This is an optimization exercise on Yosys and OpenROAD, whose aim is small area, a short achievable clock period and few clock cycles, not a production implementation.
Only simulation tests tie the RTL to the original design; equivalence was not proved.
The series may have gaps, and a smaller design here may also do less where the tests do not look.

Run 1, power grid:
Pins as bars on the die edge.
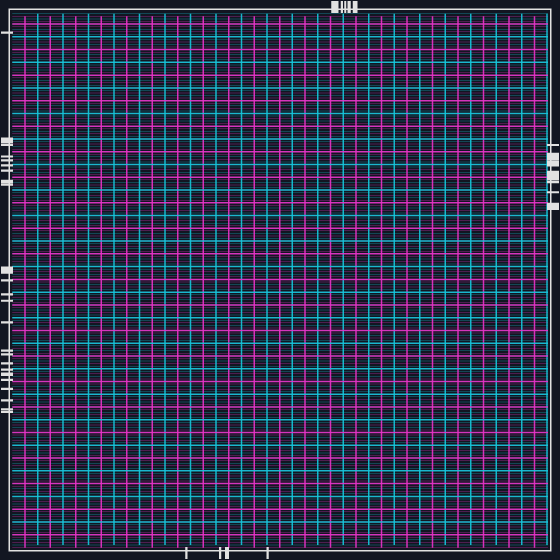
Run 1, placement by cell class:
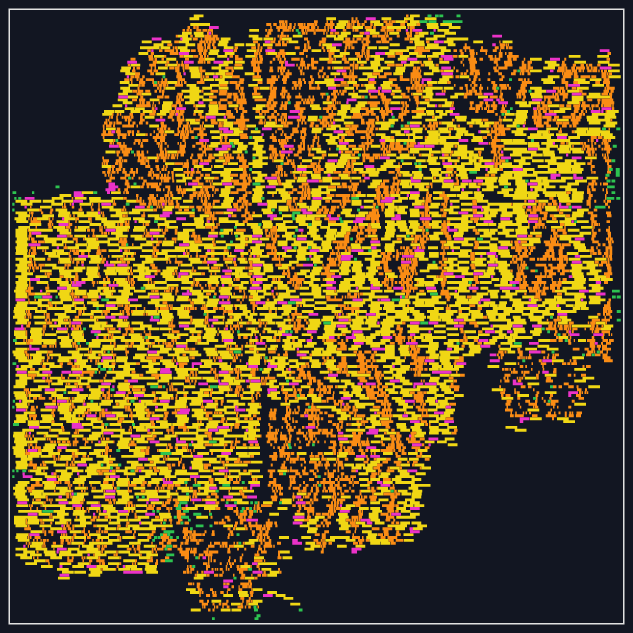
Run 1, clock network drawn from the DEF:
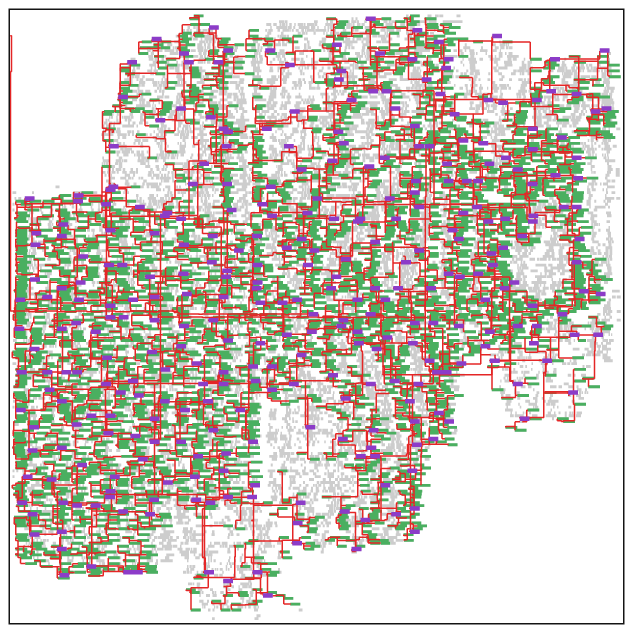
[design.v]
module cntlz8(
  input wire [7:0] in,
  output reg [3:0] o
);
  always @(in) begin
    casez (in)
      8'b1???????: o = 0;
      8'b01??????: o = 1;
      8'b001?????: o = 2;
      8'b0001????: o = 3;
      8'b00001???: o = 4;
      8'b000001??: o = 5;
      8'b0000001?: o = 6;
      8'b00000001: o = 7;
      default: o = 8;
    endcase
  end
endmodule
module cntlz24(
  input [23:0] i,
  output [4:0] o
);
  wire [3:0] cnt1, cnt2, cnt3;
  cntlz8 u1 (i[7: 0],cnt1);
  cntlz8 u2 (i[15: 8],cnt2);
  cntlz8 u3 (i[23:16],cnt3);
  assign o =
    !cnt3[3] ? {1'b0, cnt3} :
    !cnt2[3] ? {1'b0, cnt2} + 4'b1000 :
      {1'b0, cnt1} + 5'b10000;
endmodule
module PE5B (
    input wire [31:0] in,
    output reg [4:0] out
);
    always @(*) begin
        casex (in)
            32'bxxxxxxxxxxxxxxxxxxxxxxxxxxxxxxx1: out = 5'd0;
            32'bxxxxxxxxxxxxxxxxxxxxxxxxxxxxxx10: out = 5'd1;
            32'bxxxxxxxxxxxxxxxxxxxxxxxxxxxxx100: out = 5'd2;
            32'bxxxxxxxxxxxxxxxxxxxxxxxxxxxx1000: out = 5'd3;
            32'bxxxxxxxxxxxxxxxxxxxxxxxxxxx10000: out = 5'd4;
            32'bxxxxxxxxxxxxxxxxxxxxxxxxxx100000: out = 5'd5;
            32'bxxxxxxxxxxxxxxxxxxxxxxxxx1000000: out = 5'd6;
            32'bxxxxxxxxxxxxxxxxxxxxxxxx10000000: out = 5'd7;
            32'bxxxxxxxxxxxxxxxxxxxxxxx100000000: out = 5'd8;
            32'bxxxxxxxxxxxxxxxxxxxxxx1000000000: out = 5'd9;
            32'bxxxxxxxxxxxxxxxxxxxxx10000000000: out = 5'd10;
            32'bxxxxxxxxxxxxxxxxxxxx100000000000: out = 5'd11;
            32'bxxxxxxxxxxxxxxxxxxx1000000000000: out = 5'd12;
            32'bxxxxxxxxxxxxxxxxxx10000000000000: out = 5'd13;
            32'bxxxxxxxxxxxxxxxxx100000000000000: out = 5'd14;
            32'bxxxxxxxxxxxxxxxx1000000000000000: out = 5'd15;
            32'bxxxxxxxxxxxxxxx10000000000000000: out = 5'd16;
            32'bxxxxxxxxxxxxxx100000000000000000: out = 5'd17;
            32'bxxxxxxxxxxxxx1000000000000000000: out = 5'd18;
            32'bxxxxxxxxxxxx10000000000000000000: out = 5'd19;
            32'bxxxxxxxxxxx100000000000000000000: out = 5'd20;
            32'bxxxxxxxxxx1000000000000000000000: out = 5'd21;
            32'bxxxxxxxxx10000000000000000000000: out = 5'd22;
            32'bxxxxxxxx100000000000000000000000: out = 5'd23;
            32'bxxxxxxx1000000000000000000000000: out = 5'd24;
            32'bxxxxxx10000000000000000000000000: out = 5'd25;
            32'bxxxxx100000000000000000000000000: out = 5'd26;
            32'bxxxx1000000000000000000000000000: out = 5'd27;
            32'bxxx10000000000000000000000000000: out = 5'd28;
            32'bxx100000000000000000000000000000: out = 5'd29;
            32'bx1000000000000000000000000000000: out = 5'd30;
            32'b10000000000000000000000000000000: out = 5'd31;
            default: out = 5'b00000;
        endcase
    end
endmodule
`timescale 1ns / 100ps
module dual_port_ram #(
  parameter DATA_WIDTH = 32,                                  
  parameter ADDR_LINES = 4,                                  
  parameter RAM_DEPTH = 1 << ADDR_LINES                      
) (
  input wire [ADDR_LINES-1:0] addra,          
  input wire [ADDR_LINES-1:0] addrb,          
  input wire [DATA_WIDTH-1:0] dina,            
  input wire clk_i,                           
  input wire wea,                             
  input wire ena,                             
  input wire enb,                             
  input wire rstnb,                           
  input wire regceb,                          
  output wire [DATA_WIDTH-1:0] doutb           
);
  reg [DATA_WIDTH-1:0] BRAM [RAM_DEPTH-1:0];
  reg [DATA_WIDTH-1:0] ram_data_b;
  always @(posedge clk_i)
    if (ena)
      if (wea) BRAM[addra] <= dina;
  always @(posedge clk_i)
    if (enb)
      ram_data_b <= BRAM[addrb];
  generate
    reg [DATA_WIDTH-1:0] doutb_reg;
    always @(posedge clk_i) begin
        if (~rstnb)
            doutb_reg <= {DATA_WIDTH{1'b0}};
        else if (regceb)
            doutb_reg <= ram_data_b;
    end
    assign doutb = doutb_reg;
  endgenerate
endmodule
`timescale 1ns / 100ps
module rom_block #(
    parameter DATA_WIDTH = 32,
    parameter ADDR_LINES = 5,
    parameter INIT_FILE = "taylor_coeffs.mem"
) (
    input wire clk_i,
    input wire [ADDR_LINES-1:0] addr,      
    input wire rd_en_i,                      
    output reg [DATA_WIDTH-1:0] data_o      
);
    reg [DATA_WIDTH-1:0] ROM [(1 << ADDR_LINES)-1:0];
    always @(posedge clk_i) begin
        if (rd_en_i)
            data_o <= ROM[addr];
    end
    initial begin
        $readmemb("taylor_coeffs.mem", ROM);
    end
endmodule
`timescale 1ns / 100ps
module CoeffROM #(
    parameter DATA_WIDTH = 32,
    parameter ADDR_LINES = 5,
    parameter INIT_FILE = "taylor_coeffs.mem"
) (
    input wire clk_i,
    input wire rd_en_i,
    input wire [ADDR_LINES-1:0] coeff_addr_i,
    output wire [DATA_WIDTH-1:0] data_o
);
    rom_block #(
        .DATA_WIDTH(DATA_WIDTH),
        .ADDR_LINES(ADDR_LINES),
        .INIT_FILE(INIT_FILE)
    ) ROM (
        .clk_i(clk_i),
        .addr(coeff_addr_i),
        .rd_en_i(rd_en_i),
        .data_o(data_o)
    );
endmodule
`timescale 1ns / 100ps
module InputFIFO #(
    parameter DATA_WIDTH = 32,
    parameter ADDR_LINES = 5
) (
    input wire clk_i,
    input wire rstn_i,
    input wire wr_en_i,    
    input wire rd_en_i,    
    input wire [DATA_WIDTH-1:0] data_i,
    output wire full_o, empty_o, idle_o,
    output wire [DATA_WIDTH-1:0] data_o
);
    reg [(1 << ADDR_LINES)-1:0] status;
    wire [ADDR_LINES - 1:0] wr_ptr, rd_ptr;
     PE5B cntr_write (       
         .in(~status),
         .out(wr_ptr)
     );
     PE5B cntr_read (        
         .in(status),
         .out(rd_ptr)
     );
    always @ (posedge clk_i or negedge rstn_i) begin
        if (~rstn_i)
            status <= 'b0;
        else begin
            if (wr_en_i) begin
                if(~status[wr_ptr])
                    status[wr_ptr] <= ~status[wr_ptr];
            end
            else if (rd_en_i) begin
                if (status[rd_ptr])
                    status[rd_ptr] <= ~status[rd_ptr];
            end
        end
    end
    assign full_o = status[(1 << ADDR_LINES)-1];
    assign empty_o = (status == 'b0);
    assign idle_o = ~(wr_en_i | rd_en_i);
    dual_port_ram #(
        .DATA_WIDTH(DATA_WIDTH),     
        .ADDR_LINES(ADDR_LINES)      
    ) FIFO (
        .addra(wr_ptr),              
        .addrb(rd_ptr),              
        .dina(data_i),               
        .clk_i(clk_i),               
        .wea(wr_en_i),                 
        .ena(~full_o),               
        .enb(status[rd_ptr]),        
        .rstnb(rstn_i),              
        .regceb(rd_en_i),              
        .doutb(data_o)               
    );
endmodule
`timescale 1ns / 1ps
module R4Booth #(
  parameter N = 24
)(
  input clk_i, input rstn_i,
  input [N-1:0] multiplicand,
  input [N-1:0] multiplier,
  output reg [(2*N)-1:0] product
);
  reg [2*N-1:0] partial_product[0:N/2];
  reg [2*N-1:0] partial_product_hold[0:N/2];
  reg [2:0] mul_mod[0:N/2];
  wire [(N % 2 == 0) ? (N+2): (N+1) : 0] _multiplier_; 
  wire [N:0] _multiplicand;
  reg [2*N-1:0] val[0:N/4-1];
  reg [2*N-1:0] val_next[0:N/4-1];
  reg [N-1:0] multiplicand_hold;
  reg [N-1:0] multiplier_hold;
  reg [2*N-1:0] partial_product_last;
  reg  [(2*N)-1:0] accum;
  integer i;
  always @(posedge clk_i or negedge rstn_i) begin
    if (~rstn_i) begin
      multiplicand_hold <= 'b0;
      multiplier_hold <= 'b0;
    end else begin
      multiplicand_hold <= multiplicand;
      multiplier_hold <= multiplier;
    end
  end
  assign _multiplier_ = (N % 2 == 0) ? {1'b0, 1'b0, multiplier_hold, 1'b0} : {1'b0, multiplier_hold, 1'b0};
  assign _multiplicand = {1'b0, multiplicand_hold};
  always @(*) begin
    for (i = 0; i < N/2+1; i=i+1)
        mul_mod[i] = _multiplier_[2*i +: 3];
    for (i = 0; i < N/2+1; i = i + 1) begin
      case(mul_mod[i])
        3'b000: partial_product[i] = 'b0;
        3'b001: partial_product[i] = _multiplicand;
        3'b010: partial_product[i] = _multiplicand;
        3'b011: partial_product[i] = _multiplicand << 1;
        3'b100: partial_product[i] = ~(_multiplicand << 1) + 1'b1;
        3'b101: partial_product[i] = ~_multiplicand + 1'b1;
        3'b110: partial_product[i] = ~_multiplicand + 1'b1;
        3'b111: partial_product[i] = 'b0;
      endcase
    end
  end
  always @(posedge clk_i or negedge rstn_i) begin
    if (~rstn_i)
      for (i = 0; i < N/2 + 1; i = i + 1)
        partial_product_hold[i] <= 'b0;
    else
      for (i = 0; i < N/2 + 1; i = i + 1)
        partial_product_hold[i] <= partial_product[i];
  end
  always @(*) begin
    for (i = 0; i < N/4; i = i + 1) 
      val[i] = partial_product_hold[2*i] + (partial_product_hold[2*i+1] << 2);
  end
  always @(posedge clk_i or negedge rstn_i) begin
    if (~rstn_i)
      for (i = 0; i < N/4; i = i + 1)
        val_next[i] <= 'b0;
    else
      for (i = 0; i < N/4; i = i + 1)
        val_next[i] <= val[i];
  end
  always @(posedge clk_i or negedge rstn_i) begin
    if (~rstn_i) 
      partial_product_last <= 'b0;
    else 
      partial_product_last <= (N % 2 == 0) ? (partial_product_hold[N/2] << N) : (partial_product_hold[N/2] << (N-1));
  end
  always @(*) begin
    accum = partial_product_last;
    for (i = 0; i < N/4; i = i + 1) 
      accum = accum + (val_next[i] << (4 * i));
  end
  always @(posedge clk_i or negedge rstn_i) begin
    if (~rstn_i) 
      product <= 'b0;
    else 
      product <= accum;
  end
endmodule
`timescale 1ns / 1ps
module karatsuba #(
    parameter WIDTH = 24
) (
    input logic clk_i,
    input logic rstn_i,
    input logic [WIDTH-1:0] multiplicand,
    input logic [WIDTH-1:0] multiplier,
    output logic [(2*WIDTH)-1:0] product
);
    localparam HALF_WIDTH = WIDTH / 2;
    localparam MID_WIDTH = HALF_WIDTH + 1;
    logic [HALF_WIDTH-1:0] A_high, A_low, B_high, B_low;
    always_ff @(posedge clk_i or negedge rstn_i) begin
        if (!rstn_i) begin
            A_high <= 0;
            A_low  <= 0;
            B_high <= 0;
            B_low  <= 0;
        end else begin
            A_high <= multiplicand[WIDTH-1:HALF_WIDTH];
            A_low  <= multiplicand[HALF_WIDTH-1:0];
            B_high <= multiplier[WIDTH-1:HALF_WIDTH];
            B_low  <= multiplier[HALF_WIDTH-1:0];
        end
    end
    logic [WIDTH-1:0] P_low_raw, P_high_raw;
    logic [WIDTH+1:0] P_middle;
    R4Booth #(HALF_WIDTH) booth_mult1 (
        .clk_i(clk_i),
        .rstn_i(rstn_i),
        .multiplicand(A_low),
        .multiplier(B_low),
        .product(P_low_raw)
    );
    R4Booth #(HALF_WIDTH) booth_mult2 (
        .clk_i(clk_i),
        .rstn_i(rstn_i),
        .multiplicand(A_high),
        .multiplier(B_high),
        .product(P_high_raw)
    );
    logic [MID_WIDTH-1:0] temp1, temp2;
    always_ff @(posedge clk_i or negedge rstn_i) begin
        if (!rstn_i) begin
            temp1 <= 0;
            temp2 <= 0;
        end else begin
            temp1 <= A_high + A_low;
            temp2 <= B_high + B_low;
        end
    end
    R4Booth #(MID_WIDTH) booth_mult3 (
        .clk_i(clk_i),
        .rstn_i(rstn_i),
        .multiplicand(temp1),
        .multiplier(temp2),
        .product(P_middle)
    );
    logic [WIDTH-1:0] P_high, P_low;
    always_ff @(posedge clk_i or negedge rstn_i) begin
        if (!rstn_i) begin
            P_high <= 0;
            P_low  <= 0;
        end else begin
            P_high <= P_high_raw;
            P_low  <= P_low_raw;
        end
    end
    logic [WIDTH+1:0] temp3_stage1, P_low2;
    always_ff @(posedge clk_i or negedge rstn_i) begin
        if (!rstn_i) begin
            temp3_stage1 <= 0;
            P_low2 <= 'b0;
        end else begin
            temp3_stage1 <= P_middle - P_high;
            P_low2 <= P_low;
        end
    end
    logic [WIDTH:0] temp3;
    always_ff @(posedge clk_i or negedge rstn_i) begin
        if (!rstn_i) begin
            temp3 <= 0;
        end else begin
            temp3 <= temp3_stage1 - P_low2;
        end
    end
    logic [(2*WIDTH)-1:0] P_high_shifted, P_high_shifted1, P_high_shifted2;
    always_ff @(posedge clk_i or negedge rstn_i) begin
        if (!rstn_i) begin
            P_high_shifted <= 0;
            P_high_shifted1 <= 0;
            P_high_shifted2 <= 0;
        end else begin
            P_high_shifted <= P_high << WIDTH;
            P_high_shifted1 <= P_high_shifted;
            P_high_shifted2 <= P_high_shifted1;
        end
    end
    logic [(2*WIDTH)-1:0] temp3_shifted;
    always_ff @(posedge clk_i or negedge rstn_i) begin
        if (!rstn_i) begin
            temp3_shifted <= 0;
        end else begin
            temp3_shifted <= temp3 << HALF_WIDTH;
        end
    end
    logic [(2*WIDTH)-1:0] partial_product;
    always_ff @(posedge clk_i or negedge rstn_i) begin
        if (!rstn_i) begin
            partial_product <= 0;
        end else begin
            partial_product <= P_high_shifted2 + temp3_shifted;
        end
    end
    logic [(2*WIDTH)-1:0] P_low_extended, P_low_extended1, P_low_extended2;
    always_ff @(posedge clk_i or negedge rstn_i) begin
        if (!rstn_i) begin
            P_low_extended <= 0;
            P_low_extended1 <= 0;
            P_low_extended2 <= 0;
        end else begin
            P_low_extended <= P_low2;
            P_low_extended1 <= P_low_extended;
            P_low_extended2 <= P_low_extended1;
        end
    end
    always_ff @(posedge clk_i or negedge rstn_i) begin
        if (!rstn_i) begin
            product <= 0;
        end else begin
            product <= partial_product + P_low_extended2;
        end
    end
endmodule
`timescale 1ns / 100ps
module multiply_32 (
    input wire clk_i,
    input wire rstn_i,
    input wire valid_i,         
    input wire [31:0] A,
    input wire [31:0] B,
    output wire [31:0] Result,
    output wire done_o          
);
    reg [23:0] A_Mantissa, B_Mantissa;
    reg [7:0] A_Exponent, B_Exponent;
    reg sign, sign_A, sign_B;
    reg [7:0] Temp_Exponent;
    wire [47:0] Temp_Mantissa;
    reg [22:0] intermediateMan, ManChoice1, ManChoice2;
    reg [7:0] intermediateExp, ExpChoice1, ExpChoice2;
    reg intermediateSign, signChoice, choice;
    localparam bias = 7'b1111111;  
    localparam shiftStages = 5;
    reg valid_stage [0:shiftStages+3];
    always @(posedge clk_i or negedge rstn_i) begin
        if (~rstn_i) begin
            valid_stage[0] <= 1'b0;
        end else begin
            valid_stage[0] <= valid_i;
        end
    end
    always @(posedge clk_i) begin
        if (valid_i) begin
            if ((~|A[30:0]) | (~|B[30:0])) begin
                sign_A <= 'b0;
                sign_B <= 'b0;
                A_Mantissa <= 'b0;
                A_Exponent <= 'b0;
                B_Mantissa <= 'b0;
                B_Exponent <= 'b0;
            end else begin
                sign_A <= A[31];
                sign_B <= B[31];
                A_Mantissa <= {1'b1, A[22:0]};
                A_Exponent <= A[30:23] - bias;
                B_Mantissa <= {1'b1, B[22:0]};
                B_Exponent <= B[30:23];
            end
        end
    end
    karatsuba #(24) karatsuba (
        .clk_i(clk_i),
        .rstn_i(rstn_i),
        .multiplicand(A_Mantissa),
        .multiplier(B_Mantissa),
        .product(Temp_Mantissa)
    );
    reg capture_valid;
    always @(posedge clk_i or negedge rstn_i) begin
        if (~rstn_i) begin
            capture_valid <= 1'b0;
        end else begin
            capture_valid <= valid_stage[0];
        end
    end
    reg [7:0] A_Exponent_reg, B_Exponent_reg;
    always @(posedge clk_i) begin
        if (valid_stage[0]) begin
            sign <= sign_A ^ sign_B;
            A_Exponent_reg <= A_Exponent;
            B_Exponent_reg <= B_Exponent;
        end
    end
    reg lowest_valid, second_valid, third_valid, final_valid;
    always @(posedge clk_i or negedge rstn_i) begin
        if (~rstn_i) begin
            lowest_valid <= 1'b0;
            second_valid <= 1'b0;
            third_valid <= 1'b0;
            final_valid <= 1'b0;
        end else begin
            lowest_valid <= capture_valid;
            second_valid <= lowest_valid;
            third_valid <= second_valid;
            final_valid <= third_valid;
        end
    end
    reg [2:0] lowest_sum, second_sum, third_sum;
    reg [4:0] final_sum;
    always @(posedge clk_i) begin
        if (capture_valid) begin
            lowest_sum <= A_Exponent_reg[1:0] + B_Exponent_reg[1:0];
        end
    end
    always @(posedge clk_i) begin
        if (lowest_valid) begin
            second_sum <= A_Exponent_reg[3:2] + B_Exponent_reg[3:2] + lowest_sum[2];
        end
    end
    always @(posedge clk_i) begin
        if (second_valid) begin
            third_sum <= A_Exponent_reg[5:4] + B_Exponent_reg[5:4] + second_sum[2];
        end
    end
    always @(posedge clk_i) begin
        if (third_valid) begin
            final_sum <= A_Exponent_reg[7:6] + B_Exponent_reg[7:6] + third_sum[2];
        end
    end
    always @(posedge clk_i or negedge rstn_i) begin
        if (~rstn_i) begin
            valid_stage[1] <= 1'b0;
        end else begin
            valid_stage[1] <= final_valid;
        end
    end
    always @(posedge clk_i) begin
        if (final_valid) begin
            Temp_Exponent <= {final_sum[3:0], third_sum[1:0], second_sum[1:0], lowest_sum[1:0]};
        end
    end
    always @(posedge clk_i or negedge rstn_i) begin
        if (~rstn_i) begin
            for (int i = 1; i <= shiftStages; i = i + 1) begin
                valid_stage[i + 1] <= 1'b0;
            end
        end else begin
            for (int i = 1; i <= shiftStages; i = i + 1) begin
                valid_stage[i + 1] <= valid_stage[i];
            end
        end
    end
    reg pipe_sign [1:shiftStages];
    reg [7:0] pipe_Exponent [1:shiftStages];
    always @(posedge clk_i) begin
        for (int i = 1; i <= shiftStages; i = i + 1) begin
            if (valid_stage[i]) begin
                pipe_sign[i] <= (i == 1) ? sign : pipe_sign[i - 1];
                pipe_Exponent[i] <= (i == 1) ? Temp_Exponent : pipe_Exponent[i - 1];
            end
        end
    end
    always @(posedge clk_i or negedge rstn_i) begin
        if (~rstn_i) begin
            valid_stage[7] <= 1'b0;
            valid_stage[8] <= 1'b0;
        end else begin
            valid_stage[7] <= valid_stage[6];
            valid_stage[8] <= valid_stage[7];
        end
    end
    always @(posedge clk_i) begin
        if (valid_stage[6]) begin
            choice <= Temp_Mantissa[47];
            signChoice <= pipe_sign[shiftStages];
            ExpChoice1 <= pipe_Exponent[shiftStages] + 1'b1;
            ExpChoice2 <= pipe_Exponent[shiftStages];
            ManChoice1 <= Temp_Mantissa[46:24];
            ManChoice2 <= Temp_Mantissa[45:23];
        end
    end
    always @(posedge clk_i) begin
        if (valid_stage[7]) begin
            intermediateSign <= signChoice;
            intermediateExp <= choice ? ExpChoice1 : ExpChoice2;
            intermediateMan <= choice ? ManChoice1 : ManChoice2;
        end
    end
    assign Result[31] = intermediateSign;
    assign Result[30:23] = intermediateExp;
    assign Result[22:0] = intermediateMan;
    assign done_o = valid_stage[8];
endmodule
`timescale 1ns / 100ps
module Adder_32 (
     input wire clk_i,
     input wire rstn_i,
     input wire valid_i,
     input wire [31:0] A,
     input wire [31:0] B,
     output wire [31:0] Result,
     output wire done_o
);
    wire [4:0] zerocount;
    reg Sign;
    reg [7:0] Exponent;
    reg [22:0] Mantissa;
    wire comp, magcheck, zero;
    reg carry, check, check_delayed, check_delayed_delayed;
    reg [7:0] BigExp, BigExp_delayed, BigExp_delayed_delayed, BigExp_delayed_delayed_delayed;
    reg [7:0] SmallExp, DifferenceExp;
    reg [23:0] BigMan, BigMan_delayed, BigMan_delayed_delayed, SmallMan;
    reg [23:0] SmallMan_delayed, Temp_SmallMan, TempMan;
    reg valid_stage1, valid_stage2, valid_stage3, valid_stage4, valid_stage5, valid_stage6;
    reg A_sign, B_sign;
    reg sign, sign_delayed, sign_delayed_delayed, sign_delayed_delayed_delayed;
    reg [7:0] A_Exp, B_Exp;
    reg [22:0] A_Man, B_Man;
    always @(posedge clk_i or negedge rstn_i) begin
        if (~rstn_i) begin
            valid_stage1 <= 1'b0;
        end else begin
            valid_stage1 <= valid_i;
        end
    end
    always @(posedge clk_i) begin
        if (valid_i) begin
            A_sign <= A[31];
            B_sign <= B[31];
            A_Exp <= A[30:23];
            B_Exp <= B[30:23];
            A_Man <= A[22:0];
            B_Man <= B[22:0];
        end
    end
    assign comp = (A_Exp > B_Exp) ? 1'b1 : 1'b0;
    assign magcheck = (A_Exp ^ B_Exp) ? 1'b0 : ((A_Man > B_Man) ? 1'b1 : 1'b0);
    assign zero = (~|{A_Exp, A_Man} && ~|{B_Exp, B_Man});
    always @(posedge clk_i or negedge rstn_i) begin
        if (~rstn_i) begin
            valid_stage2 <= 1'b0;
        end else begin
            valid_stage2 <= valid_stage1;
        end
    end
    always @(posedge clk_i) begin
        if (valid_stage1) begin
            check <= A_sign ^ B_sign;
            sign <= (comp | magcheck) ? A_sign : (zero ? 1'b0 : B_sign);
            if (zero) begin
                BigExp <= 8'b0;
                SmallExp <= 8'b0;
                BigMan <= 24'b0;
                SmallMan <= 24'b0;
            end else begin
                BigExp <= comp ? A_Exp : B_Exp;
                SmallExp <= comp ? B_Exp : A_Exp;
                BigMan <= {1'b1, (comp | magcheck) ? A_Man : B_Man};
                SmallMan <= {1'b1, (comp | magcheck) ? B_Man : A_Man};
            end
        end
    end
    always @(posedge clk_i or negedge rstn_i) begin
        if (~rstn_i) begin
            valid_stage3 <= 1'b0;
        end else begin
            valid_stage3 <= valid_stage2;
        end
    end
    always @(posedge clk_i) begin
        if (valid_stage2) begin
            DifferenceExp <= BigExp - SmallExp;
            sign_delayed <= sign;
            SmallMan_delayed <= SmallMan;
            BigExp_delayed <= BigExp;
            BigMan_delayed <= BigMan;
            check_delayed <= check;
        end
    end
    always @(posedge clk_i or negedge rstn_i) begin
        if (~rstn_i) begin
            valid_stage4 <= 1'b0;
        end else begin
            valid_stage4 <= valid_stage3;
        end
    end
    always @(posedge clk_i) begin
        if (valid_stage3) begin
            Temp_SmallMan <= SmallMan_delayed >> DifferenceExp;
            sign_delayed_delayed <= sign_delayed;
            BigExp_delayed_delayed <= BigExp_delayed;
            BigMan_delayed_delayed <= BigMan_delayed;
            check_delayed_delayed <= check_delayed;
        end
    end
    always @(posedge clk_i or negedge rstn_i) begin
        if (~rstn_i) begin
            valid_stage5 <= 1'b0;
        end else begin
            valid_stage5 <= valid_stage4;
        end
    end
    always @(posedge clk_i) begin
        if (valid_stage4) begin
            {carry, TempMan} <= check_delayed_delayed ?
                (BigMan_delayed_delayed - Temp_SmallMan) :
                (BigMan_delayed_delayed + Temp_SmallMan);
            sign_delayed_delayed_delayed <= sign_delayed_delayed;
            BigExp_delayed_delayed_delayed <= BigExp_delayed_delayed;
        end
    end
    cntlz24 stage_31 (       
        .i(TempMan),
        .o(zerocount)
    );
    always @(posedge clk_i or negedge rstn_i) begin
        if (~rstn_i) begin
            valid_stage6 <= 1'b0;
            Sign <= 1'b0;         
            Exponent <= 8'b0;     
            Mantissa <= 23'b0;    
        end else begin
            valid_stage6 <= valid_stage5;
            if (valid_stage5) begin
                if (carry) begin
                    Mantissa <= TempMan[23:1];
                    Exponent <= BigExp_delayed_delayed_delayed + 1;
                end
                else if (|TempMan[22:0]) begin
                    Mantissa <= TempMan[22:0] << zerocount;
                    Exponent <= BigExp_delayed_delayed_delayed - {3'b0, zerocount};
                end else begin
                    Mantissa <= TempMan[22:0];
                    Exponent <= BigExp_delayed_delayed_delayed;
                end
                Sign <= sign_delayed_delayed_delayed;
            end
        end
    end
    assign Result = {Sign, Exponent, Mantissa};
    assign done_o = valid_stage6;
endmodule
`timescale 1ns / 100ps
module datapath #(parameter DATA_WIDTH = 32)
    (
        input wire clk_i,
        input wire rstn_i,
        input wire [DATA_WIDTH - 1:0] signal_i,
        input wire [DATA_WIDTH - 1:0] coeff_i,
        input wire load_result_i,
        input wire add_valid_i,
        input wire mul_valid_i,
        output wire add_done_o,
        output wire mul_done_o,
        output reg [DATA_WIDTH - 1:0] result_o
    );
    reg [DATA_WIDTH - 1:0] mul_in1, mul_in2, add_in1, add_in2;
    wire [DATA_WIDTH - 1:0] adder_result, mul_result;
    always @(posedge clk_i) begin
        add_in1 <= coeff_i;
        add_in2 <= mul_result;
        mul_in1 <= signal_i;
        mul_in2 <= adder_result;
        result_o <= load_result_i ? adder_result : result_o;
    end
    Adder_32 ADD (
        .clk_i(clk_i),
        .rstn_i(rstn_i),
        .valid_i(add_valid_i),
        .A(add_in1),
        .B(add_in2),
        .Result(adder_result),
        .done_o(add_done_o)
    );
    multiply_32 MUL (
        .clk_i(clk_i),
        .rstn_i(rstn_i),
        .valid_i(mul_valid_i),
        .A(mul_in1),
        .B(mul_in2),
        .Result(mul_result),
        .done_o(mul_done_o)
    );
endmodule
`timescale 1ns / 100ps
module controller #(
    parameter int ADDR_LINES = 5
) (
    input  logic                    clk_i,
    input  logic                    rstn_i,
    input  logic                    start_i,     
    input  logic                    empty_i,     
    input  logic [ADDR_LINES-1:0]   terms_i,     
    input  logic                    mul_done_i,
    input  logic                    add_done_i,
    output logic                    mul_valid_i,  
    output logic                    add_valid_i,  
    output logic                    dp_reset_o,   
    output logic                    rd_signal_o,    
    output logic                    rd_coeff_o,     
    output logic                    load_result_o,  
    output logic [ADDR_LINES-1:0]   coeff_addr_o,   
    output logic                    done_o          
);
    typedef enum logic [3:0] {
        IDLE,
        RESET_DATAPATH,
        LOAD_SIGNAL,
        LOAD_COEFF,
        MULTIPLY,
        WAIT_MUL,
        ADD,
        WAIT_ADD,
        CHECK_TERMS,
        STORE_RESULT
    } state_t;
    logic reload_o;
    state_t current_state, next_state;
    logic [ADDR_LINES-1:0] term_count;
    logic [ADDR_LINES-1:0] term_count_next;
    logic done_comb;
    logic [4:0] done_shift_reg;
    always_ff @(posedge clk_i or negedge rstn_i) begin
        if (!rstn_i) begin
            current_state <= IDLE;
            term_count <= '0;
            done_shift_reg <= 5'b0;
        end else begin
            current_state <= next_state;
            term_count <= term_count_next;
            done_shift_reg <= {done_shift_reg[3:0], done_comb};
        end
    end
    assign done_o = done_shift_reg[4];
    always_comb begin
        if (!rstn_i || reload_o) begin
            coeff_addr_o = terms_i - 1;
        end else begin
            coeff_addr_o = terms_i - 1 - term_count;
        end
    end
    always_comb begin
        next_state = current_state;
        term_count_next = term_count;
        mul_valid_i = 1'b0;
        add_valid_i = 1'b0;
        rd_signal_o = 1'b0;
        rd_coeff_o = 1'b0;
        reload_o = 1'b0;
        load_result_o = 1'b0;
        dp_reset_o = 1'b0;
        done_comb = 1'b0;   
        case (current_state)
            IDLE: begin
                term_count_next = '0;
                reload_o = 1'b1;
                if (start_i) begin
                    next_state = RESET_DATAPATH;
                end
            end
            RESET_DATAPATH: begin
                dp_reset_o = 1'b1;   
                next_state = LOAD_SIGNAL;
            end
            LOAD_SIGNAL: begin
                rd_signal_o = 1'b1;
                next_state = LOAD_COEFF;
            end
            LOAD_COEFF: begin
                rd_coeff_o = 1'b1;
                next_state = MULTIPLY;
            end
            MULTIPLY: begin
                mul_valid_i = 1'b1;
                next_state = WAIT_MUL;
            end
            WAIT_MUL: begin
                if (mul_done_i) begin
                    next_state = ADD;
                end
            end
            ADD: begin
                add_valid_i = 1'b1;
                next_state = WAIT_ADD;
            end
            WAIT_ADD: begin
                if (add_done_i) begin
                    next_state = CHECK_TERMS;
                end
            end
            CHECK_TERMS: begin
                if (term_count < terms_i - 1) begin
                    term_count_next = term_count + 1'b1;
                    next_state = LOAD_COEFF;
                end else begin
                    next_state = STORE_RESULT;
                end
            end
            STORE_RESULT: begin
                load_result_o = 1'b1;
                if (start_i) begin
                    next_state = IDLE;
                end else if (!empty_i) begin
                    reload_o = 1'b1;
                    term_count_next = '0;
                    done_comb = 1'b1;
                    next_state = RESET_DATAPATH;
                end else begin
                    next_state = IDLE;
                    done_comb = 1'b1;   
                end
            end
            default: begin
                next_state = IDLE;
            end
        endcase
    end
endmodule
`timescale 1ns / 100ps
module mac #(
    parameter int DATA_WIDTH    = 32,
    parameter int ADDR_LINES    = 5
) (
    input  logic                        clk_i,      
    input  logic                        rstn_i,    
    input  logic [DATA_WIDTH-1:0]       signal_i,   
    input  logic                        wr_en_i,    
    input  logic                        last_i,     
    input  logic [ADDR_LINES-1:0]       terms_i,    
    output logic                        full_o,     
    output logic                        empty_o,    
    output logic                        idle_o,     
    output logic [DATA_WIDTH-1:0]       result_o,   
    output logic done_o
);
    logic [DATA_WIDTH-1:0] signal_data, coeff_data;
    logic rd_en_signal, rd_en_coeff, load_result, dp_reset_o;
    logic add_valid, mul_valid, add_done, mul_done;
    logic [ADDR_LINES-1:0] coeff_addr;
    logic datapath_reset_n;
    assign datapath_reset_n = rstn_i & ~dp_reset_o;
    InputFIFO #(
        .DATA_WIDTH  (DATA_WIDTH),
        .ADDR_LINES  (ADDR_LINES)
    ) signal_fifo_inst (
        .clk_i      (clk_i),
        .rstn_i     (rstn_i),
        .full_o     (full_o),
        .empty_o    (empty_o),
        .idle_o     (idle_o),
        .wr_en_i    (wr_en_i),
        .rd_en_i    (rd_en_signal),
        .data_i     (signal_i),
        .data_o     (signal_data)
    );
    CoeffROM #(
        .DATA_WIDTH  (DATA_WIDTH),
        .ADDR_LINES  (ADDR_LINES),
        .INIT_FILE   ("taylor_coeffs.mem")
    ) coeff_rom_inst (
        .clk_i          (clk_i),
        .rd_en_i        (rd_en_coeff),
        .coeff_addr_i   (coeff_addr),
        .data_o         (coeff_data)
    );
    datapath #(
        .DATA_WIDTH  (DATA_WIDTH)
    ) datapath_inst (
        .clk_i          (clk_i),
        .rstn_i         (datapath_reset_n),   
        .signal_i       (signal_data),
        .coeff_i        (coeff_data),
        .load_result_i  (load_result),
        .add_valid_i    (add_valid),
        .mul_valid_i    (mul_valid),
        .add_done_o     (add_done),
        .mul_done_o     (mul_done),
        .result_o       (result_o)
    );
    controller #(
        .ADDR_LINES  (ADDR_LINES)
    ) controller_inst (
        .clk_i          (clk_i),
        .rstn_i         (rstn_i),
        .start_i        (last_i),
        .empty_i        (empty_o),
        .terms_i        (terms_i+1'd1),
        .mul_valid_i    (mul_valid),
        .mul_done_i     (mul_done),
        .add_valid_i    (add_valid),
        .add_done_i     (add_done),
        .rd_signal_o    (rd_en_signal),
        .rd_coeff_o     (rd_en_coeff),
        .load_result_o  (load_result),
        .coeff_addr_o   (coeff_addr),
        .dp_reset_o     (dp_reset_o),
        .done_o         (done_o)
    );
endmodule
[taylor_coeffs.mem]
00111111100000000000000000000000
00111111100000000000000000000000
00111111000000000000000000000000
00111110001010101010101010101011
00111101001010101010101010101011
00111100000010001000100010001001
00111010101101100000101101100001
00111001010100000000110100000001
00110111110100000000110100000001
00110110001110001110111100011101
00110100100100111111001001111101
00110010110101110011001000101011
00110001000011110111011011000111
00101111001100001001001000110001
00101101010010011100101110100101
00101011010101110011111110011111
00101001010101110011111110011111
00100111010010101001011000111011
00100101001101000001001111000011
00100011000101111010010011011011
00100000111100101010000101011101
00011110101110001101110001110111
00011100100001100111000111001011
00011010001110110000110110100001
00010111111110010110011110000001
00010101100111111001111001100111
00010011010001000111010000101111
00010000111010001101010110001111
00001110100001010000110001010001
00001100000100101100111111001101
00001001100111001001100101100011
[run.sh]
#!/bin/bash
# synth_recipe.tcl (not shown) runs the flow's synth.tcl, then flattens the netlist and writes it again
# the make line also repeats each setting of config.mk as NAME=value (left out here)
make -C /OpenROAD-flow-scripts/flow DESIGN_CONFIG=/design/flow/config.mk WORK_HOME=/design/flow/orfs CLKGATE_MAP_FILE= SYNTH_SCRIPT=/design/flow/synth_recipe.tcl finish
[config.mk]
export PLATFORM = sky130hd
export DESIGN_NAME = mac
export DESIGN_NICKNAME = mac
export VERILOG_FILES = /design/flow/design.v
export SDC_FILE = /design/flow/constraint.sdc
export NUM_CORES = 4
export LEC_CHECK = 0
export CAP_MARGIN = 20
export CORE_MARGIN = 2
export CORE_UTILIZATION = 40
export SLEW_MARGIN = 20
[constraint.sdc]
create_clock -name core_clock -period 6.0 [get_ports {clk_i}]
set_input_delay 1.2000 -clock core_clock [delete_from_list [all_inputs] [get_ports {clk_i}]]
set_output_delay 1.2000 -clock core_clock [all_outputs]
set_load 0.01 [all_outputs]
==> out/metrics.cfg, run 1 <==
[logic_synthesis]
synth_most_common_cell = edfxtp_1
synth_compound_area_frac = 0.1079
synthTopCellsByArea = edfxtp_1, dfrtp_1, ha_1
synthCells = 10770
synthTopCellsByCount = edfxtp_1, nand2_1, dfrtp_1
ys_seq_area_frac = 0.6323
synth_top_flop_cell = edfxtp_1
synth_edf_count = 1622
synthArstFlopShare = 0.4079
yosys_warnings = 25
synth_xor_area_frac = 0.03019
synth_top_area_frac = 0.3731
yosysUniqueCellTypes = 98
yosysTopAreaCell = edfxtp_1
muxShareOfSynthArea = 0.02443
yosys.area_share.simple = 0.1197
ys_seq_elements = 3006
syn_nets = 11360

[finish]
area_growth_pct = 13.02
biggestCellCategory = flip-flops and latches
multi_input_cells = 6877
largest_reg_flops = 1024
n_sequential_cell = 3006
final_cell_mix = edfxtp_1, nand2_1, dfrtp_1
multi_input_area_share = 0.3047
clk_share = 0.07287
non_clock_buffer_area_share = 0.01772
fin_cells = 15410
inverters = 325
layout-drive-gt1-share = 0.08844
fillCellCount = 28940
regArea_um2 = 82560
clock_buffer_count = 443
multi_input_comb_area_um2 = 44970
nets = 11410

[die]
tapCellCount = 4325
num_io_pins = 77
die-area_um2 = 331000
initial_core_util = 0.4023

[setup_path]
reg2regPathDepth = 12
cp_top_family = simple AND/OR/NAND/NOR gates
end_kind = flop
timing.rr.end = signal_fifo_inst.FIFO.ram_data_b[24]$_DFFE_PP_
cp.arrival_ps = 5790
r2r-start = signal_fifo_inst.status[5]$_DFFE_PN0P_
r2r_setup_slack_ps = 930
path_depth = 12
cp_slowest_cell = nor4_1
endpoint = signal_fifo_inst.FIFO.ram_data_b[24]$_DFFE_PP_
crit_top_cell = buf_4
max_stage_delay_ps = 770
critPathMaxFanout = 75
worstPathCellList = nor4_1, nand2_1, nor3b_1, o21ai_0, a21oi_1, or2_4, inv_8, buf_4, buf_4, a311oi_1, a31oi_1, o2111ai_1
crit_required_ps = 6720
path_buf_inv = 3

[global_routing]
grt_pass1_wl_mm = 544.7
antenna_found_initial = 19
gr-usage-all-layers = 0.2157
grt_max_degree = 172
busiest_layer = met2
use_met3 = 0.02622
overflow = 0
grt_util_met1 = 0.2890

[route]
routed_via_density = 5.586
drt_iter0_drc = 8276
vias = 86100
dr.max_layer_used = met5
drc_errors = 0
route.met3.wl_mm = 21.92
routed_wl_mm = 363.5
dr.pass1.iters = 6
wl_met2_mm = 175.2
wl_per_cell_um = 23.58

[sta]
fin_setup_tns_ps = 0
whs_ps = 295.9
min_period_ps = 5068
setup_slack_ps = 932.5
tightest_slew_ps = 1226
rsz0062_at_grt = false
slew_headroom = 0.1765
setup_viol = 0
max_freq_ghz = 0.1973

[placed_design]
place_congestion = 0.9138
placed_cells = 14810
dp_slack_ps = 858.5
place_area_um2 = 136800
dp_hpwl_mm = 239.0
port_buffers = 76

[clock_tree]
htree_num_levels = 5
clk_pin_slew_ps = 60
ctsHoldBuffers = 0
ctsRootBufferMaster = clkbuf_16
cts.sinks = 3006

[outcome]
outcome = no timing/DRC/antenna violations

[worst_hold_path]
hold_path.class = reg -> reg
min_to = datapath_inst.MUL.karatsuba.P_high[0]$_DFF_PN0_

Testbench counts for the RTL of run 1, summed over its fixed seeds: cycles 296,700.
Notes on 'power grid' above:
| net | colour |
|---|---|
| VDD | cyan |
| VSS | magenta |
met5 straps: 41
met4 straps: 42
rows: 209
met1 rails: 210
die height: 575.3 um
Die X-Extent: 575.3 um
Core Box Area: 324500 um^2

Notes on 'placement by cell class' above:
| class | colour | cells |
|---|---|---|
| clock drivers and dummy loads | magenta | 591 |
| remaining buffers and delay cells | green | 282 |
| remaining logic cells | orange | 7202 |
| registers | yellow | 3006 |
post-route cell area: 147600 um^2
final core utilization: 0.4547
sequential share of cell area: 0.5595
row count: 209

Notes on 'clock network drawn from the DEF' above:
[clock-net drivers] purple | count: 323
[clock wires] red | length: 36.4 mm
[flip-flops] green | count: 3006
routed clock nets: 324
flops lie: all over the die
Worst Skew: 75.95 ps
Clk Latency, worst-skew pair: 920 ps

--- run 2 (changed files replaced; the others as in run 1) ---
removed: taylor_coeffs.mem
==> design.v <==
`timescale 1ns / 100ps
module coef_rom (
    input  wire [4:0]  k,
    output reg  [30:0] q
);
    always @(*) begin
        case (k)
            5'd0: q = 31'h3f800000;
            5'd1: q = 31'h3f800000;
            5'd2: q = 31'h3f000000;
            5'd3: q = 31'h3e2aaaab;
            5'd4: q = 31'h3d2aaaab;
            5'd5: q = 31'h3c088889;
            5'd6: q = 31'h3ab60b61;
            5'd7: q = 31'h39500d01;
            5'd8: q = 31'h37d00d01;
            5'd9: q = 31'h3638ef1d;
            5'd10: q = 31'h3493f27d;
            5'd11: q = 31'h32d7322b;
            5'd12: q = 31'h310f76c7;
            5'd13: q = 31'h2f309231;
            5'd14: q = 31'h2d49cba5;
            5'd15: q = 31'h2b573f9f;
            5'd16: q = 31'h29573f9f;
            5'd17: q = 31'h274a963b;
            5'd18: q = 31'h253413c3;
            5'd19: q = 31'h2317a4db;
            5'd20: q = 31'h20f2a15d;
            5'd21: q = 31'h1eb8dc77;
            5'd22: q = 31'h1c8671cb;
            5'd23: q = 31'h1a3b0da1;
            5'd24: q = 31'h17f96781;
            5'd25: q = 31'h159f9e67;
            5'd26: q = 31'h1344742f;
            5'd27: q = 31'h10e8d58f;
            5'd28: q = 31'h0e850c51;
            5'd29: q = 31'h0c12cfcd;
            5'd30: q = 31'h099c9963;
            default: q = 31'h00000000;
        endcase
    end
endmodule
`timescale 1ns / 100ps
module first_rom (
    input  wire [4:0]  k,
    output reg  [31:0] q
);
    always @(*) begin
        case (k)
            5'd0: q = 32'h3f800000;
            5'd1: q = 32'h3f800000;
            5'd2: q = 32'h3f000000;
            5'd3: q = 32'h3e2aaaab;
            5'd4: q = 32'h3d2aaaab;
            5'd5: q = 32'h3c088889;
            5'd6: q = 32'h3ab60b61;
            5'd7: q = 32'h39500d01;
            5'd8: q = 32'h37d00d01;
            5'd9: q = 32'h3638ef1d;
            5'd10: q = 32'h3493f27d;
            5'd11: q = 32'h32d7322b;
            5'd12: q = 32'h310f76c7;
            5'd13: q = 32'h2f309231;
            5'd14: q = 32'h2d49cba5;
            5'd15: q = 32'h2b573f9f;
            5'd16: q = 32'h29573f9f;
            5'd17: q = 32'h274a963b;
            5'd18: q = 32'h253413c3;
            5'd19: q = 32'h2317a4db;
            5'd20: q = 32'h20f2a15d;
            5'd21: q = 32'h1eb8dc77;
            5'd22: q = 32'h1c8671cb;
            5'd23: q = 32'h1a3b0da1;
            5'd24: q = 32'h17f96781;
            5'd25: q = 32'h159f9e67;
            5'd26: q = 32'h1344742f;
            5'd27: q = 32'h10e8d58f;
            5'd28: q = 32'h0e850c51;
            5'd29: q = 32'h0c12cfcd;
            5'd30: q = 32'h099c9973;
            default: q = 32'h00000000;
        endcase
    end
endmodule
`timescale 1ns / 100ps
module mac #(
    parameter int DATA_WIDTH    = 32,
    parameter int ADDR_LINES    = 5
) (
    input  logic                        clk_i,
    input  logic                        rstn_i,
    input  logic [DATA_WIDTH-1:0]       signal_i,
    input  logic                        wr_en_i,
    input  logic                        last_i,
    input  logic [ADDR_LINES-1:0]       terms_i,
    output logic                        full_o,
    output logic                        empty_o,
    output logic                        idle_o,
    output logic [DATA_WIDTH-1:0]       result_o,
    output logic                        done_o
);
    localparam int D = 4;
    logic [31:0] mem [0:31];
    logic [5:0]  count;
    logic        run;        
    logic        zrun;       
    wire         busy = run | zrun;
    wire         wr   = wr_en_i & ~busy & ~count[5];
    always_ff @(posedge clk_i)
        if (wr) mem[count[4:0]] <= signal_i;
    assign full_o  = count[5];
    assign empty_o = (count == 6'd0);
    assign idle_o  = ~wr_en_i;
    logic [5:0]  nlast;      
    logic [4:0]  tq;         
    logic [31:0] a0r;        
    logic [1:0]  s;          
    logic [4:0]  it;         
    logic [5:0]  rp;         
    logic [5:0]  gb;         
    wire [31:0]  a0_tab;
    first_rom u_first (.k(terms_i), .q(a0_tab));
    wire         fin_done;   
    wire         start = ~busy & last_i;
    always_ff @(posedge clk_i or negedge rstn_i) begin
        if (!rstn_i) begin
            count <= 6'd0;
            run   <= 1'b0;
            zrun  <= 1'b0;
        end else begin
            if (wr) count <= count + 6'd1;
            if (start) begin
                run  <= (terms_i != 5'd0);
                zrun <= (terms_i == 5'd0);
            end else if (fin_done) begin
                run   <= 1'b0;
                zrun  <= 1'b0;
                count <= 6'd0;
            end
        end
    end
    always_ff @(posedge clk_i) begin
        if (start) begin
            nlast <= count + {5'd0, wr} - 6'd1;
            tq    <= terms_i;
            a0r   <= a0_tab;
            s     <= 2'd0;
            it    <= 5'd1;
            rp    <= 6'd0;
            gb    <= 6'd0;
        end else if (busy) begin
            if (zrun) begin
                rp <= rp + 6'd1;
            end else if (s == 2'(D-1)) begin
                s <= 2'd0;
                if (it == tq) begin
                    it <= 5'd1;
                    gb <= gb + 6'(D);
                    rp <= gb + 6'(D);
                end else begin
                    it <= it + 5'd1;
                    rp <= gb;
                end
            end else begin
                s  <= s + 2'd1;
                rp <= rp + 6'd1;
            end
        end
    end
    logic [31:0] acc_new;            
    logic [31:0] a_r;                
    logic        xs_r, xz_r;
    logic [7:0]  xe_r;               
    logic [11:0] one_r, two_r, neg_r;
    logic [4:0]  k_r;
    logic        v_r, f_r, l_r;
    wire  [31:0] xrd = mem[rp[4:0]];
    wire  [24:0] xb  = {1'b1, xrd[22:0], 1'b0};
    logic [11:0] b_one, b_two, b_neg;
    always_comb
        for (int i = 0; i < 12; i++) begin
            b_one[i] = xb[2*i+1] ^ xb[2*i];
            b_two[i] = (xb[2*i+2] & ~xb[2*i+1] & ~xb[2*i]) | (~xb[2*i+2] & xb[2*i+1] & xb[2*i]);
            b_neg[i] = xb[2*i+2] & ~(xb[2*i+1] & xb[2*i]);
        end
    always_ff @(posedge clk_i) begin
        a_r  <= (it == 5'd1) ? a0r : acc_new;
        xs_r <= xrd[31];
        xz_r <= (xrd[30:0] == 31'd0);
        xe_r <= xrd[30:23] - 8'd127;
        one_r <= b_one;
        two_r <= b_two;
        neg_r <= b_neg;
        k_r  <= tq - it;
        f_r  <= (it == tq);
        l_r  <= (it == tq) && (rp == nlast);
    end
    always_ff @(posedge clk_i or negedge rstn_i)
        if (!rstn_i) v_r <= 1'b0;
        else         v_r <= run && (rp <= nlast);
    wire [23:0] am = {1'b1, a_r[22:0]};
    logic [47:0] row [0:12];
    always_comb begin
        logic [24:0] v [0:11];
        for (int i = 0; i < 12; i++)
            v[i] = (one_r[i] ? {1'b0, am} : two_r[i] ? {am, 1'b0} : 25'd0) ^ {25{neg_r[i]}};
        row[0] = {20'd0, ~neg_r[0], neg_r[0], neg_r[0], v[0]};
        for (int i = 1; i < 11; i++)
            row[i] = ({21'd0, 1'b1, ~neg_r[i], v[i]} << (2*i)) | ({47'd0, neg_r[i-1]} << (2*i-2));
        row[11] = {~neg_r[11], v[11], 22'd0} | ({47'd0, neg_r[10]} << 20);
        row[12] = {am, 24'd0} | ({47'd0, neg_r[11]} << 22);
    end
    function automatic [95:0] csa(input [47:0] x, input [47:0] y, input [47:0] z);
        csa = {x ^ y ^ z, ((x & y) | (x & z) | (y & z)) << 1};
    endfunction
    logic [47:0] t1 [0:8];
    logic [47:0] t2 [0:5];
    logic [47:0] t3 [0:3];
    logic [47:0] t4 [0:2];
    logic [47:0] t5 [0:1];
    always_comb begin
        {t1[0], t1[1]} = csa(row[0], row[1], row[2]);
        {t1[2], t1[3]} = csa(row[3], row[4], row[5]);
        {t1[4], t1[5]} = csa(row[6], row[7], row[8]);
        {t1[6], t1[7]} = csa(row[9], row[10], row[11]);
        t1[8] = row[12];
        {t2[0], t2[1]} = csa(t1[0], t1[1], t1[2]);
        {t2[2], t2[3]} = csa(t1[3], t1[4], t1[5]);
        {t2[4], t2[5]} = csa(t1[6], t1[7], t1[8]);
        {t3[0], t3[1]} = csa(t2[0], t2[1], t2[2]);
        {t3[2], t3[3]} = csa(t2[3], t2[4], t2[5]);
        {t4[0], t4[1]} = csa(t3[0], t3[1], t3[2]);
        t4[2] = t3[3];
        {t5[0], t5[1]} = csa(t4[0], t4[1], t4[2]);
    end
    wire  [30:0] c_tab;
    coef_rom u_coef (.k(k_r), .q(c_tab));
    logic [47:0] ps1, pc1;
    logic        z1, sg1;
    logic [7:0]  pe1;
    logic [30:0] c1;
    logic        v1, f1, l1;
    always_ff @(posedge clk_i) begin
        ps1 <= t5[0];
        pc1 <= t5[1];
        z1  <= xz_r | (a_r[30:0] == 31'd0);
        sg1 <= xs_r ^ a_r[31];
        pe1 <= xe_r + a_r[30:23];
        c1  <= c_tab;
        f1  <= f_r;
        l1  <= l_r;
    end
    always_ff @(posedge clk_i or negedge rstn_i)
        if (!rstn_i) v1 <= 1'b0;
        else         v1 <= v_r;
    wire [47:0] P   = ps1 + pc1;
    wire        p47 = P[47];
    wire [7:0]  be  = z1 ? 8'd0  : pe1 + {7'd0, p47};
    wire [22:0] bm  = z1 ? 23'd0 : (p47 ? P[46:24] : P[45:23]);
    wire        bs  = z1 ? 1'b0  : sg1;
    wire [7:0]  ce  = c1[30:23];
    wire [22:0] cm  = c1[22:0];
    wire        comp = ce > be;
    wire        swap = c1 > {be, bm};
    logic [23:0] big2, small2;
    logic [7:0]  bex2, dif2;
    logic        sub2, sgn2;
    logic        v2, f2, l2;
    always_ff @(posedge clk_i) begin
        big2   <= {1'b1, swap ? cm : bm};
        small2 <= {1'b1, swap ? bm : cm};
        bex2   <= comp ? ce : be;
        dif2   <= comp ? ce - be : be - ce;
        sub2   <= bs;
        sgn2   <= swap ? 1'b0 : bs;
        f2     <= f1;
        l2     <= l1;
    end
    always_ff @(posedge clk_i or negedge rstn_i)
        if (!rstn_i) v2 <= 1'b0;
        else         v2 <= v1;
    wire [23:0] sh  = (dif2 >= 8'd24) ? 24'd0 : (small2 >> dif2[4:0]);
    wire [24:0] sum = sub2 ? ({1'b0, big2} - {1'b0, sh}) : ({1'b0, big2} + {1'b0, sh});
    logic [24:0] sum3;
    logic [7:0]  bex3;
    logic        sgn3;
    logic        v3, f3, l3;
    always_ff @(posedge clk_i) begin
        sum3 <= sum;
        bex3 <= bex2;
        sgn3 <= sgn2;
        f3   <= f2;
        l3   <= l2;
    end
    always_ff @(posedge clk_i or negedge rstn_i)
        if (!rstn_i) v3 <= 1'b0;
        else         v3 <= v2;
    logic [4:0] lz;
    always_comb begin
        lz = 5'd24;
        for (int i = 0; i < 24; i++)
            if (sum3[i]) lz = 5'(23 - i);
    end
    logic [7:0]  ne;
    logic [22:0] nm;
    always_comb begin
        if (sum3[24]) begin
            nm = sum3[23:1];
            ne = bex3 + 8'd1;
        end else if (|sum3[22:0]) begin
            nm = sum3[22:0] << lz;
            ne = bex3 - {3'd0, lz};
        end else begin
            nm = sum3[22:0];
            ne = bex3;
        end
    end
    assign acc_new = {sgn3, ne, nm};
    wire zlast = zrun && (rp == nlast);
    assign fin_done = (v3 & f3 & l3) | zlast;
    always_ff @(posedge clk_i)
        result_o <= zrun ? a0r : acc_new;
    always_ff @(posedge clk_i or negedge rstn_i)
        if (!rstn_i) done_o <= 1'b0;
        else         done_o <= (v3 & f3) | zrun;
endmodule
==> config.mk <==
export PLATFORM = sky130hd
export DESIGN_NAME = mac
export DESIGN_NICKNAME = mac
export VERILOG_FILES = /design/flow/design.v
export SDC_FILE = /design/flow/constraint.sdc
export NUM_CORES = 4
export LEC_CHECK = 0
export CAP_MARGIN = 20
export CORE_MARGIN = 2
export CORE_UTILIZATION = 55
export SETUP_SLACK_MARGIN = 2.0
export SLEW_MARGIN = 20
Run 2, full-chip view from the flow's report step:
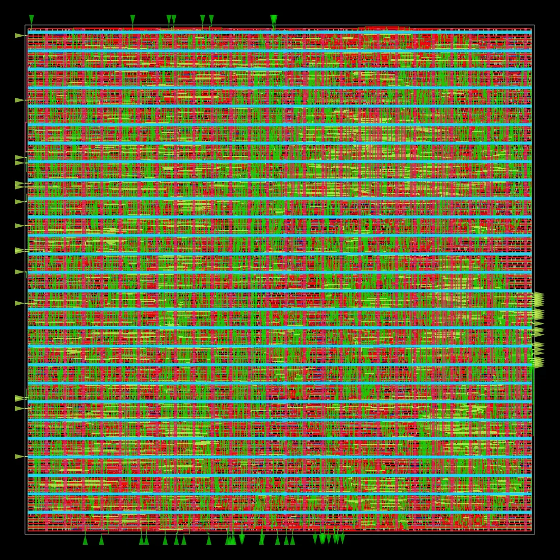
row count: 136
die height: 375.3 um
post-route cell area: 88880 um^2
drt total wl: 220.3 mm

Run 2, wiring by layer:
Only two layers are drawn.
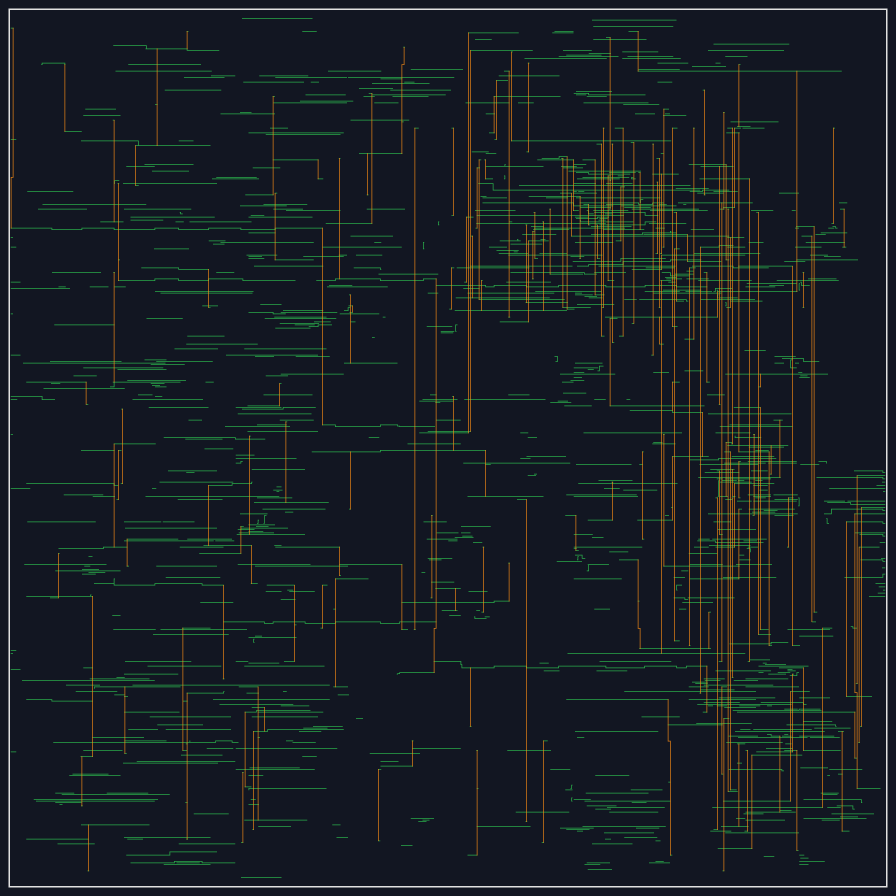
| layer | colour | wire length |
|---|---|---|
| M4 | orange | 9710 um |
| M3 | green | 15300 um |
Routed WL per cell: 27.57 um
Global Route Usage Sum: 0.3073
via count: 49410

==> run 2 against run 1 <==
Against the previous run: first-iteration DRC count decreased by 43%; die area decreased by 57%; worst setup slack improved by 110 ps; critical path type unchanged.
==> out/metrics.cfg, run 2 <==
[logic_synthesis]
synthTopCellsByCount = edfxtp_1, inv_1, nand2_1
yosysTopAreaCell = edfxtp_1
synth_compound_area_frac = 0.08792  ; -0.02003
synth_top_area_frac = 0.4217  ; +0.04864
synth_top_flop_cell = edfxtp_1
synthArstFlopShare = 0.008990  ; -0.3989
synthCells = 5841  ; -46%
synth_edf_count = 1065  ; -34%
ys_seq_elements = 1446  ; -52%
ys_seq_area_frac = 0.5231  ; -0.1091
muxShareOfSynthArea = 0.1190  ; +0.09459
synthTopCellsByArea = edfxtp_1, mux4_2, dfxtp_1
synth_top_family_by_area = multiplexers
synth_most_common_cell = edfxtp_1
yosys_warnings = 10  ; -60%
synth_xor_area_frac = 0.04768  ; +0.01749
yosys.area_share.simple = 0.06492  ; -0.05474
syn_nets = 6401  ; -44%
syn-cell-area_um2 = 75840
yosysUniqueCellTypes = 98  ; unchanged

[sta]
tightest_slew_ps = 1047  ; -179.0 ps
setup_viol = 0  ; unchanged
max_freq_ghz = 0.2019  ; +2.3%
slew_headroom = 0.2995  ; +0.1230
whs_ps = 324.3  ; +28.43 ps
drv_slew = 0
setup_slack_ps = 1047  ; +115.0 ps
min_period_ps = 4953  ; -115.0 ps
fin_setup_tns_ps = 0  ; unchanged
rsz0062_at_grt = true

[setup_path]
cp.arrival_ps = 5600  ; -190 ps
path_buf_inv = 8  ; +5
cp-startpoint = pc1[35]$_DFF_P_
r2r_setup_slack_ps = 1050  ; +110 ps
crit_required_ps = 6650  ; -70 ps
path_depth = 26  ; +14
r2r-start = pc1[35]$_DFF_P_
critPathMaxFanout = 5  ; -93%
end_kind = flop
endpoint = big2[6]$_DFF_P_
crit_top_cell = buf_6
reg2regPathDepth = 26  ; +14
cp_slowest_cell = dfxtp_1
cp_top_family = compound AO/OA/AOI/OAI gates
timing.rr.end = big2[6]$_DFF_P_
max_stage_delay_ps = 360  ; -410 ps

[die]
core_um2 = 137200  ; -58%
die-width_um = 375.3  ; -35%
num_io_pins = 77  ; unchanged
tapCellCount = 1794  ; -59%
die-area_um2 = 140900  ; -57%
initial_core_util = 0.5529  ; +0.1506

[route]
drt_iter0_drc = 4707  ; -43%
dr.max_layer_used = met4
wl_met2_mm = 107.5  ; -39%
drc_errors = 0  ; unchanged
route.met3.wl_mm = 15.30  ; -30%
routed_via_density = 6.184  ; +11%
dr.pass1.iters = 6  ; unchanged

[worst_hold_path]
hold_path.class = reg -> reg
min_to = bex3[4]$_DFF_P_

[finish]
nets = 6626  ; -42%
regArea_um2 = 39860  ; -52%
layout-drive-gt1-share = 0.2307  ; +0.1422
biggestCellCategory = flip-flops and latches
multi_input_cells = 3534  ; -49%
multi_input_comb_area_um2 = 34870  ; -22%
seq_area_frac = 0.4485  ; -0.1110
multi_input_area_share = 0.3924  ; +0.08763
num-nonclk-buffers = 455
largest_reg_flops = 1024  ; unchanged
clk_share = 0.05694  ; -0.01592
final_cell_mix = edfxtp_1, inv_1, nand2_1
non_clock_buffer_area_share = 0.05642  ; +0.03870
inverters = 475  ; +46%
n_sequential_cell = 1446  ; -52%
clock_buffer_count = 205  ; -54%
fin_cells = 7989  ; -48%
final_util = 0.6481  ; +0.1934
area_growth_pct = 17.20
layout_commonest_cell = edfxtp_1
fillCellCount = 10250  ; -65%

[placed_design]
dp_hpwl_mm = 134.8  ; -44%
dp_slack_ps = 260.3  ; -598.2 ps
place_area_um2 = 79180  ; -42%
port_buffers = 76  ; unchanged
placed_cells = 7482  ; -49%
place_congestion = 0.9374  ; +2.6%

[clock_tree]
ctsHoldBuffers = 0  ; unchanged
clk_pin_slew_ps = 60  ; about the same
htree_num_levels = 4  ; -1
cts.sinks = 1446  ; -52%
cts_resized = 326
cts_buffers = 154
ctsRootBufferMaster = clkbuf_16

[global_routing]
antenna_found_initial = 4  ; -15
grt_util_met1 = 0.4144  ; +0.1254
use_met3 = 0.03989  ; +0.01367
grt_pass1_wl_mm = 319.9  ; -41%
overflow = 0  ; unchanged
grt_max_degree = 76  ; -56%
busiest_layer = met2

[outcome]
outcome = no timing/DRC/antenna violations

Testbench counts for the RTL of run 2, summed over its fixed seeds: cycles 13,338.
Run 2, clock network drawn from the DEF:
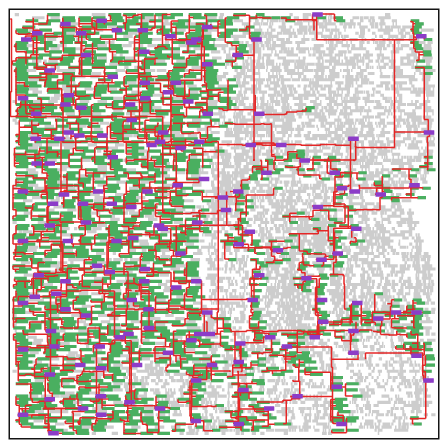
[clock-net drivers] purple | count: 154
[flip-flops] green | count: 1446
[clock wires] red | length: 16800 um
flops lie: all over the die
routed clock nets: 155
Clk Latency, worst-skew pair: 790 ps
Worst Skew: 52.52 ps

Run 2, placement by cell class:
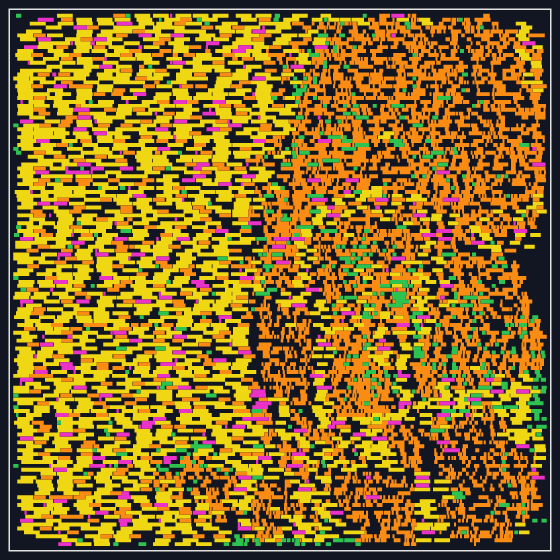

==> run 3: a larger rewrite; changed files in full <==
==> design.v <==
`timescale 1ns / 100ps
module coef_rom (
    input  wire [4:0]  k,
    output reg  [30:0] q
);
    always @(*) begin
        case (k)
            5'd0: q = 31'h3f800000;
            5'd1: q = 31'h3f800000;
            5'd2: q = 31'h3f000000;
            5'd3: q = 31'h3e2aaaab;
            5'd4: q = 31'h3d2aaaab;
            5'd5: q = 31'h3c088889;
            5'd6: q = 31'h3ab60b61;
            5'd7: q = 31'h39500d01;
            5'd8: q = 31'h37d00d01;
            5'd9: q = 31'h3638ef1d;
            5'd10: q = 31'h3493f27d;
            5'd11: q = 31'h32d7322b;
            5'd12: q = 31'h310f76c7;
            5'd13: q = 31'h2f309231;
            5'd14: q = 31'h2d49cba5;
            5'd15: q = 31'h2b573f9f;
            5'd16: q = 31'h29573f9f;
            5'd17: q = 31'h274a963b;
            5'd18: q = 31'h253413c3;
            5'd19: q = 31'h2317a4db;
            5'd20: q = 31'h20f2a15d;
            5'd21: q = 31'h1eb8dc77;
            5'd22: q = 31'h1c8671cb;
            5'd23: q = 31'h1a3b0da1;
            5'd24: q = 31'h17f96781;
            5'd25: q = 31'h159f9e67;
            5'd26: q = 31'h1344742f;
            5'd27: q = 31'h10e8d58f;
            5'd28: q = 31'h0e850c51;
            5'd29: q = 31'h0c12cfcd;
            5'd30: q = 31'h099c9963;
            default: q = 31'h00000000;
        endcase
    end
endmodule
`timescale 1ns / 100ps
module first_rom (
    input  wire [4:0]  k,
    output reg  [31:0] q
);
    always @(*) begin
        case (k)
            5'd0: q = 32'h3f800000;
            5'd1: q = 32'h3f800000;
            5'd2: q = 32'h3f000000;
            5'd3: q = 32'h3e2aaaab;
            5'd4: q = 32'h3d2aaaab;
            5'd5: q = 32'h3c088889;
            5'd6: q = 32'h3ab60b61;
            5'd7: q = 32'h39500d01;
            5'd8: q = 32'h37d00d01;
            5'd9: q = 32'h3638ef1d;
            5'd10: q = 32'h3493f27d;
            5'd11: q = 32'h32d7322b;
            5'd12: q = 32'h310f76c7;
            5'd13: q = 32'h2f309231;
            5'd14: q = 32'h2d49cba5;
            5'd15: q = 32'h2b573f9f;
            5'd16: q = 32'h29573f9f;
            5'd17: q = 32'h274a963b;
            5'd18: q = 32'h253413c3;
            5'd19: q = 32'h2317a4db;
            5'd20: q = 32'h20f2a15d;
            5'd21: q = 32'h1eb8dc77;
            5'd22: q = 32'h1c8671cb;
            5'd23: q = 32'h1a3b0da1;
            5'd24: q = 32'h17f96781;
            5'd25: q = 32'h159f9e67;
            5'd26: q = 32'h1344742f;
            5'd27: q = 32'h10e8d58f;
            5'd28: q = 32'h0e850c51;
            5'd29: q = 32'h0c12cfcd;
            5'd30: q = 32'h099c9973;
            default: q = 32'h00000000;
        endcase
    end
endmodule
`timescale 1ns / 100ps
module mac #(
    parameter int DATA_WIDTH    = 32,
    parameter int ADDR_LINES    = 5
) (
    input  logic                        clk_i,
    input  logic                        rstn_i,
    input  logic [DATA_WIDTH-1:0]       signal_i,
    input  logic                        wr_en_i,
    input  logic                        last_i,
    input  logic [ADDR_LINES-1:0]       terms_i,
    output logic                        full_o,
    output logic                        empty_o,
    output logic                        idle_o,
    output logic [DATA_WIDTH-1:0]       result_o,
    output logic                        done_o
);
    localparam int D  = 8;               
    localparam int SW = 3;               
    logic [31:0] mem [0:31];
    logic [5:0]  count;
    logic        run;        
    logic        zrun;       
    wire         busy = run | zrun;
    wire         wr   = wr_en_i & ~busy & ~count[5];
    always_ff @(posedge clk_i)
        if (wr) mem[count[4:0]] <= signal_i;
    assign full_o  = count[5];
    assign empty_o = (count == 6'd0);
    assign idle_o  = ~wr_en_i;
    logic [5:0]    nlast;    
    logic [4:0]    tq;       
    logic [31:0]   a0r;      
    logic [SW-1:0] s;        
    logic [4:0]    it;       
    logic [5:0]    rp;       
    logic [5:0]    gb;       
    wire  [31:0]   a0_tab;
    first_rom u_first (.k(terms_i), .q(a0_tab));
    wire           fin_done;   
    wire           start = ~busy & last_i;
    always_ff @(posedge clk_i or negedge rstn_i) begin
        if (!rstn_i) begin
            count <= 6'd0;
            run   <= 1'b0;
            zrun  <= 1'b0;
        end else begin
            if (wr) count <= count + 6'd1;
            if (start) begin
                run  <= (terms_i != 5'd0);
                zrun <= (terms_i == 5'd0);
            end else if (fin_done) begin
                run   <= 1'b0;
                zrun  <= 1'b0;
                count <= 6'd0;
            end
        end
    end
    always_ff @(posedge clk_i) begin
        if (start) begin
            nlast <= count + {5'd0, wr} - 6'd1;
            tq    <= terms_i;
            a0r   <= a0_tab;
            s     <= '0;
            it    <= 5'd1;
            rp    <= 6'd0;
            gb    <= 6'd0;
        end else if (busy) begin
            if (zrun) begin
                rp <= rp + 6'd1;
            end else if (s == SW'(D-1)) begin
                s <= '0;
                if (it == tq) begin
                    it <= 5'd1;
                    gb <= gb + 6'(D);
                    rp <= gb + 6'(D);
                end else begin
                    it <= it + 5'd1;
                    rp <= gb;
                end
            end else begin
                s  <= s + SW'(1);
                rp <= rp + 6'd1;
            end
        end
    end
    logic          vq, fq, lq, firstq;
    logic [4:0]    kq;
    always_ff @(posedge clk_i or negedge rstn_i)
        if (!rstn_i) vq <= 1'b0;
        else         vq <= run && (rp <= nlast);
    always_ff @(posedge clk_i) begin
        fq     <= (it == tq);
        lq     <= (it == tq) && (rp == nlast);
        firstq <= (it == 5'd1);
        kq     <= tq - it;
    end
    logic [D-1:0] vp;
    logic [D-1:0] fp, lp;
    logic [4:0]   kp [0:D-1];
    always_ff @(posedge clk_i or negedge rstn_i)
        if (!rstn_i) vp <= '0;
        else         vp <= {vp[D-2:0], vq};
    always_ff @(posedge clk_i) begin
        fp    <= {fp[D-2:0], fq};
        lp    <= {lp[D-2:0], lq};
        kp[0] <= kq;
        for (int i = 1; i < D; i++) kp[i] <= kp[i-1];
    end
    logic [31:0] acc_new;            
    logic [31:0] a_r;                
    logic        xs_r, xz_r;
    logic [7:0]  xe_r;               
    logic [11:0] one_r, two_r, neg_r;
    logic [31:0] xrd;
    always_ff @(posedge clk_i) xrd <= mem[rp[4:0]];
    wire  [24:0] xb  = {1'b1, xrd[22:0], 1'b0};
    logic [11:0] b_one, b_two, b_neg;
    always_comb
        for (int i = 0; i < 12; i++) begin
            b_one[i] = xb[2*i+1] ^ xb[2*i];
            b_two[i] = (xb[2*i+2] & ~xb[2*i+1] & ~xb[2*i]) | (~xb[2*i+2] & xb[2*i+1] & xb[2*i]);
            b_neg[i] = xb[2*i+2] & ~(xb[2*i+1] & xb[2*i]);
        end
    always_ff @(posedge clk_i) begin
        a_r   <= firstq ? a0r : acc_new;
        xs_r  <= xrd[31];
        xz_r  <= (xrd[30:0] == 31'd0);
        xe_r  <= xrd[30:23] - 8'd127;
        one_r <= b_one;
        two_r <= b_two;
        neg_r <= b_neg;
    end
    function automatic [95:0] csa(input [47:0] x, input [47:0] y, input [47:0] z);
        csa = {x ^ y ^ z, ((x & y) | (x & z) | (y & z)) << 1};
    endfunction
    wire [23:0] am = {1'b1, a_r[22:0]};
    logic [47:0] row [0:12];
    always_comb begin
        logic [24:0] v [0:11];
        for (int i = 0; i < 12; i++)
            v[i] = (one_r[i] ? {1'b0, am} : two_r[i] ? {am, 1'b0} : 25'd0) ^ {25{neg_r[i]}};
        row[0] = {20'd0, ~neg_r[0], neg_r[0], neg_r[0], v[0]};
        for (int i = 1; i < 11; i++)
            row[i] = ({21'd0, 1'b1, ~neg_r[i], v[i]} << (2*i)) | ({47'd0, neg_r[i-1]} << (2*i-2));
        row[11] = {~neg_r[11], v[11], 22'd0} | ({47'd0, neg_r[10]} << 20);
        row[12] = {am, 24'd0} | ({47'd0, neg_r[11]} << 22);
    end
    logic [47:0] t1 [0:8];
    logic [47:0] t2 [0:5];
    always_comb begin
        {t1[0], t1[1]} = csa(row[0], row[1], row[2]);
        {t1[2], t1[3]} = csa(row[3], row[4], row[5]);
        {t1[4], t1[5]} = csa(row[6], row[7], row[8]);
        {t1[6], t1[7]} = csa(row[9], row[10], row[11]);
        t1[8] = row[12];
        {t2[0], t2[1]} = csa(t1[0], t1[1], t1[2]);
        {t2[2], t2[3]} = csa(t1[3], t1[4], t1[5]);
        {t2[4], t2[5]} = csa(t1[6], t1[7], t1[8]);
    end
    logic [47:0] r1 [0:5];
    logic        z1, sg1;
    logic [7:0]  pe1;
    always_ff @(posedge clk_i) begin
        for (int i = 0; i < 6; i++) r1[i] <= t2[i];
        z1  <= xz_r | (a_r[30:0] == 31'd0);
        sg1 <= xs_r ^ a_r[31];
        pe1 <= xe_r + a_r[30:23];
    end
    logic [47:0] t3 [0:3];
    logic [47:0] t4 [0:2];
    logic [47:0] t5 [0:1];
    always_comb begin
        {t3[0], t3[1]} = csa(r1[0], r1[1], r1[2]);
        {t3[2], t3[3]} = csa(r1[3], r1[4], r1[5]);
        {t4[0], t4[1]} = csa(t3[0], t3[1], t3[2]);
        t4[2] = t3[3];
        {t5[0], t5[1]} = csa(t4[0], t4[1], t4[2]);
    end
    wire  [30:0] c_tab;
    coef_rom u_coef (.k(kp[1]), .q(c_tab));
    logic [47:0] ps2, pc2;
    logic        z2, sg2;
    logic [7:0]  pe2;
    logic [30:0] c2;
    always_ff @(posedge clk_i) begin
        ps2 <= t5[0];
        pc2 <= t5[1];
        z2  <= z1;
        sg2 <= sg1;
        pe2 <= pe1;
        c2  <= c_tab;
    end
    wire [23:0] plo  = {1'b0, ps2[22:0]} + {1'b0, pc2[22:0]};
    wire [25:0] phi0 = {1'b0, ps2[47:23], 1'b0} + {1'b0, pc2[47:23], 1'b0};
    wire [25:0] phi1 = {1'b0, ps2[47:23], 1'b1} + {1'b0, pc2[47:23], 1'b1};
    wire [24:0] Ph   = plo[23] ? phi1[25:1] : phi0[25:1];    
    wire        p47 = ~z2 & Ph[24];
    wire [7:0]  pez = z2 ? 8'd0 : pe2;               
    wire [7:0]  ce2 = c2[30:23];
    wire [8:0]  d0  = {1'b0, ce2} - {1'b0, pez};     
    wire [7:0]  pez1 = pez + 8'd1;                   
    wire [8:0]  d1  = {1'b0, ce2} - {1'b0, pez1};    
    wire        comp0 = ~d0[8] & (d0[7:0] != 8'd0);  
    wire        comp1 = ~d1[8] & (d1[7:0] != 8'd0);
    wire [7:0]  dif0  = d0[8] ? -d0[7:0] : d0[7:0];   
    wire [7:0]  dif1  = d1[8] ? -d1[7:0] : d1[7:0];
    logic [22:0] bm3, cm3;
    logic [7:0]  be3, ce3, dif3;
    logic        bs3, comp3, eq3;
    always_ff @(posedge clk_i) begin
        bm3   <= z2 ? 23'd0 : (p47 ? Ph[23:1] : Ph[22:0]);
        be3   <= p47 ? pez1 : pez;
        bs3   <= ~z2 & sg2;
        cm3   <= c2[22:0];
        ce3   <= ce2;
        comp3 <= p47 ? comp1 : comp0;
        eq3   <= p47 ? (d1 == 9'd0) : (d0 == 9'd0);
        dif3  <= p47 ? dif1 : dif0;
    end
    wire        swap = comp3 | (eq3 & (cm3 > bm3));
    logic [23:0] big4, small4;
    logic [7:0]  bex4, dif4;
    logic        sub4, sgn4;
    always_ff @(posedge clk_i) begin
        big4   <= {1'b1, swap ? cm3 : bm3};
        small4 <= {1'b1, swap ? bm3 : cm3};
        bex4   <= comp3 ? ce3 : be3;
        dif4   <= dif3;
        sub4   <= bs3;
        sgn4   <= swap ? 1'b0 : bs3;
    end
    logic [23:0] big5;
    logic [24:0] sh5;            
    logic [7:0]  bex5;
    logic        sub5, sgn5;
    always_ff @(posedge clk_i) begin
        big5 <= big4;
        sh5  <= {1'b0, (dif4 >= 8'd24) ? 24'd0 : (small4 >> dif4[4:0])} ^ {25{sub4}};
        bex5 <= bex4;
        sub5 <= sub4;
        sgn5 <= sgn4;
    end
    wire  [25:0] sum5 = {1'b0, big5, 1'b1} + {sh5, sub5};
    logic [24:0] sum6;
    logic [7:0]  bex6;
    logic        sgn6;
    always_ff @(posedge clk_i) begin
        sum6 <= sum5[25:1];
        bex6 <= bex5;
        sgn6 <= sgn5;
    end
    logic [4:0] lz;
    always_comb begin
        lz = 5'd24;
        for (int i = 0; i < 24; i++)
            if (sum6[i]) lz = 5'(23 - i);
    end
    logic [24:0] sum7;
    logic [4:0]  lz7;
    logic        nz7;
    logic [7:0]  bex7;
    logic        sgn7;
    always_ff @(posedge clk_i) begin
        sum7 <= sum6;
        lz7  <= lz;
        nz7  <= |sum6[22:0];
        bex7 <= bex6;
        sgn7 <= sgn6;
    end
    logic [7:0]  ne;
    logic [22:0] nm;
    always_comb begin
        if (sum7[24]) begin
            nm = sum7[23:1];
            ne = bex7 + 8'd1;
        end else if (nz7) begin
            nm = sum7[22:0] << lz7;
            ne = bex7 - {3'd0, lz7};
        end else begin
            nm = sum7[22:0];
            ne = bex7;
        end
    end
    assign acc_new = {sgn7, ne, nm};
    wire zlast = zrun && (rp == nlast);
    assign fin_done = (vp[D-1] & fp[D-1] & lp[D-1]) | zlast;
    always_ff @(posedge clk_i)
        result_o <= zrun ? a0r : acc_new;
    always_ff @(posedge clk_i or negedge rstn_i)
        if (!rstn_i) done_o <= 1'b0;
        else         done_o <= (vp[D-1] & fp[D-1]) | zrun;
endmodule
==> config.mk <==
export PLATFORM = sky130hd
export DESIGN_NAME = mac
export DESIGN_NICKNAME = mac
export VERILOG_FILES = /design/flow/design.v
export SDC_FILE = /design/flow/constraint.sdc
export NUM_CORES = 4
export LEC_CHECK = 0
export CAP_MARGIN = 20
export CORE_MARGIN = 2
export CORE_UTILIZATION = 55
export SETUP_SLACK_MARGIN = 2.5
export SLEW_MARGIN = 20
Run 3, placement by cell class:
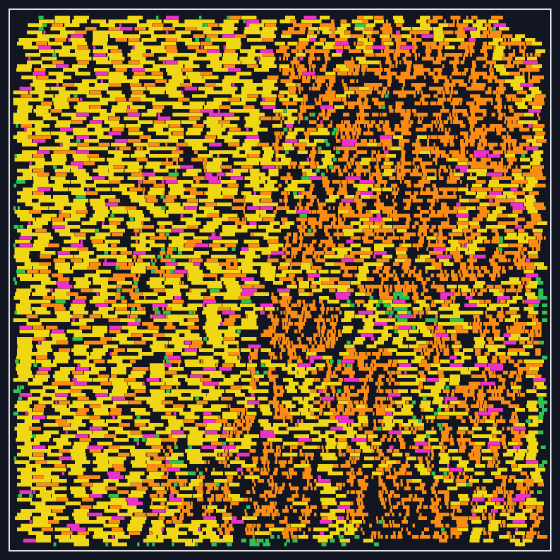
| class | colour | cells |
|---|---|---|
| registers | yellow | 1864 |
| remaining logic cells | orange | 3852 |
| remaining buffers and delay cells | green | 225 |
| clock drivers and dummy loads | magenta | 349 |
post-route cell area: 93270 um^2
sequential share of cell area: 0.5157
Core Box Area: 150100 um^2

Run 3, power grid:
Pins as bars on the die edge.
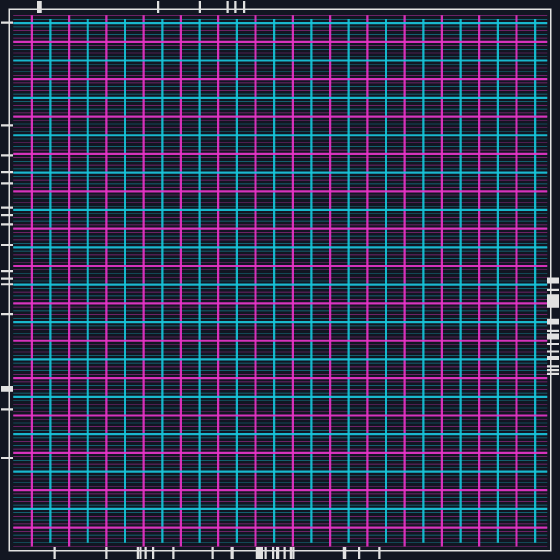
| net | colour |
|---|---|
| VSS | magenta |
| VDD | cyan |
rows: 142
met5 straps: 28
signal pins: 77
met4 straps: 28
Die X-Extent: 393.1 um

==> run 3 against run 2 <==
Against the previous run: still clean on timing, DRC and antenna; first-iteration DRC count grew 13%; final cell count grew 4.0%; die area grew 9.7%; largest cell class unchanged.
==> out/metrics.cfg, run 3 <==
[outcome]
outcome = no timing/DRC/antenna violations

[finish]
clock_buffer_count = 243  ; +19%
fillCellCount = 11520  ; +12%
layout-drive-gt1-share = 0.1615  ; -0.06914
multi_input_area_share = 0.3542  ; -0.03813
inverters = 322  ; -32%
largest_reg_flops = 1024  ; unchanged
fin_cells = 8306  ; +4.0%
multi_input_comb_area_um2 = 33040  ; -5.3%
num-nonclk-buffers = 225  ; -51%
area_growth_pct = 12.02
biggestCellCategory = flip-flops and latches

[logic_synthesis]
yosysTopAreaCell = edfxtp_1
synth_compound_area_frac = 0.06861  ; -0.01931
synth_xor_area_frac = 0.04637  ; -0.001306
synth_top_area_frac = 0.3841  ; -0.03760
synthCells = 6093  ; +4.3%
synthTopCellsByArea = edfxtp_1, dfxtp_1, mux4_2
syn_nets = 6657  ; +4.0%
synth_top_flop_cell = edfxtp_1
ys_seq_elements = 1864  ; +29%
synth_most_common_cell = edfxtp_1
synth_edf_count = 1065  ; unchanged
synthArstFlopShare = 0.009657  ; +0.0006663
synth_top_family_by_area = multiplexers
synthTopCellsByCount = edfxtp_1, dfxtp_1, nand2_1

[clock_tree]
cts_buffers = 187  ; +21%
cts.sinks = 1864  ; +29%
clk_pin_slew_ps = 60  ; about the same
ctsHoldBuffers = 0  ; unchanged

[setup_path]
critPathMaxFanout = 4  ; -1
r2r-start = pc2[23]$_DFF_P_
end_kind = flop
endpoint = comp3$_DFF_P_
max_stage_delay_ps = 490  ; +130 ps
path_depth = 15  ; -42%
cp-startpoint = pc2[23]$_DFF_P_

[die]
rows = 142  ; +4.4%
die-area_um2 = 154500  ; +9.7%
num_io_pins = 77  ; unchanged
tapCellCount = 2016  ; +12%

[placed_design]
place_area_um2 = 86350  ; +9.1%
place_congestion = 0.8719  ; -7.0%
port_buffers = 76  ; unchanged
placed_cells = 7936  ; +6.1%

[sta]
slew_headroom = 0.2159  ; -0.08362
max_freq_ghz = 0.2874  ; +42%
min_period_ps = 3479  ; -1473 ps
setup_slack_ps = 2521  ; +1473 ps
finClkSkew_ps = 70.78  ; +18.26 ps
tightest_slew_ps = 1175  ; +127.1 ps

[worst_hold_path]
hold_path.class = reg -> reg

[route]
route.met3.wl_mm = 15.66  ; +2.3%
routed_via_density = 5.927  ; -4.2%
wl_met2_mm = 104.5  ; -2.8%
dr.max_layer_used = met5

[global_routing]
grt_util_met1 = 0.4220  ; +0.007673
busiest_layer = met2
grt_pass1_wl_mm = 329.2  ; +2.9%

Testbench counts for the RTL of run 3, summed over its fixed seeds: cycles 14,556.
Run 3, wiring by layer:
Only two layers are drawn.
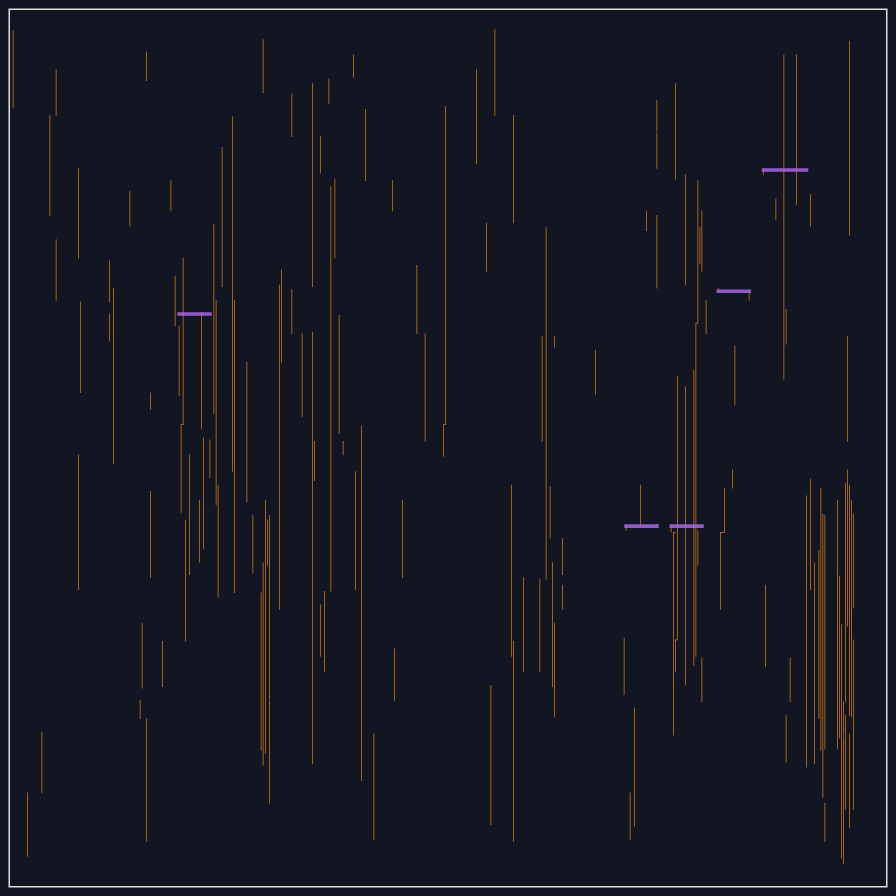
| layer | colour | wire length |
|---|---|---|
| M4 | orange | 7840 um |
| M5 | purple | 74.5 um |
Global Route Usage Sum: 0.2935
drt total wl: 223.1 mm
via count: 49230

==> inputs of run 4 (changes only) <==
--- a/design.v
+++ b/design.v
@@ -268,8 +268,8 @@
     logic [7:0]  pe2;
     logic [30:0] c2;
     always_ff @(posedge clk_i) begin
-        ps2 <= t5[0];
-        pc2 <= t5[1];
+        ps2 <= z1 ? 48'd0 : t5[0];       
+        pc2 <= z1 ? 48'd0 : t5[1];
         z2  <= z1;
         sg2 <= sg1;
         pe2 <= pe1;
@@ -278,39 +278,44 @@
     wire [23:0] plo  = {1'b0, ps2[22:0]} + {1'b0, pc2[22:0]};
     wire [25:0] phi0 = {1'b0, ps2[47:23], 1'b0} + {1'b0, pc2[47:23], 1'b0};
     wire [25:0] phi1 = {1'b0, ps2[47:23], 1'b1} + {1'b0, pc2[47:23], 1'b1};
-    wire [24:0] Ph   = plo[23] ? phi1[25:1] : phi0[25:1];    
-    wire        p47 = ~z2 & Ph[24];
-    wire [7:0]  pez = z2 ? 8'd0 : pe2;               
-    wire [7:0]  ce2 = c2[30:23];
-    wire [8:0]  d0  = {1'b0, ce2} - {1'b0, pez};     
+    wire [7:0]  pez  = z2 ? 8'd0 : pe2;              
     wire [7:0]  pez1 = pez + 8'd1;                   
-    wire [8:0]  d1  = {1'b0, ce2} - {1'b0, pez1};    
-    wire        comp0 = ~d0[8] & (d0[7:0] != 8'd0);  
-    wire        comp1 = ~d1[8] & (d1[7:0] != 8'd0);
-    wire [7:0]  dif0  = d0[8] ? -d0[7:0] : d0[7:0];   
-    wire [7:0]  dif1  = d1[8] ? -d1[7:0] : d1[7:0];
-    logic [22:0] bm3, cm3;
-    logic [7:0]  be3, ce3, dif3;
-    logic        bs3, comp3, eq3;
+    wire [7:0]  ce2  = c2[30:23];
+    wire [8:0]  d0   = {1'b0, ce2} - {1'b0, pez};    
+    wire [8:0]  d1   = {1'b0, ce2} - {1'b0, pez1};   
+    logic [24:0] ph3;                                
+    logic [22:0] cm3;
+    logic [7:0]  ce3, be03, be13, dif03, dif13;
+    logic        bs3, comp03, comp13, eq03, eq13;
     always_ff @(posedge clk_i) begin
-        bm3   <= z2 ? 23'd0 : (p47 ? Ph[23:1] : Ph[22:0]);
-        be3   <= p47 ? pez1 : pez;
-        bs3   <= ~z2 & sg2;
-        cm3   <= c2[22:0];
-        ce3   <= ce2;
-        comp3 <= p47 ? comp1 : comp0;
-        eq3   <= p47 ? (d1 == 9'd0) : (d0 == 9'd0);
-        dif3  <= p47 ? dif1 : dif0;
+        ph3    <= plo[23] ? phi1[25:1] : phi0[25:1];
+        bs3    <= ~z2 & sg2;
+        cm3    <= c2[22:0];
+        ce3    <= ce2;
+        be03   <= pez;
+        be13   <= pez1;
+        comp03 <= ~d0[8] & (d0[7:0] != 8'd0);        
+        comp13 <= ~d1[8] & (d1[7:0] != 8'd0);
+        eq03   <= (d0 == 9'd0);
+        eq13   <= (d1 == 9'd0);
+        dif03  <= d0[8] ? -d0[7:0] : d0[7:0];        
+        dif13  <= d1[8] ? -d1[7:0] : d1[7:0];
     end
-    wire        swap = comp3 | (eq3 & (cm3 > bm3));
+    wire        p47  = ph3[24];
+    wire [22:0] bm   = p47 ? ph3[23:1] : ph3[22:0];
+    wire [7:0]  be   = p47 ? be13 : be03;
+    wire        comp = p47 ? comp13 : comp03;
+    wire        eq   = p47 ? eq13 : eq03;
+    wire        gt   = p47 ? (cm3 > ph3[23:1]) : (cm3 > ph3[22:0]);
+    wire        swap = comp | (eq & gt);
     logic [23:0] big4, small4;
     logic [7:0]  bex4, dif4;
     logic        sub4, sgn4;
     always_ff @(posedge clk_i) begin
-        big4   <= {1'b1, swap ? cm3 : bm3};
-        small4 <= {1'b1, swap ? bm3 : cm3};
-        bex4   <= comp3 ? ce3 : be3;
-        dif4   <= dif3;
+        big4   <= {1'b1, swap ? cm3 : bm};
+        small4 <= {1'b1, swap ? bm : cm3};
+        bex4   <= comp ? ce3 : be;
+        dif4   <= p47 ? dif13 : dif03;
         sub4   <= bs3;
         sgn4   <= swap ? 1'b0 : bs3;
     end
--- a/config.mk
+++ b/config.mk
@@ -7,6 +7,6 @@
 export LEC_CHECK = 0
 export CAP_MARGIN = 20
 export CORE_MARGIN = 2
-export CORE_UTILIZATION = 55
-export SETUP_SLACK_MARGIN = 2.5
+export CORE_UTILIZATION = 65
+export SETUP_SLACK_MARGIN = 3.0
 export SLEW_MARGIN = 20
Run 4, full-chip view from the flow's report step:
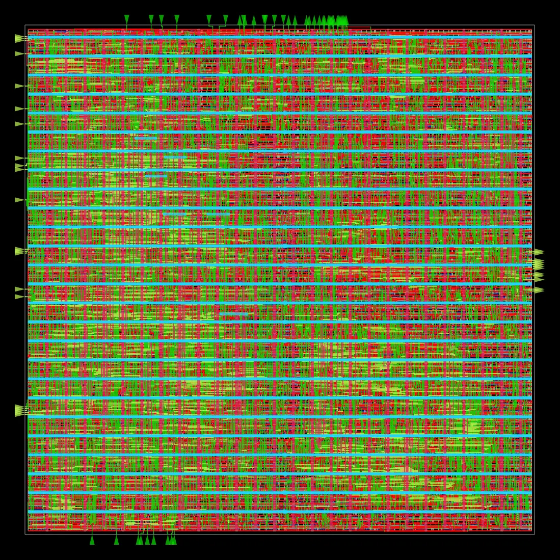
Die X-Extent: 365.0 um
top-level I/O count: 77
Post-Layout Cell Count: 8320
final core utilization: 0.7379
die area: 133200 um^2

Run 4, wiring by layer:
Only two layers are drawn.
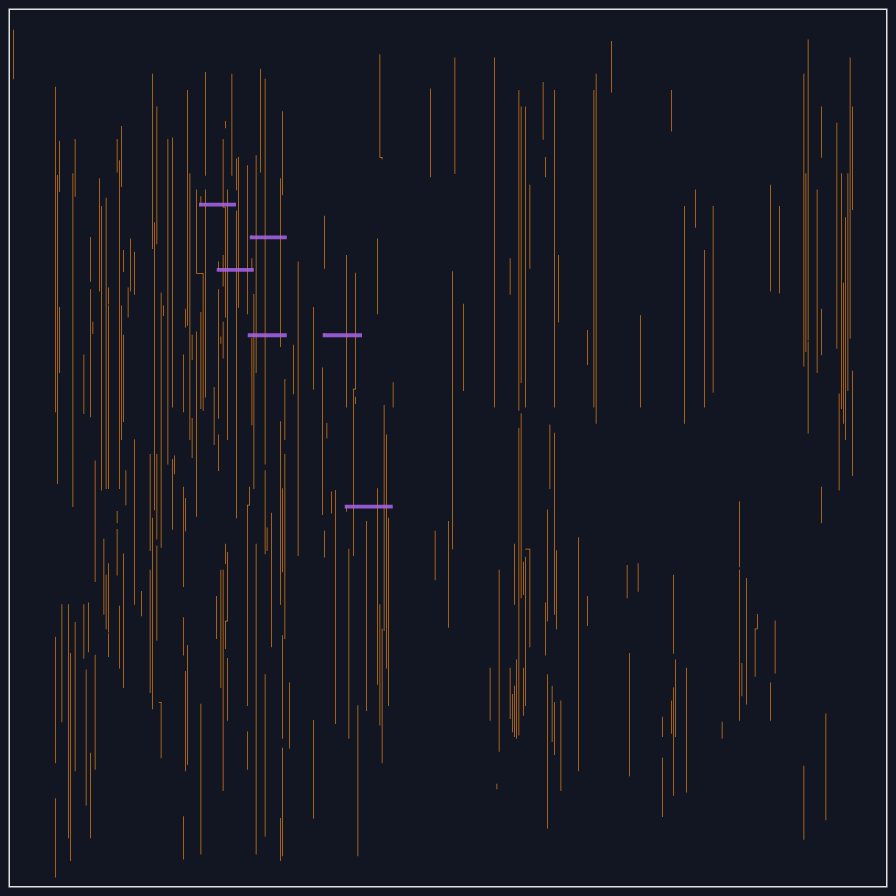
| layer | colour | wire length |
|---|---|---|
| M5 | purple | 89.2 um |
| M4 | orange | 12000 um |
Routed WL per cell: 27.52 um
Global Route Usage Sum: 0.3470

Run 4, clock network drawn from the DEF:
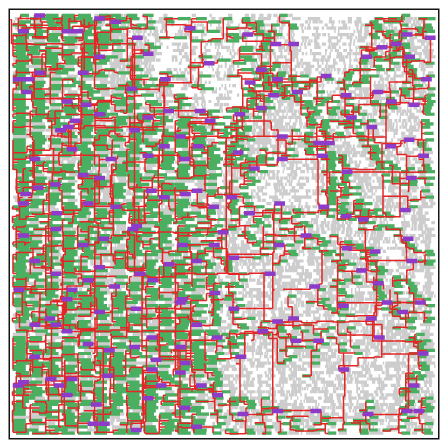
[clock wires] red | length: 21.3 mm
[flip-flops] green | count: 1884
[clock-net drivers] purple | count: 186
routed clock nets: 187
flops lie: all over the die
Worst Skew: 59.56 ps
Clk Latency, worst-skew pair: 830 ps

==> run 4 against run 3 <==
Against the previous run: area after synthesis is 1.7% higher; fmax is 1.8% higher; largest cell class unchanged; non-clock buffer count is 75 higher.
==> out/metrics.cfg, run 4 <==
[sta]
setup_slack_ps = 2582  ; +61.01 ps
max_freq_ghz = 0.2926  ; +1.8%
drv_slew = 0
finalCritPeriodShare = 0.5697
hold_viol = 0
tightest_slew_ps = 1185  ; +10.26 ps
slew_headroom = 0.2101  ; -0.005771
min_period_ps = 3418  ; -61.01 ps

[route]
dr.max_layer_used = met5
routed_wl_mm = 229.0  ; +2.7%
vias = 52210  ; +6.1%
wl_met2_mm = 109.7  ; +5.0%
routed_via_density = 6.275  ; +5.9%

[finish]
fin_area_um2 = 95550  ; +2.4%
multi_input_comb_area_um2 = 34440  ; +4.2%
largest_reg_flops = 1024  ; unchanged
biggestCellCategory = flip-flops and latches
seq_area_frac = 0.5081  ; -0.007642
clock_buffer_count = 260  ; +7.0%
fillCellCount = 8217  ; -29%
multi_input_area_share = 0.3604  ; +0.006149
num-nonclk-buffers = 300  ; +33%
layout-drive-gt1-share = 0.1725  ; +0.01097
inverters = 333  ; +3.4%
n_sequential_cell = 1884
multi_input_cells = 3718
area_growth_pct = 12.79

[worst_hold_path]
hold_path.class = reg -> reg

[setup_path]
worstPathCellList = or3_4, nor3b_4, buf_2
critPathMaxFanout = 5  ; +1
endpoint = empty_o
r2r-start = cm3[1]$_DFF_P_
end_kind = output port
path_depth = 3  ; -12
cp-startpoint = count[3]$_DFF_PN0_
path_class = reg -> out
max_stage_delay_ps = 450  ; -40 ps

[logic_synthesis]
ys_seq_elements = 1884  ; +1.1%
synthTopCellsByCount = edfxtp_1, dfxtp_1, nand2_1
synth_edf_count = 1065  ; unchanged
synth_top_flop_cell = edfxtp_1
synth_xor_area_frac = 0.04539  ; -0.0009859
syn_nets = 6890  ; +3.5%
synthArstFlopShare = 0.009554  ; -0.0001025
synthTopCellsByArea = edfxtp_1, dfxtp_1, mux4_2
yosysTopAreaCell = edfxtp_1
synth_compound_area_frac = 0.07023  ; +0.001617
synth_most_common_cell = edfxtp_1
synth_top_family_by_area = multiplexers
synth_top_area_frac = 0.3775  ; -0.006575

[outcome]
outcome = no timing/DRC/antenna violations

[global_routing]
grt_pass1_wl_mm = 337.2  ; +2.4%
grt_util_met1 = 0.4632  ; +0.04122

[clock_tree]
ctsHoldBuffers = 0  ; unchanged
cts.sinks = 1884  ; +1.1%
cts_buffers = 186  ; -0.53%
clk_pin_slew_ps = 70  ; about the same

[placed_design]
port_buffers = 76  ; unchanged
placed_cells = 7846  ; -1.1%
place_congestion = 0.9010  ; +3.3%
place_area_um2 = 87340  ; +1.1%

[die]
rows = 132  ; -7.0%
core_um2 = 129500  ; -14%
tapCellCount = 1742  ; -14%

[flow_run]
cap_viol_max_count = 0

Testbench counts for the RTL of run 4, summed over its fixed seeds: cycles 14,556.
==> inputs of run 5 (changes only) <==
--- a/design.v
+++ b/design.v
@@ -101,84 +101,82 @@
 );
     localparam int D  = 8;               
     localparam int SW = 3;               
-    logic [31:0] mem [0:31];
-    logic [5:0]  count;
-    logic        run;        
-    logic        zrun;       
-    wire         busy = run | zrun;
-    wire         wr   = wr_en_i & ~busy & ~count[5];
+    logic [1023:0] st;       
+    logic [5:0]    count;
+    logic          run;      
+    logic          zrun;     
+    logic [2:0]    g;        
+    wire           busy = run | zrun;
+    wire           wr   = wr_en_i & ~busy & ~count[5];
     always_ff @(posedge clk_i)
-        if (wr) mem[count[4:0]] <= signal_i;
-    assign full_o  = count[5];
-    assign empty_o = (count == 6'd0);
+        for (int b = 0; b < 4; b++)
+            if ((wr && count[4:3] == 2'(b)) || (run && g == 3'(b))) begin
+                st[b*256 +: 224]     <= st[b*256+32 +: 224];
+                st[b*256+224 +: 32]  <= run ? st[b*256 +: 32] : signal_i;
+            end
     assign idle_o  = ~wr_en_i;
-    logic [5:0]    nlast;    
+    logic [4:0]    nl;       
     logic [4:0]    tq;       
     logic [31:0]   a0r;      
     logic [SW-1:0] s;        
     logic [4:0]    it;       
-    logic [5:0]    rp;       
-    logic [5:0]    gb;       
     wire  [31:0]   a0_tab;
     first_rom u_first (.k(terms_i), .q(a0_tab));
     wire           fin_done;   
     wire           start = ~busy & last_i;
+    wire  [4:0]    ncount = count[4:0] + {4'd0, wr} - 5'd1;
     always_ff @(posedge clk_i or negedge rstn_i) begin
         if (!rstn_i) begin
-            count <= 6'd0;
-            run   <= 1'b0;
-            zrun  <= 1'b0;
+            count   <= 6'd0;
+            full_o  <= 1'b0;
+            empty_o <= 1'b1;
+            run     <= 1'b0;
+            zrun    <= 1'b0;
         end else begin
-            if (wr) count <= count + 6'd1;
+            if (wr) begin
+                count   <= count + 6'd1;
+                full_o  <= (count == 6'd31);
+                empty_o <= 1'b0;
+            end
             if (start) begin
                 run  <= (terms_i != 5'd0);
                 zrun <= (terms_i == 5'd0);
             end else if (fin_done) begin
-                run   <= 1'b0;
-                zrun  <= 1'b0;
-                count <= 6'd0;
+                run     <= 1'b0;
+                zrun    <= 1'b0;
+                count   <= 6'd0;
+                full_o  <= 1'b0;
+                empty_o <= 1'b1;
             end
         end
     end
     always_ff @(posedge clk_i) begin
         if (start) begin
-            nlast <= count + {5'd0, wr} - 6'd1;
-            tq    <= terms_i;
-            a0r   <= a0_tab;
-            s     <= '0;
-            it    <= 5'd1;
-            rp    <= 6'd0;
-            gb    <= 6'd0;
-        end else if (busy) begin
-            if (zrun) begin
-                rp <= rp + 6'd1;
-            end else if (s == SW'(D-1)) begin
-                s <= '0;
+            nl <= ncount;
+            tq <= terms_i;
+            a0r <= a0_tab;
+            s  <= '0;
+            it <= 5'd1;
+            g  <= 3'd0;
+        end else if (zrun) begin
+            {g[1:0], s} <= {g[1:0], s} + 5'd1;
+        end else if (run) begin
+            s <= s + SW'(1);
+            if (s == SW'(D-1)) begin
                 if (it == tq) begin
                     it <= 5'd1;
-                    gb <= gb + 6'(D);
-                    rp <= gb + 6'(D);
+                    g  <= g + 3'd1;
                 end else begin
                     it <= it + 5'd1;
-                    rp <= gb;
                 end
-            end else begin
-                s  <= s + SW'(1);
-                rp <= rp + 6'd1;
             end
         end
     end
-    logic          vq, fq, lq, firstq;
-    logic [4:0]    kq;
-    always_ff @(posedge clk_i or negedge rstn_i)
-        if (!rstn_i) vq <= 1'b0;
-        else         vq <= run && (rp <= nlast);
-    always_ff @(posedge clk_i) begin
-        fq     <= (it == tq);
-        lq     <= (it == tq) && (rp == nlast);
-        firstq <= (it == 5'd1);
-        kq     <= tq - it;
-    end
+    wire          lastg = (g == {1'b0, nl[4:3]});
+    wire          vq = run && ((g < {1'b0, nl[4:3]}) || (lastg && s >= ~nl[2:0]));
+    wire          fq = (it == tq);
+    wire          lq = fq && lastg && (s == SW'(D-1));
+    wire  [4:0]   kq = tq - it;
     logic [D-1:0] vp;
     logic [D-1:0] fp, lp;
     logic [4:0]   kp [0:D-1];
@@ -196,8 +194,7 @@
     logic        xs_r, xz_r;
     logic [7:0]  xe_r;               
     logic [11:0] one_r, two_r, neg_r;
-    logic [31:0] xrd;
-    always_ff @(posedge clk_i) xrd <= mem[rp[4:0]];
+    wire  [31:0] xrd = st[g[1:0]*256 +: 32];
     wire  [24:0] xb  = {1'b1, xrd[22:0], 1'b0};
     logic [11:0] b_one, b_two, b_neg;
     always_comb
@@ -207,7 +204,7 @@
             b_neg[i] = xb[2*i+2] & ~(xb[2*i+1] & xb[2*i]);
         end
     always_ff @(posedge clk_i) begin
-        a_r   <= firstq ? a0r : acc_new;
+        a_r   <= (it == 5'd1) ? a0r : acc_new;
         xs_r  <= xrd[31];
         xz_r  <= (xrd[30:0] == 31'd0);
         xe_r  <= xrd[30:23] - 8'd127;
@@ -372,7 +369,7 @@
         end
     end
     assign acc_new = {sgn7, ne, nm};
-    wire zlast = zrun && (rp == nlast);
+    wire zlast = zrun && ({g[1:0], s} == nl);
     assign fin_done = (vp[D-1] & fp[D-1] & lp[D-1]) | zlast;
     always_ff @(posedge clk_i)
         result_o <= zrun ? a0r : acc_new;
--- a/config.mk
+++ b/config.mk
@@ -7,6 +7,6 @@
 export LEC_CHECK = 0
 export CAP_MARGIN = 20
 export CORE_MARGIN = 2
-export CORE_UTILIZATION = 65
-export SETUP_SLACK_MARGIN = 3.0
+export CORE_UTILIZATION = 60
+export SETUP_SLACK_MARGIN = 3.1
 export SLEW_MARGIN = 20
==> run 5 against run 4 <==
Against the previous run: global-route usage shrank 7.5 points; final cell count shrank 5.1%; largest cell class unchanged.
==> out/metrics.cfg, run 5 <==
[worst_hold_path]
min_to = cm3[18]$_DFF_P_
hold_path_depth = 0
hold_path.class = reg -> reg
min_from = c2[18]$_DFF_P_

[logic_synthesis]
synth_top_family_by_area = adder cells
synth_top_flop_cell = edfxtp_1
ys_seq_area_frac = 0.6149
synth_area_per_cell_um2 = 12.92
synthCells = 5985
muxShareOfSynthArea = 0.03575
synth-adder-area-share = 0.1144
yosys.area_share.simple = 0.07913
syn-cell-area_um2 = 77320
yosysUniqueCellTypes = 82
synthArstFlopShare = 0.01034  ; +0.0007832
synth_edf_count = 1064  ; -0.094%
synth_top_area_frac = 0.4132  ; +0.03571
yosysTopAreaCell = edfxtp_1
synth_xor_area_frac = 0.04984  ; +0.004453
syn_nets = 6572  ; -4.6%
synthTopCellsByArea = edfxtp_1, dfxtp_1, fa_1
synthTopCellsByCount = edfxtp_1, nand2_1, dfxtp_1
yosys_warnings = 21
synth_most_common_cell = edfxtp_1
synth_compound_area_frac = 0.07358  ; +0.003350
ys_seq_elements = 1838  ; -2.4%

[sta]
hold_viol = 0  ; unchanged
min_period_ps = 3076  ; -342.0 ps
max_freq_ghz = 0.3251  ; +11%
finalCritPeriodShare = 0.5127  ; -0.05699
rsz0062_at_grt = true
drv_slew = 0  ; unchanged
setup_viol = 0
setup_slack_ps = 2924  ; +342.0 ps
tightest_slew_ps = 1113  ; -72.14 ps
whs_ps = 314.4
slew_headroom = 0.2572  ; +0.04708
fin_setup_tns_ps = 0

[setup_path]
crit_top_cell = o21a_1
end_kind = flop
cp_slowest_cell = dfxtp_4
path_class = reg -> reg
path_depth = 15  ; +12
max_stage_delay_ps = 350  ; -100 ps
timing.rr.end = small4[8]$_DFF_P_
cp_top_family = compound AO/OA/AOI/OAI gates
r2r_setup_slack_ps = 2920
critPathMaxFanout = 7  ; +2
endpoint = small4[8]$_DFF_P_
path_buf_inv = 4
reg2regPathDepth = 15
startpoint_type = flop
cp.arrival_ps = 3780
worstPathCellList = ha_4, nor2b_4, o21a_1, o21a_1, o21a_1, o21a_1, o21ai_2, o2111ai_2, a221oi_2, buf_4, o221a_4, buf_12, buf_12, buf_16, mux2_4
crit_required_ps = 6700
cp-startpoint = cm3[1]$_DFF_P_
r2r-start = cm3[1]$_DFF_P_

[global_routing]
grtUsageMet2 = 0.4079
grt_max_degree = 128
grt_pass1_wl_mm = 269.8  ; -20%
use_met3 = 0.05210
grt_util_met1 = 0.4076  ; -0.05567
busiest_layer = met2
antenna_found_initial = 12
overflow = 0
grt_pass1_vias = 43980

[finish]
biggestCellCategory = flip-flops and latches
n_sequential_cell = 1838  ; -2.4%
num_antenna_cells = 3
clk_share = 0.06846
non_clock_buffer_area_share = 0.02586
layout_commonest_cell = edfxtp_1
clock_buffer_count = 237  ; -8.8%
area_growth_pct = 12.77  ; about the same
fillCellCount = 9072  ; +10%
multi_input_comb_area_um2 = 28040  ; -19%
final_cell_mix = edfxtp_1, nand2_1, dfxtp_1
multi_input_area_share = 0.3216  ; -0.03881
regArea_um2 = 47610
largest_reg_flops = 1024  ; unchanged
multi_input_cells = 3508  ; -5.6%
num-nonclk-buffers = 224  ; -25%
fin_cells = 7894  ; -5.1%
inverters = 327  ; -1.8%
layout-drive-gt1-share = 0.1145  ; -0.05803
nets = 6666

[outcome]
outcome = no timing/DRC/antenna violations

[clock_tree]
ctsRootBufferMaster = clkbuf_16
cts.path.max_buffers = 3
cts_buffers = 180  ; -3.2%
cts_tree = done
clk_pin_slew_ps = 70  ; about the same
htree_num_levels = 4
cts_setup_buffers = 18
cts_resized = 141
cts.sinks = 1838  ; -2.4%
ctsHoldBuffers = 0  ; unchanged

[placed_design]
dp_slack_ps = 1801
place_congestion = 0.9176  ; +1.8%
placed_cells = 7491  ; -4.5%
place_area_um2 = 79750  ; -8.7%
port_buffers = 76  ; unchanged
dp_hpwl_mm = 115.6

[route]
drc_errors = 0
route.met3.wl_mm = 12.80
ant_nets = 0
met1_length_mm = 81.71
dr.max_layer_used = met5
routed_via_density = 5.713  ; -9.0%
drt_iter0_drc = 4733
dr.pass1.iters = 5
wl_met2_mm = 80.00  ; -27%

[die]
num_io_pins = 77  ; unchanged
initial_core_util = 0.6056
die-area_um2 = 131800  ; -1.1%
tapCellCount = 1662  ; -4.6%
die-width_um = 363.0  ; -0.56%
die-height_um = 363.0

[flow_run]
cap_viol_max_count = 0  ; unchanged

Testbench counts for the RTL of run 5, summed over its fixed seeds: cycles 14,644.
Run 5, wiring by layer:
Only two layers are drawn.
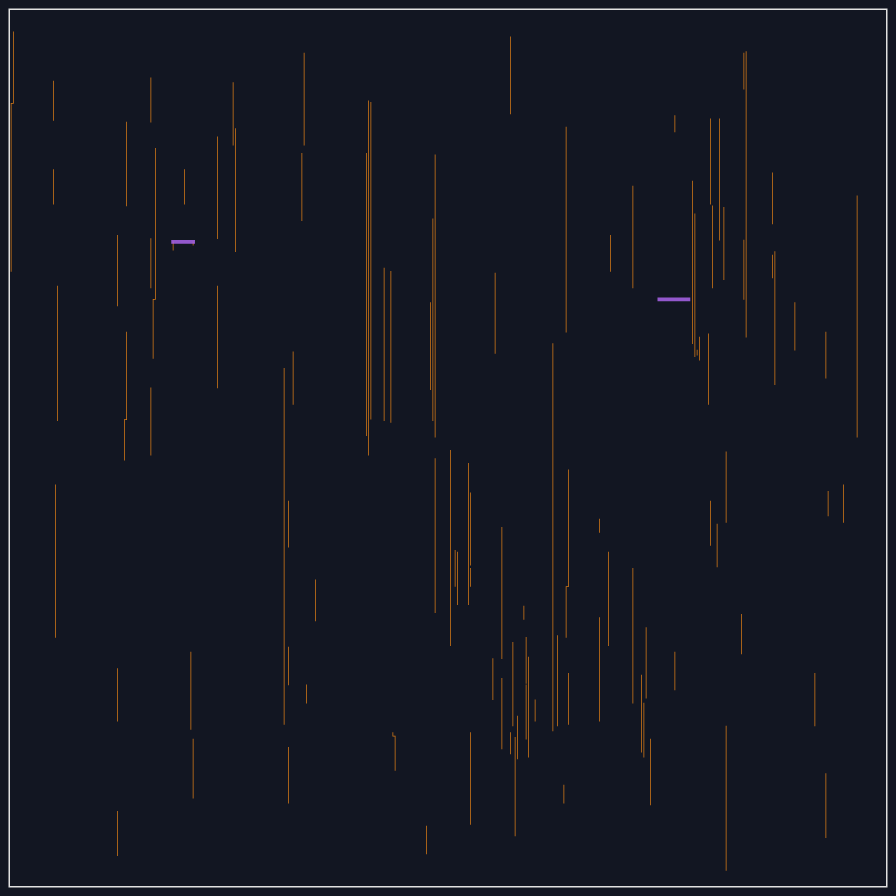
| layer | colour | wire length |
|---|---|---|
| M4 | orange | 4210 um |
| M5 | purple | 20.2 um |
Routed WL per cell: 22.64 um
Global Route Usage Sum: 0.2720
via count: 45100
drt total wl: 178.7 mm

Run 5, clock network drawn from the DEF:
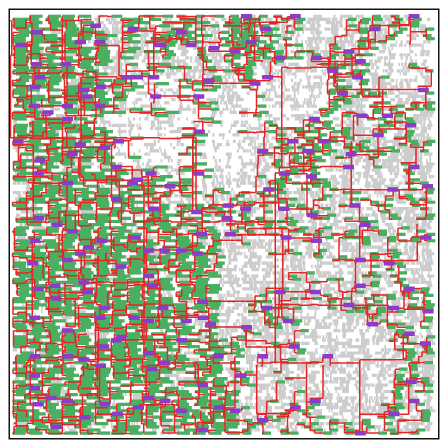
[clock-net drivers] purple | count: 180
[flip-flops] green | count: 1838
[clock wires] red | length: 20.2 mm
flops lie: all over the die
Worst Skew: 36.11 ps
Clk Latency, worst-skew pair: 820 ps

Run 5, placement by cell class:
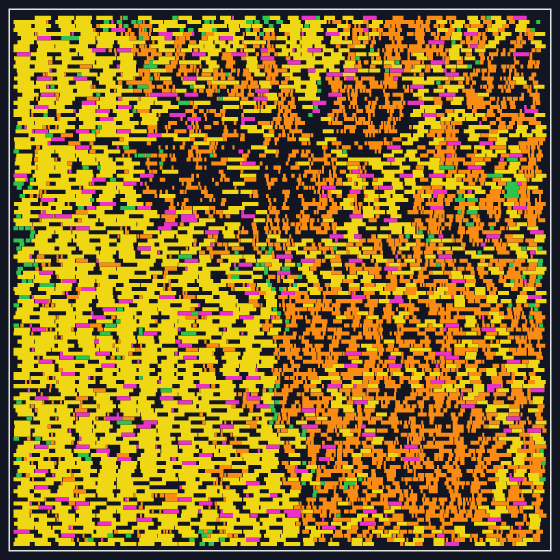
| class | colour | cells |
|---|---|---|
| registers | yellow | 1838 |
| clock drivers and dummy loads | magenta | 332 |
| remaining logic cells | orange | 3835 |
| remaining buffers and delay cells | green | 224 |
final core utilization: 0.6829
sequential share of cell area: 0.5460
row count: 131
post-route cell area: 87200 um^2
Core Box Area: 127700 um^2

==> inputs of run 6 (changes only) <==
--- a/design.v
+++ b/design.v
@@ -110,7 +110,7 @@
     wire           wr   = wr_en_i & ~busy & ~count[5];
     always_ff @(posedge clk_i)
         for (int b = 0; b < 4; b++)
-            if ((wr && count[4:3] == 2'(b)) || (run && g == 3'(b))) begin
+            if ((wr && count[4:3] == 2'(b)) || (run && (g == 3'(b) || (pr != 3'd0 && nl[4:3] == 2'(b))))) begin
                 st[b*256 +: 224]     <= st[b*256+32 +: 224];
                 st[b*256+224 +: 32]  <= run ? st[b*256 +: 32] : signal_i;
             end
@@ -120,6 +120,9 @@
     logic [31:0]   a0r;      
     logic [SW-1:0] s;        
     logic [4:0]    it;       
+    logic [SW-1:0] s0;       
+    logic [SW-1:0] pr;       
+    wire           lastg = (g == {1'b0, nl[4:3]});
     wire  [31:0]   a0_tab;
     first_rom u_first (.k(terms_i), .q(a0_tab));
     wire           fin_done;   
@@ -158,21 +161,26 @@
             s  <= '0;
             it <= 5'd1;
             g  <= 3'd0;
+            s0 <= (ncount[4:3] != 2'd0) ? ~ncount[2:0] : 3'd0;
+            pr <= (ncount[4:3] != 2'd0) ? ~ncount[2:0] : 3'd0;
         end else if (zrun) begin
             {g[1:0], s} <= {g[1:0], s} + 5'd1;
         end else if (run) begin
-            s <= s + SW'(1);
-            if (s == SW'(D-1)) begin
+            if (pr != 3'd0) pr <= pr - 3'd1;
+            if (s == (lastg ? s0 - SW'(1) : SW'(D-1))) begin
                 if (it == tq) begin
                     it <= 5'd1;
                     g  <= g + 3'd1;
+                    s  <= (g + 3'd1 == {1'b0, nl[4:3]}) ? s0 : s + SW'(1);
                 end else begin
                     it <= it + 5'd1;
+                    s  <= s + SW'(1);
                 end
+            end else begin
+                s <= s + SW'(1);
             end
         end
     end
-    wire          lastg = (g == {1'b0, nl[4:3]});
     wire          vq = run && ((g < {1'b0, nl[4:3]}) || (lastg && s >= ~nl[2:0]));
     wire          fq = (it == tq);
     wire          lq = fq && lastg && (s == SW'(D-1));
@@ -303,77 +311,72 @@
     wire [7:0]  be   = p47 ? be13 : be03;
     wire        comp = p47 ? comp13 : comp03;
     wire        eq   = p47 ? eq13 : eq03;
+    wire [7:0]  dif  = p47 ? dif13 : dif03;
     wire        gt   = p47 ? (cm3 > ph3[23:1]) : (cm3 > ph3[22:0]);
     wire        swap = comp | (eq & gt);
-    logic [23:0] big4, small4;
-    logic [7:0]  bex4, dif4;
+    wire [23:0] shin = {1'b1, comp ? bm : cm3};
+    wire [23:0] shd  = (dif >= 8'd24) ? 24'd0 : (shin >> dif[4:0]);
+    wire [23:0] sml  = (eq & gt) ? {1'b1, bm} : shd;
+    logic [23:0] big4;
+    logic [24:0] sh4;            
+    logic [7:0]  bex4;
     logic        sub4, sgn4;
     always_ff @(posedge clk_i) begin
-        big4   <= {1'b1, swap ? cm3 : bm};
-        small4 <= {1'b1, swap ? bm : cm3};
-        bex4   <= comp ? ce3 : be;
-        dif4   <= p47 ? dif13 : dif03;
-        sub4   <= bs3;
-        sgn4   <= swap ? 1'b0 : bs3;
+        big4 <= {1'b1, swap ? cm3 : bm};
+        sh4  <= {1'b0, sml} ^ {25{bs3}};
+        bex4 <= comp ? ce3 : be;
+        sub4 <= bs3;
+        sgn4 <= swap ? 1'b0 : bs3;
     end
-    logic [23:0] big5;
-    logic [24:0] sh5;            
+    wire  [25:0] sum4 = {1'b0, big4, 1'b1} + {sh4, sub4};
+    logic [24:0] sum5;
     logic [7:0]  bex5;
-    logic        sub5, sgn5;
+    logic        sgn5;
     always_ff @(posedge clk_i) begin
-        big5 <= big4;
-        sh5  <= {1'b0, (dif4 >= 8'd24) ? 24'd0 : (small4 >> dif4[4:0])} ^ {25{sub4}};
+        sum5 <= sum4[25:1];
         bex5 <= bex4;
-        sub5 <= sub4;
         sgn5 <= sgn4;
     end
-    wire  [25:0] sum5 = {1'b0, big5, 1'b1} + {sh5, sub5};
-    logic [24:0] sum6;
-    logic [7:0]  bex6;
-    logic        sgn6;
-    always_ff @(posedge clk_i) begin
-        sum6 <= sum5[25:1];
-        bex6 <= bex5;
-        sgn6 <= sgn5;
-    end
     logic [4:0] lz;
     always_comb begin
         lz = 5'd24;
         for (int i = 0; i < 24; i++)
-            if (sum6[i]) lz = 5'(23 - i);
+            if (sum5[i]) lz = 5'(23 - i);
     end
-    logic [24:0] sum7;
-    logic [4:0]  lz7;
-    logic        nz7;
-    logic [7:0]  bex7;
-    logic        sgn7;
+    logic [24:0] sum6;
+    logic [4:0]  lz6;
+    logic        nz6;
+    logic [7:0]  bex6;
+    logic        sgn6;
     always_ff @(posedge clk_i) begin
-        sum7 <= sum6;
-        lz7  <= lz;
-        nz7  <= |sum6[22:0];
-        bex7 <= bex6;
-        sgn7 <= sgn6;
+        sum6 <= sum5;
+        lz6  <= lz;
+        nz6  <= |sum5[22:0];
+        bex6 <= bex5;
+        sgn6 <= sgn5;
     end
     logic [7:0]  ne;
     logic [22:0] nm;
     always_comb begin
-        if (sum7[24]) begin
-            nm = sum7[23:1];
-            ne = bex7 + 8'd1;
-        end else if (nz7) begin
-            nm = sum7[22:0] << lz7;
-            ne = bex7 - {3'd0, lz7};
+        if (sum6[24]) begin
+            nm = sum6[23:1];
+            ne = bex6 + 8'd1;
+        end else if (nz6) begin
+            nm = sum6[22:0] << lz6;
+            ne = bex6 - {3'd0, lz6};
         end else begin
-            nm = sum7[22:0];
-            ne = bex7;
+            nm = sum6[22:0];
+            ne = bex6;
         end
     end
-    assign acc_new = {sgn7, ne, nm};
-    wire zlast = zrun && ({g[1:0], s} == nl);
-    assign fin_done = (vp[D-1] & fp[D-1] & lp[D-1]) | zlast;
+    logic [31:0] acc7;
     always_ff @(posedge clk_i)
-        result_o <= zrun ? a0r : acc_new;
+        acc7 <= zrun ? a0r : {sgn6, ne, nm};
+    assign acc_new = acc7;
+    wire zlast = zrun && ({g[1:0], s} == nl);
+    assign fin_done = (vp[D-2] & fp[D-2] & lp[D-2]) | zlast;
+    assign result_o = acc7;
     always_ff @(posedge clk_i or negedge rstn_i)
         if (!rstn_i) done_o <= 1'b0;
-        else         done_o <= (vp[D-1] & fp[D-1]) | zrun;
+        else         done_o <= (vp[D-2] & fp[D-2]) | zrun;
 endmodule
Run 6, full-chip view from the flow's report step:
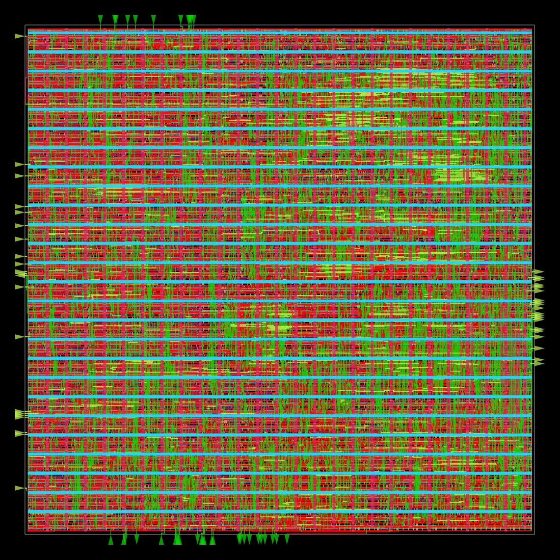
die area: 131000 um^2
die height: 361.9 um
Die X-Extent: 361.9 um
final core utilization: 0.6855
Post-Layout Cell Count: 7872

Run 6, wiring by layer:
Only two layers are drawn.
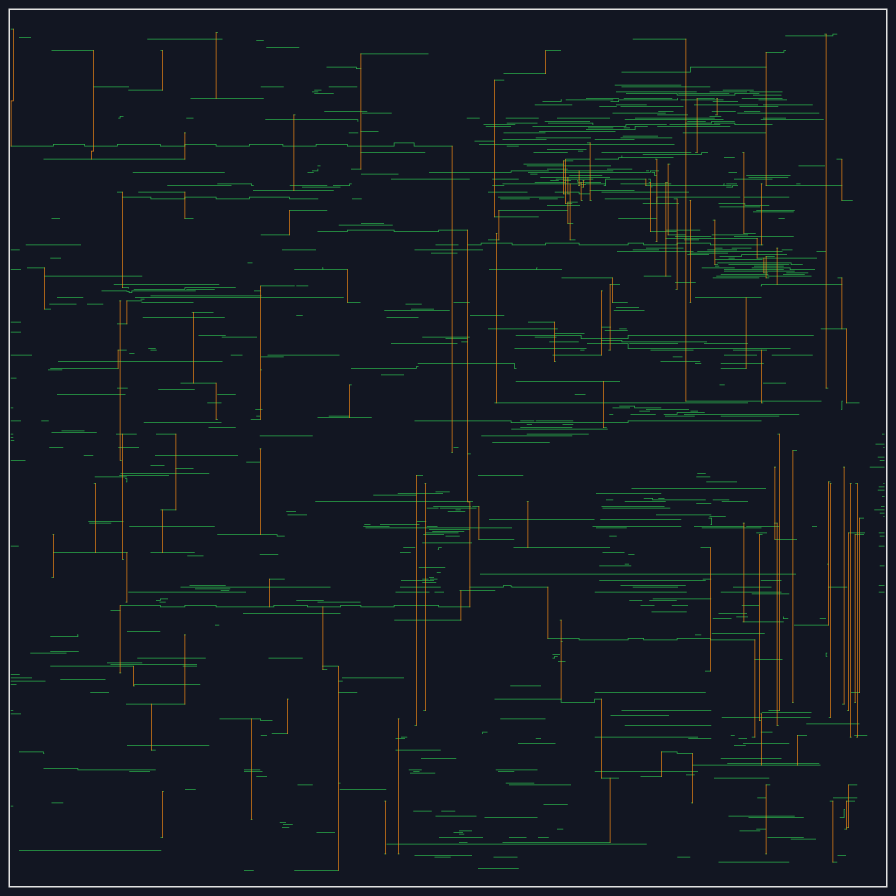
| layer | colour | wire length |
|---|---|---|
| M4 | orange | 4260 um |
| M3 | green | 11200 um |
via count: 45270
drt total wl: 179.5 mm
Global Route Usage Sum: 0.2709
Routed WL per cell: 22.80 um

Run 6, placement by cell class:
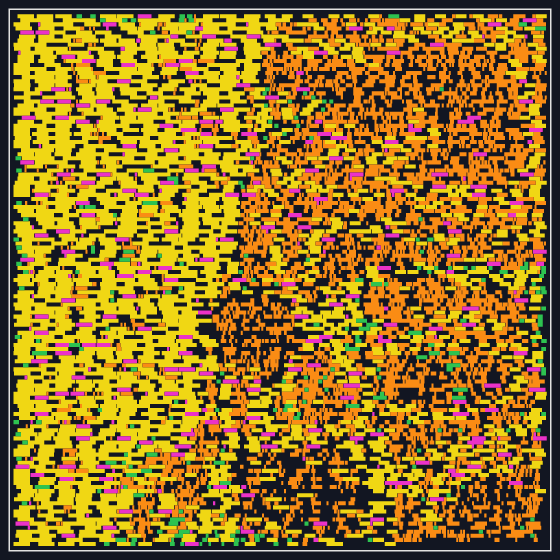
| class | colour | cells |
|---|---|---|
| registers | yellow | 1777 |
| remaining logic cells | orange | 3862 |
| remaining buffers and delay cells | green | 243 |
| clock drivers and dummy loads | magenta | 328 |
post-route cell area: 87310 um^2
sequential share of cell area: 0.5323

==> run 6 against run 5 <==
Against the previous run: still clean on timing, DRC and antenna; final cell count down 0.28%; sequential share of layout area shrank 1.4 points; first-iteration DRC count fell by 11%; fmax grew 3.0%; clock skew up 16 ps; area after synthesis down 0.61%; cell area increased by 0.12%; wire length grew 0.43%; utilization grew 0.26 points.
==> out/metrics.cfg, run 6 <==
[logic_synthesis]
ys_seq_area_frac = 0.6035  ; -0.01138
synth_most_common_cell = edfxtp_1
synthTopCellsByArea = edfxtp_1, dfxtp_1, fa_1
yosys_warnings = 21  ; unchanged
synth_area_per_cell_um2 = 12.90  ; -0.18%
synth_edf_count = 1070  ; +0.56%
synth_top_area_frac = 0.4181  ; +0.004895
synth_compound_area_frac = 0.07609  ; +0.002506
yosysUniqueCellTypes = 87  ; +6.1%
synthTopCellsByCount = edfxtp_1, nand2_1, dfxtp_1
synthArstFlopShare = 0.01013  ; -0.0002079
synth_top_family_by_area = adder cells
synth_top_flop_cell = edfxtp_1
syn_nets = 6549  ; -0.35%
syn-cell-area_um2 = 76840  ; -0.61%
synth_xor_area_frac = 0.05049  ; +0.0006495
synth-adder-area-share = 0.1156  ; +0.001194
yosys.area_share.simple = 0.07618  ; -0.002947

[finish]
area_growth_pct = 13.61
final_cell_mix = edfxtp_1, nand2_1, dfxtp_1
inverters = 341  ; +4.3%
nets = 6651  ; -0.23%
fillCellCount = 9121  ; +0.54%
multi_input_comb_area_um2 = 29140  ; +3.9%
num-nonclk-buffers = 243  ; +8.5%
multi_input_cells = 3521  ; +0.37%
layout_commonest_cell = edfxtp_1
clk_share = 0.06690  ; -0.001561
largest_reg_flops = 1024  ; unchanged

[sta]
setup_viol = 0  ; unchanged
slew_headroom = 0.3261  ; +0.06896
min_period_ps = 2987  ; -89.15 ps
hold_viol = 0  ; unchanged
rsz0062_at_grt = true
finalCritPeriodShare = 0.4978  ; -0.01486
setup_slack_ps = 3013  ; +89.15 ps

[placed_design]
port_buffers = 76  ; unchanged
placed_cells = 7460  ; -0.41%
dp_slack_ps = 1904  ; +102.8 ps
dp_hpwl_mm = 114.7  ; -0.83%
place_congestion = 0.9099  ; -0.84%
place_area_um2 = 79370  ; -0.48%

[setup_path]
cp_top_family = compound AO/OA/AOI/OAI gates
timing.rr.end = ph3[11]$_DFF_P_
reg2regPathDepth = 13  ; -2
crit_required_ps = 6650  ; -50 ps
path_class = reg -> reg
cp-startpoint = ps2[16]$_SDFF_PP0_
max_stage_delay_ps = 400  ; +50 ps
r2r-start = ps2[16]$_SDFF_PP0_
endpoint = ph3[11]$_DFF_P_
worstPathCellList = ha_4, and3_4, a221o_1, a221oi_4, buf_12, o21ai_4, o311ai_4, buf_4, buf_6, a21oi_4, a21oi_2, o21ai_2, xor2_1

[route]
drc_errors = 0  ; unchanged
dr.pass1.iters = 5  ; unchanged
ant_nets = 0  ; unchanged
drt_iter0_drc = 4211  ; -11%
routed_via_density = 5.751  ; +0.66%
met1_length_mm = 82.76  ; +1.3%
wl_met2_mm = 81.33  ; +1.7%
dr.max_layer_used = met4

[global_routing]
antenna_found_initial = 5  ; -7
grt_pass1_vias = 44010  ; +0.073%
grtUsageMet2 = 0.4103  ; +0.002389
use_met3 = 0.04676  ; -0.005338
overflow = 0  ; unchanged

[die]
num_io_pins = 77  ; unchanged
core_um2 = 127400  ; -0.26%
tapCellCount = 1662  ; unchanged

[clock_tree]
cts_resized = 155  ; +9.9%
cts_buffers = 177  ; -1.7%
insertion_delay_ps = 800  ; -20 ps

[worst_hold_path]
min_to = pe2[3]$_DFF_P_
hold_path_depth = 0  ; unchanged

[flow_run]
cap_viol_max_count = 0  ; unchanged

[outcome]
outcome = no timing/DRC/antenna violations

Testbench counts for the RTL of run 6, summed over its fixed seeds: cycles 14,498.

port drivers added, routing unchanged:
How much do the figures lean on ideal ports? The routed layouts below were timed once more, with nothing changed but the port constraints.
Step 1, drivers: a clkbuf_16 drives clk_i and a buf_2 each remaining input, both assumed.
Step 2 moves the port delays by t, midway between the first and last clock arrival at a register: inputs arrive t later, outputs are due t later. That takes back most of the time a late clock gives input paths.
Three values: ideal, step 1, step 2; two values: the first two.
run	t (ns)	setup slack, ns	worst setup path at the end	worst data-port slew with drivers (ns)	cell pins on the clock port's net
run 1	0.983	0.932 / 0.932 / 0.781	input to register	0.18	1
run 2	0.846	1.047 / 1.047 / 1.047	register to register	0.13	1
run 3	0.883	2.521 / 2.485 / 1.876	input to register	0.07	1
run 4	0.892	2.582 / 2.497 / 2.230	input to register	0.15	1
run 5	0.881	2.924 / 2.924 / 2.354	input to register	0.10	1
run 6	0.855	3.013 / 3.013 / 2.435	input to register	0.06	1
After both steps setup and hold are still met in every run listed. The setup slack of run 3, which loses most, moves by -0.036 ns with the drivers and by -0.645 ns with both steps.
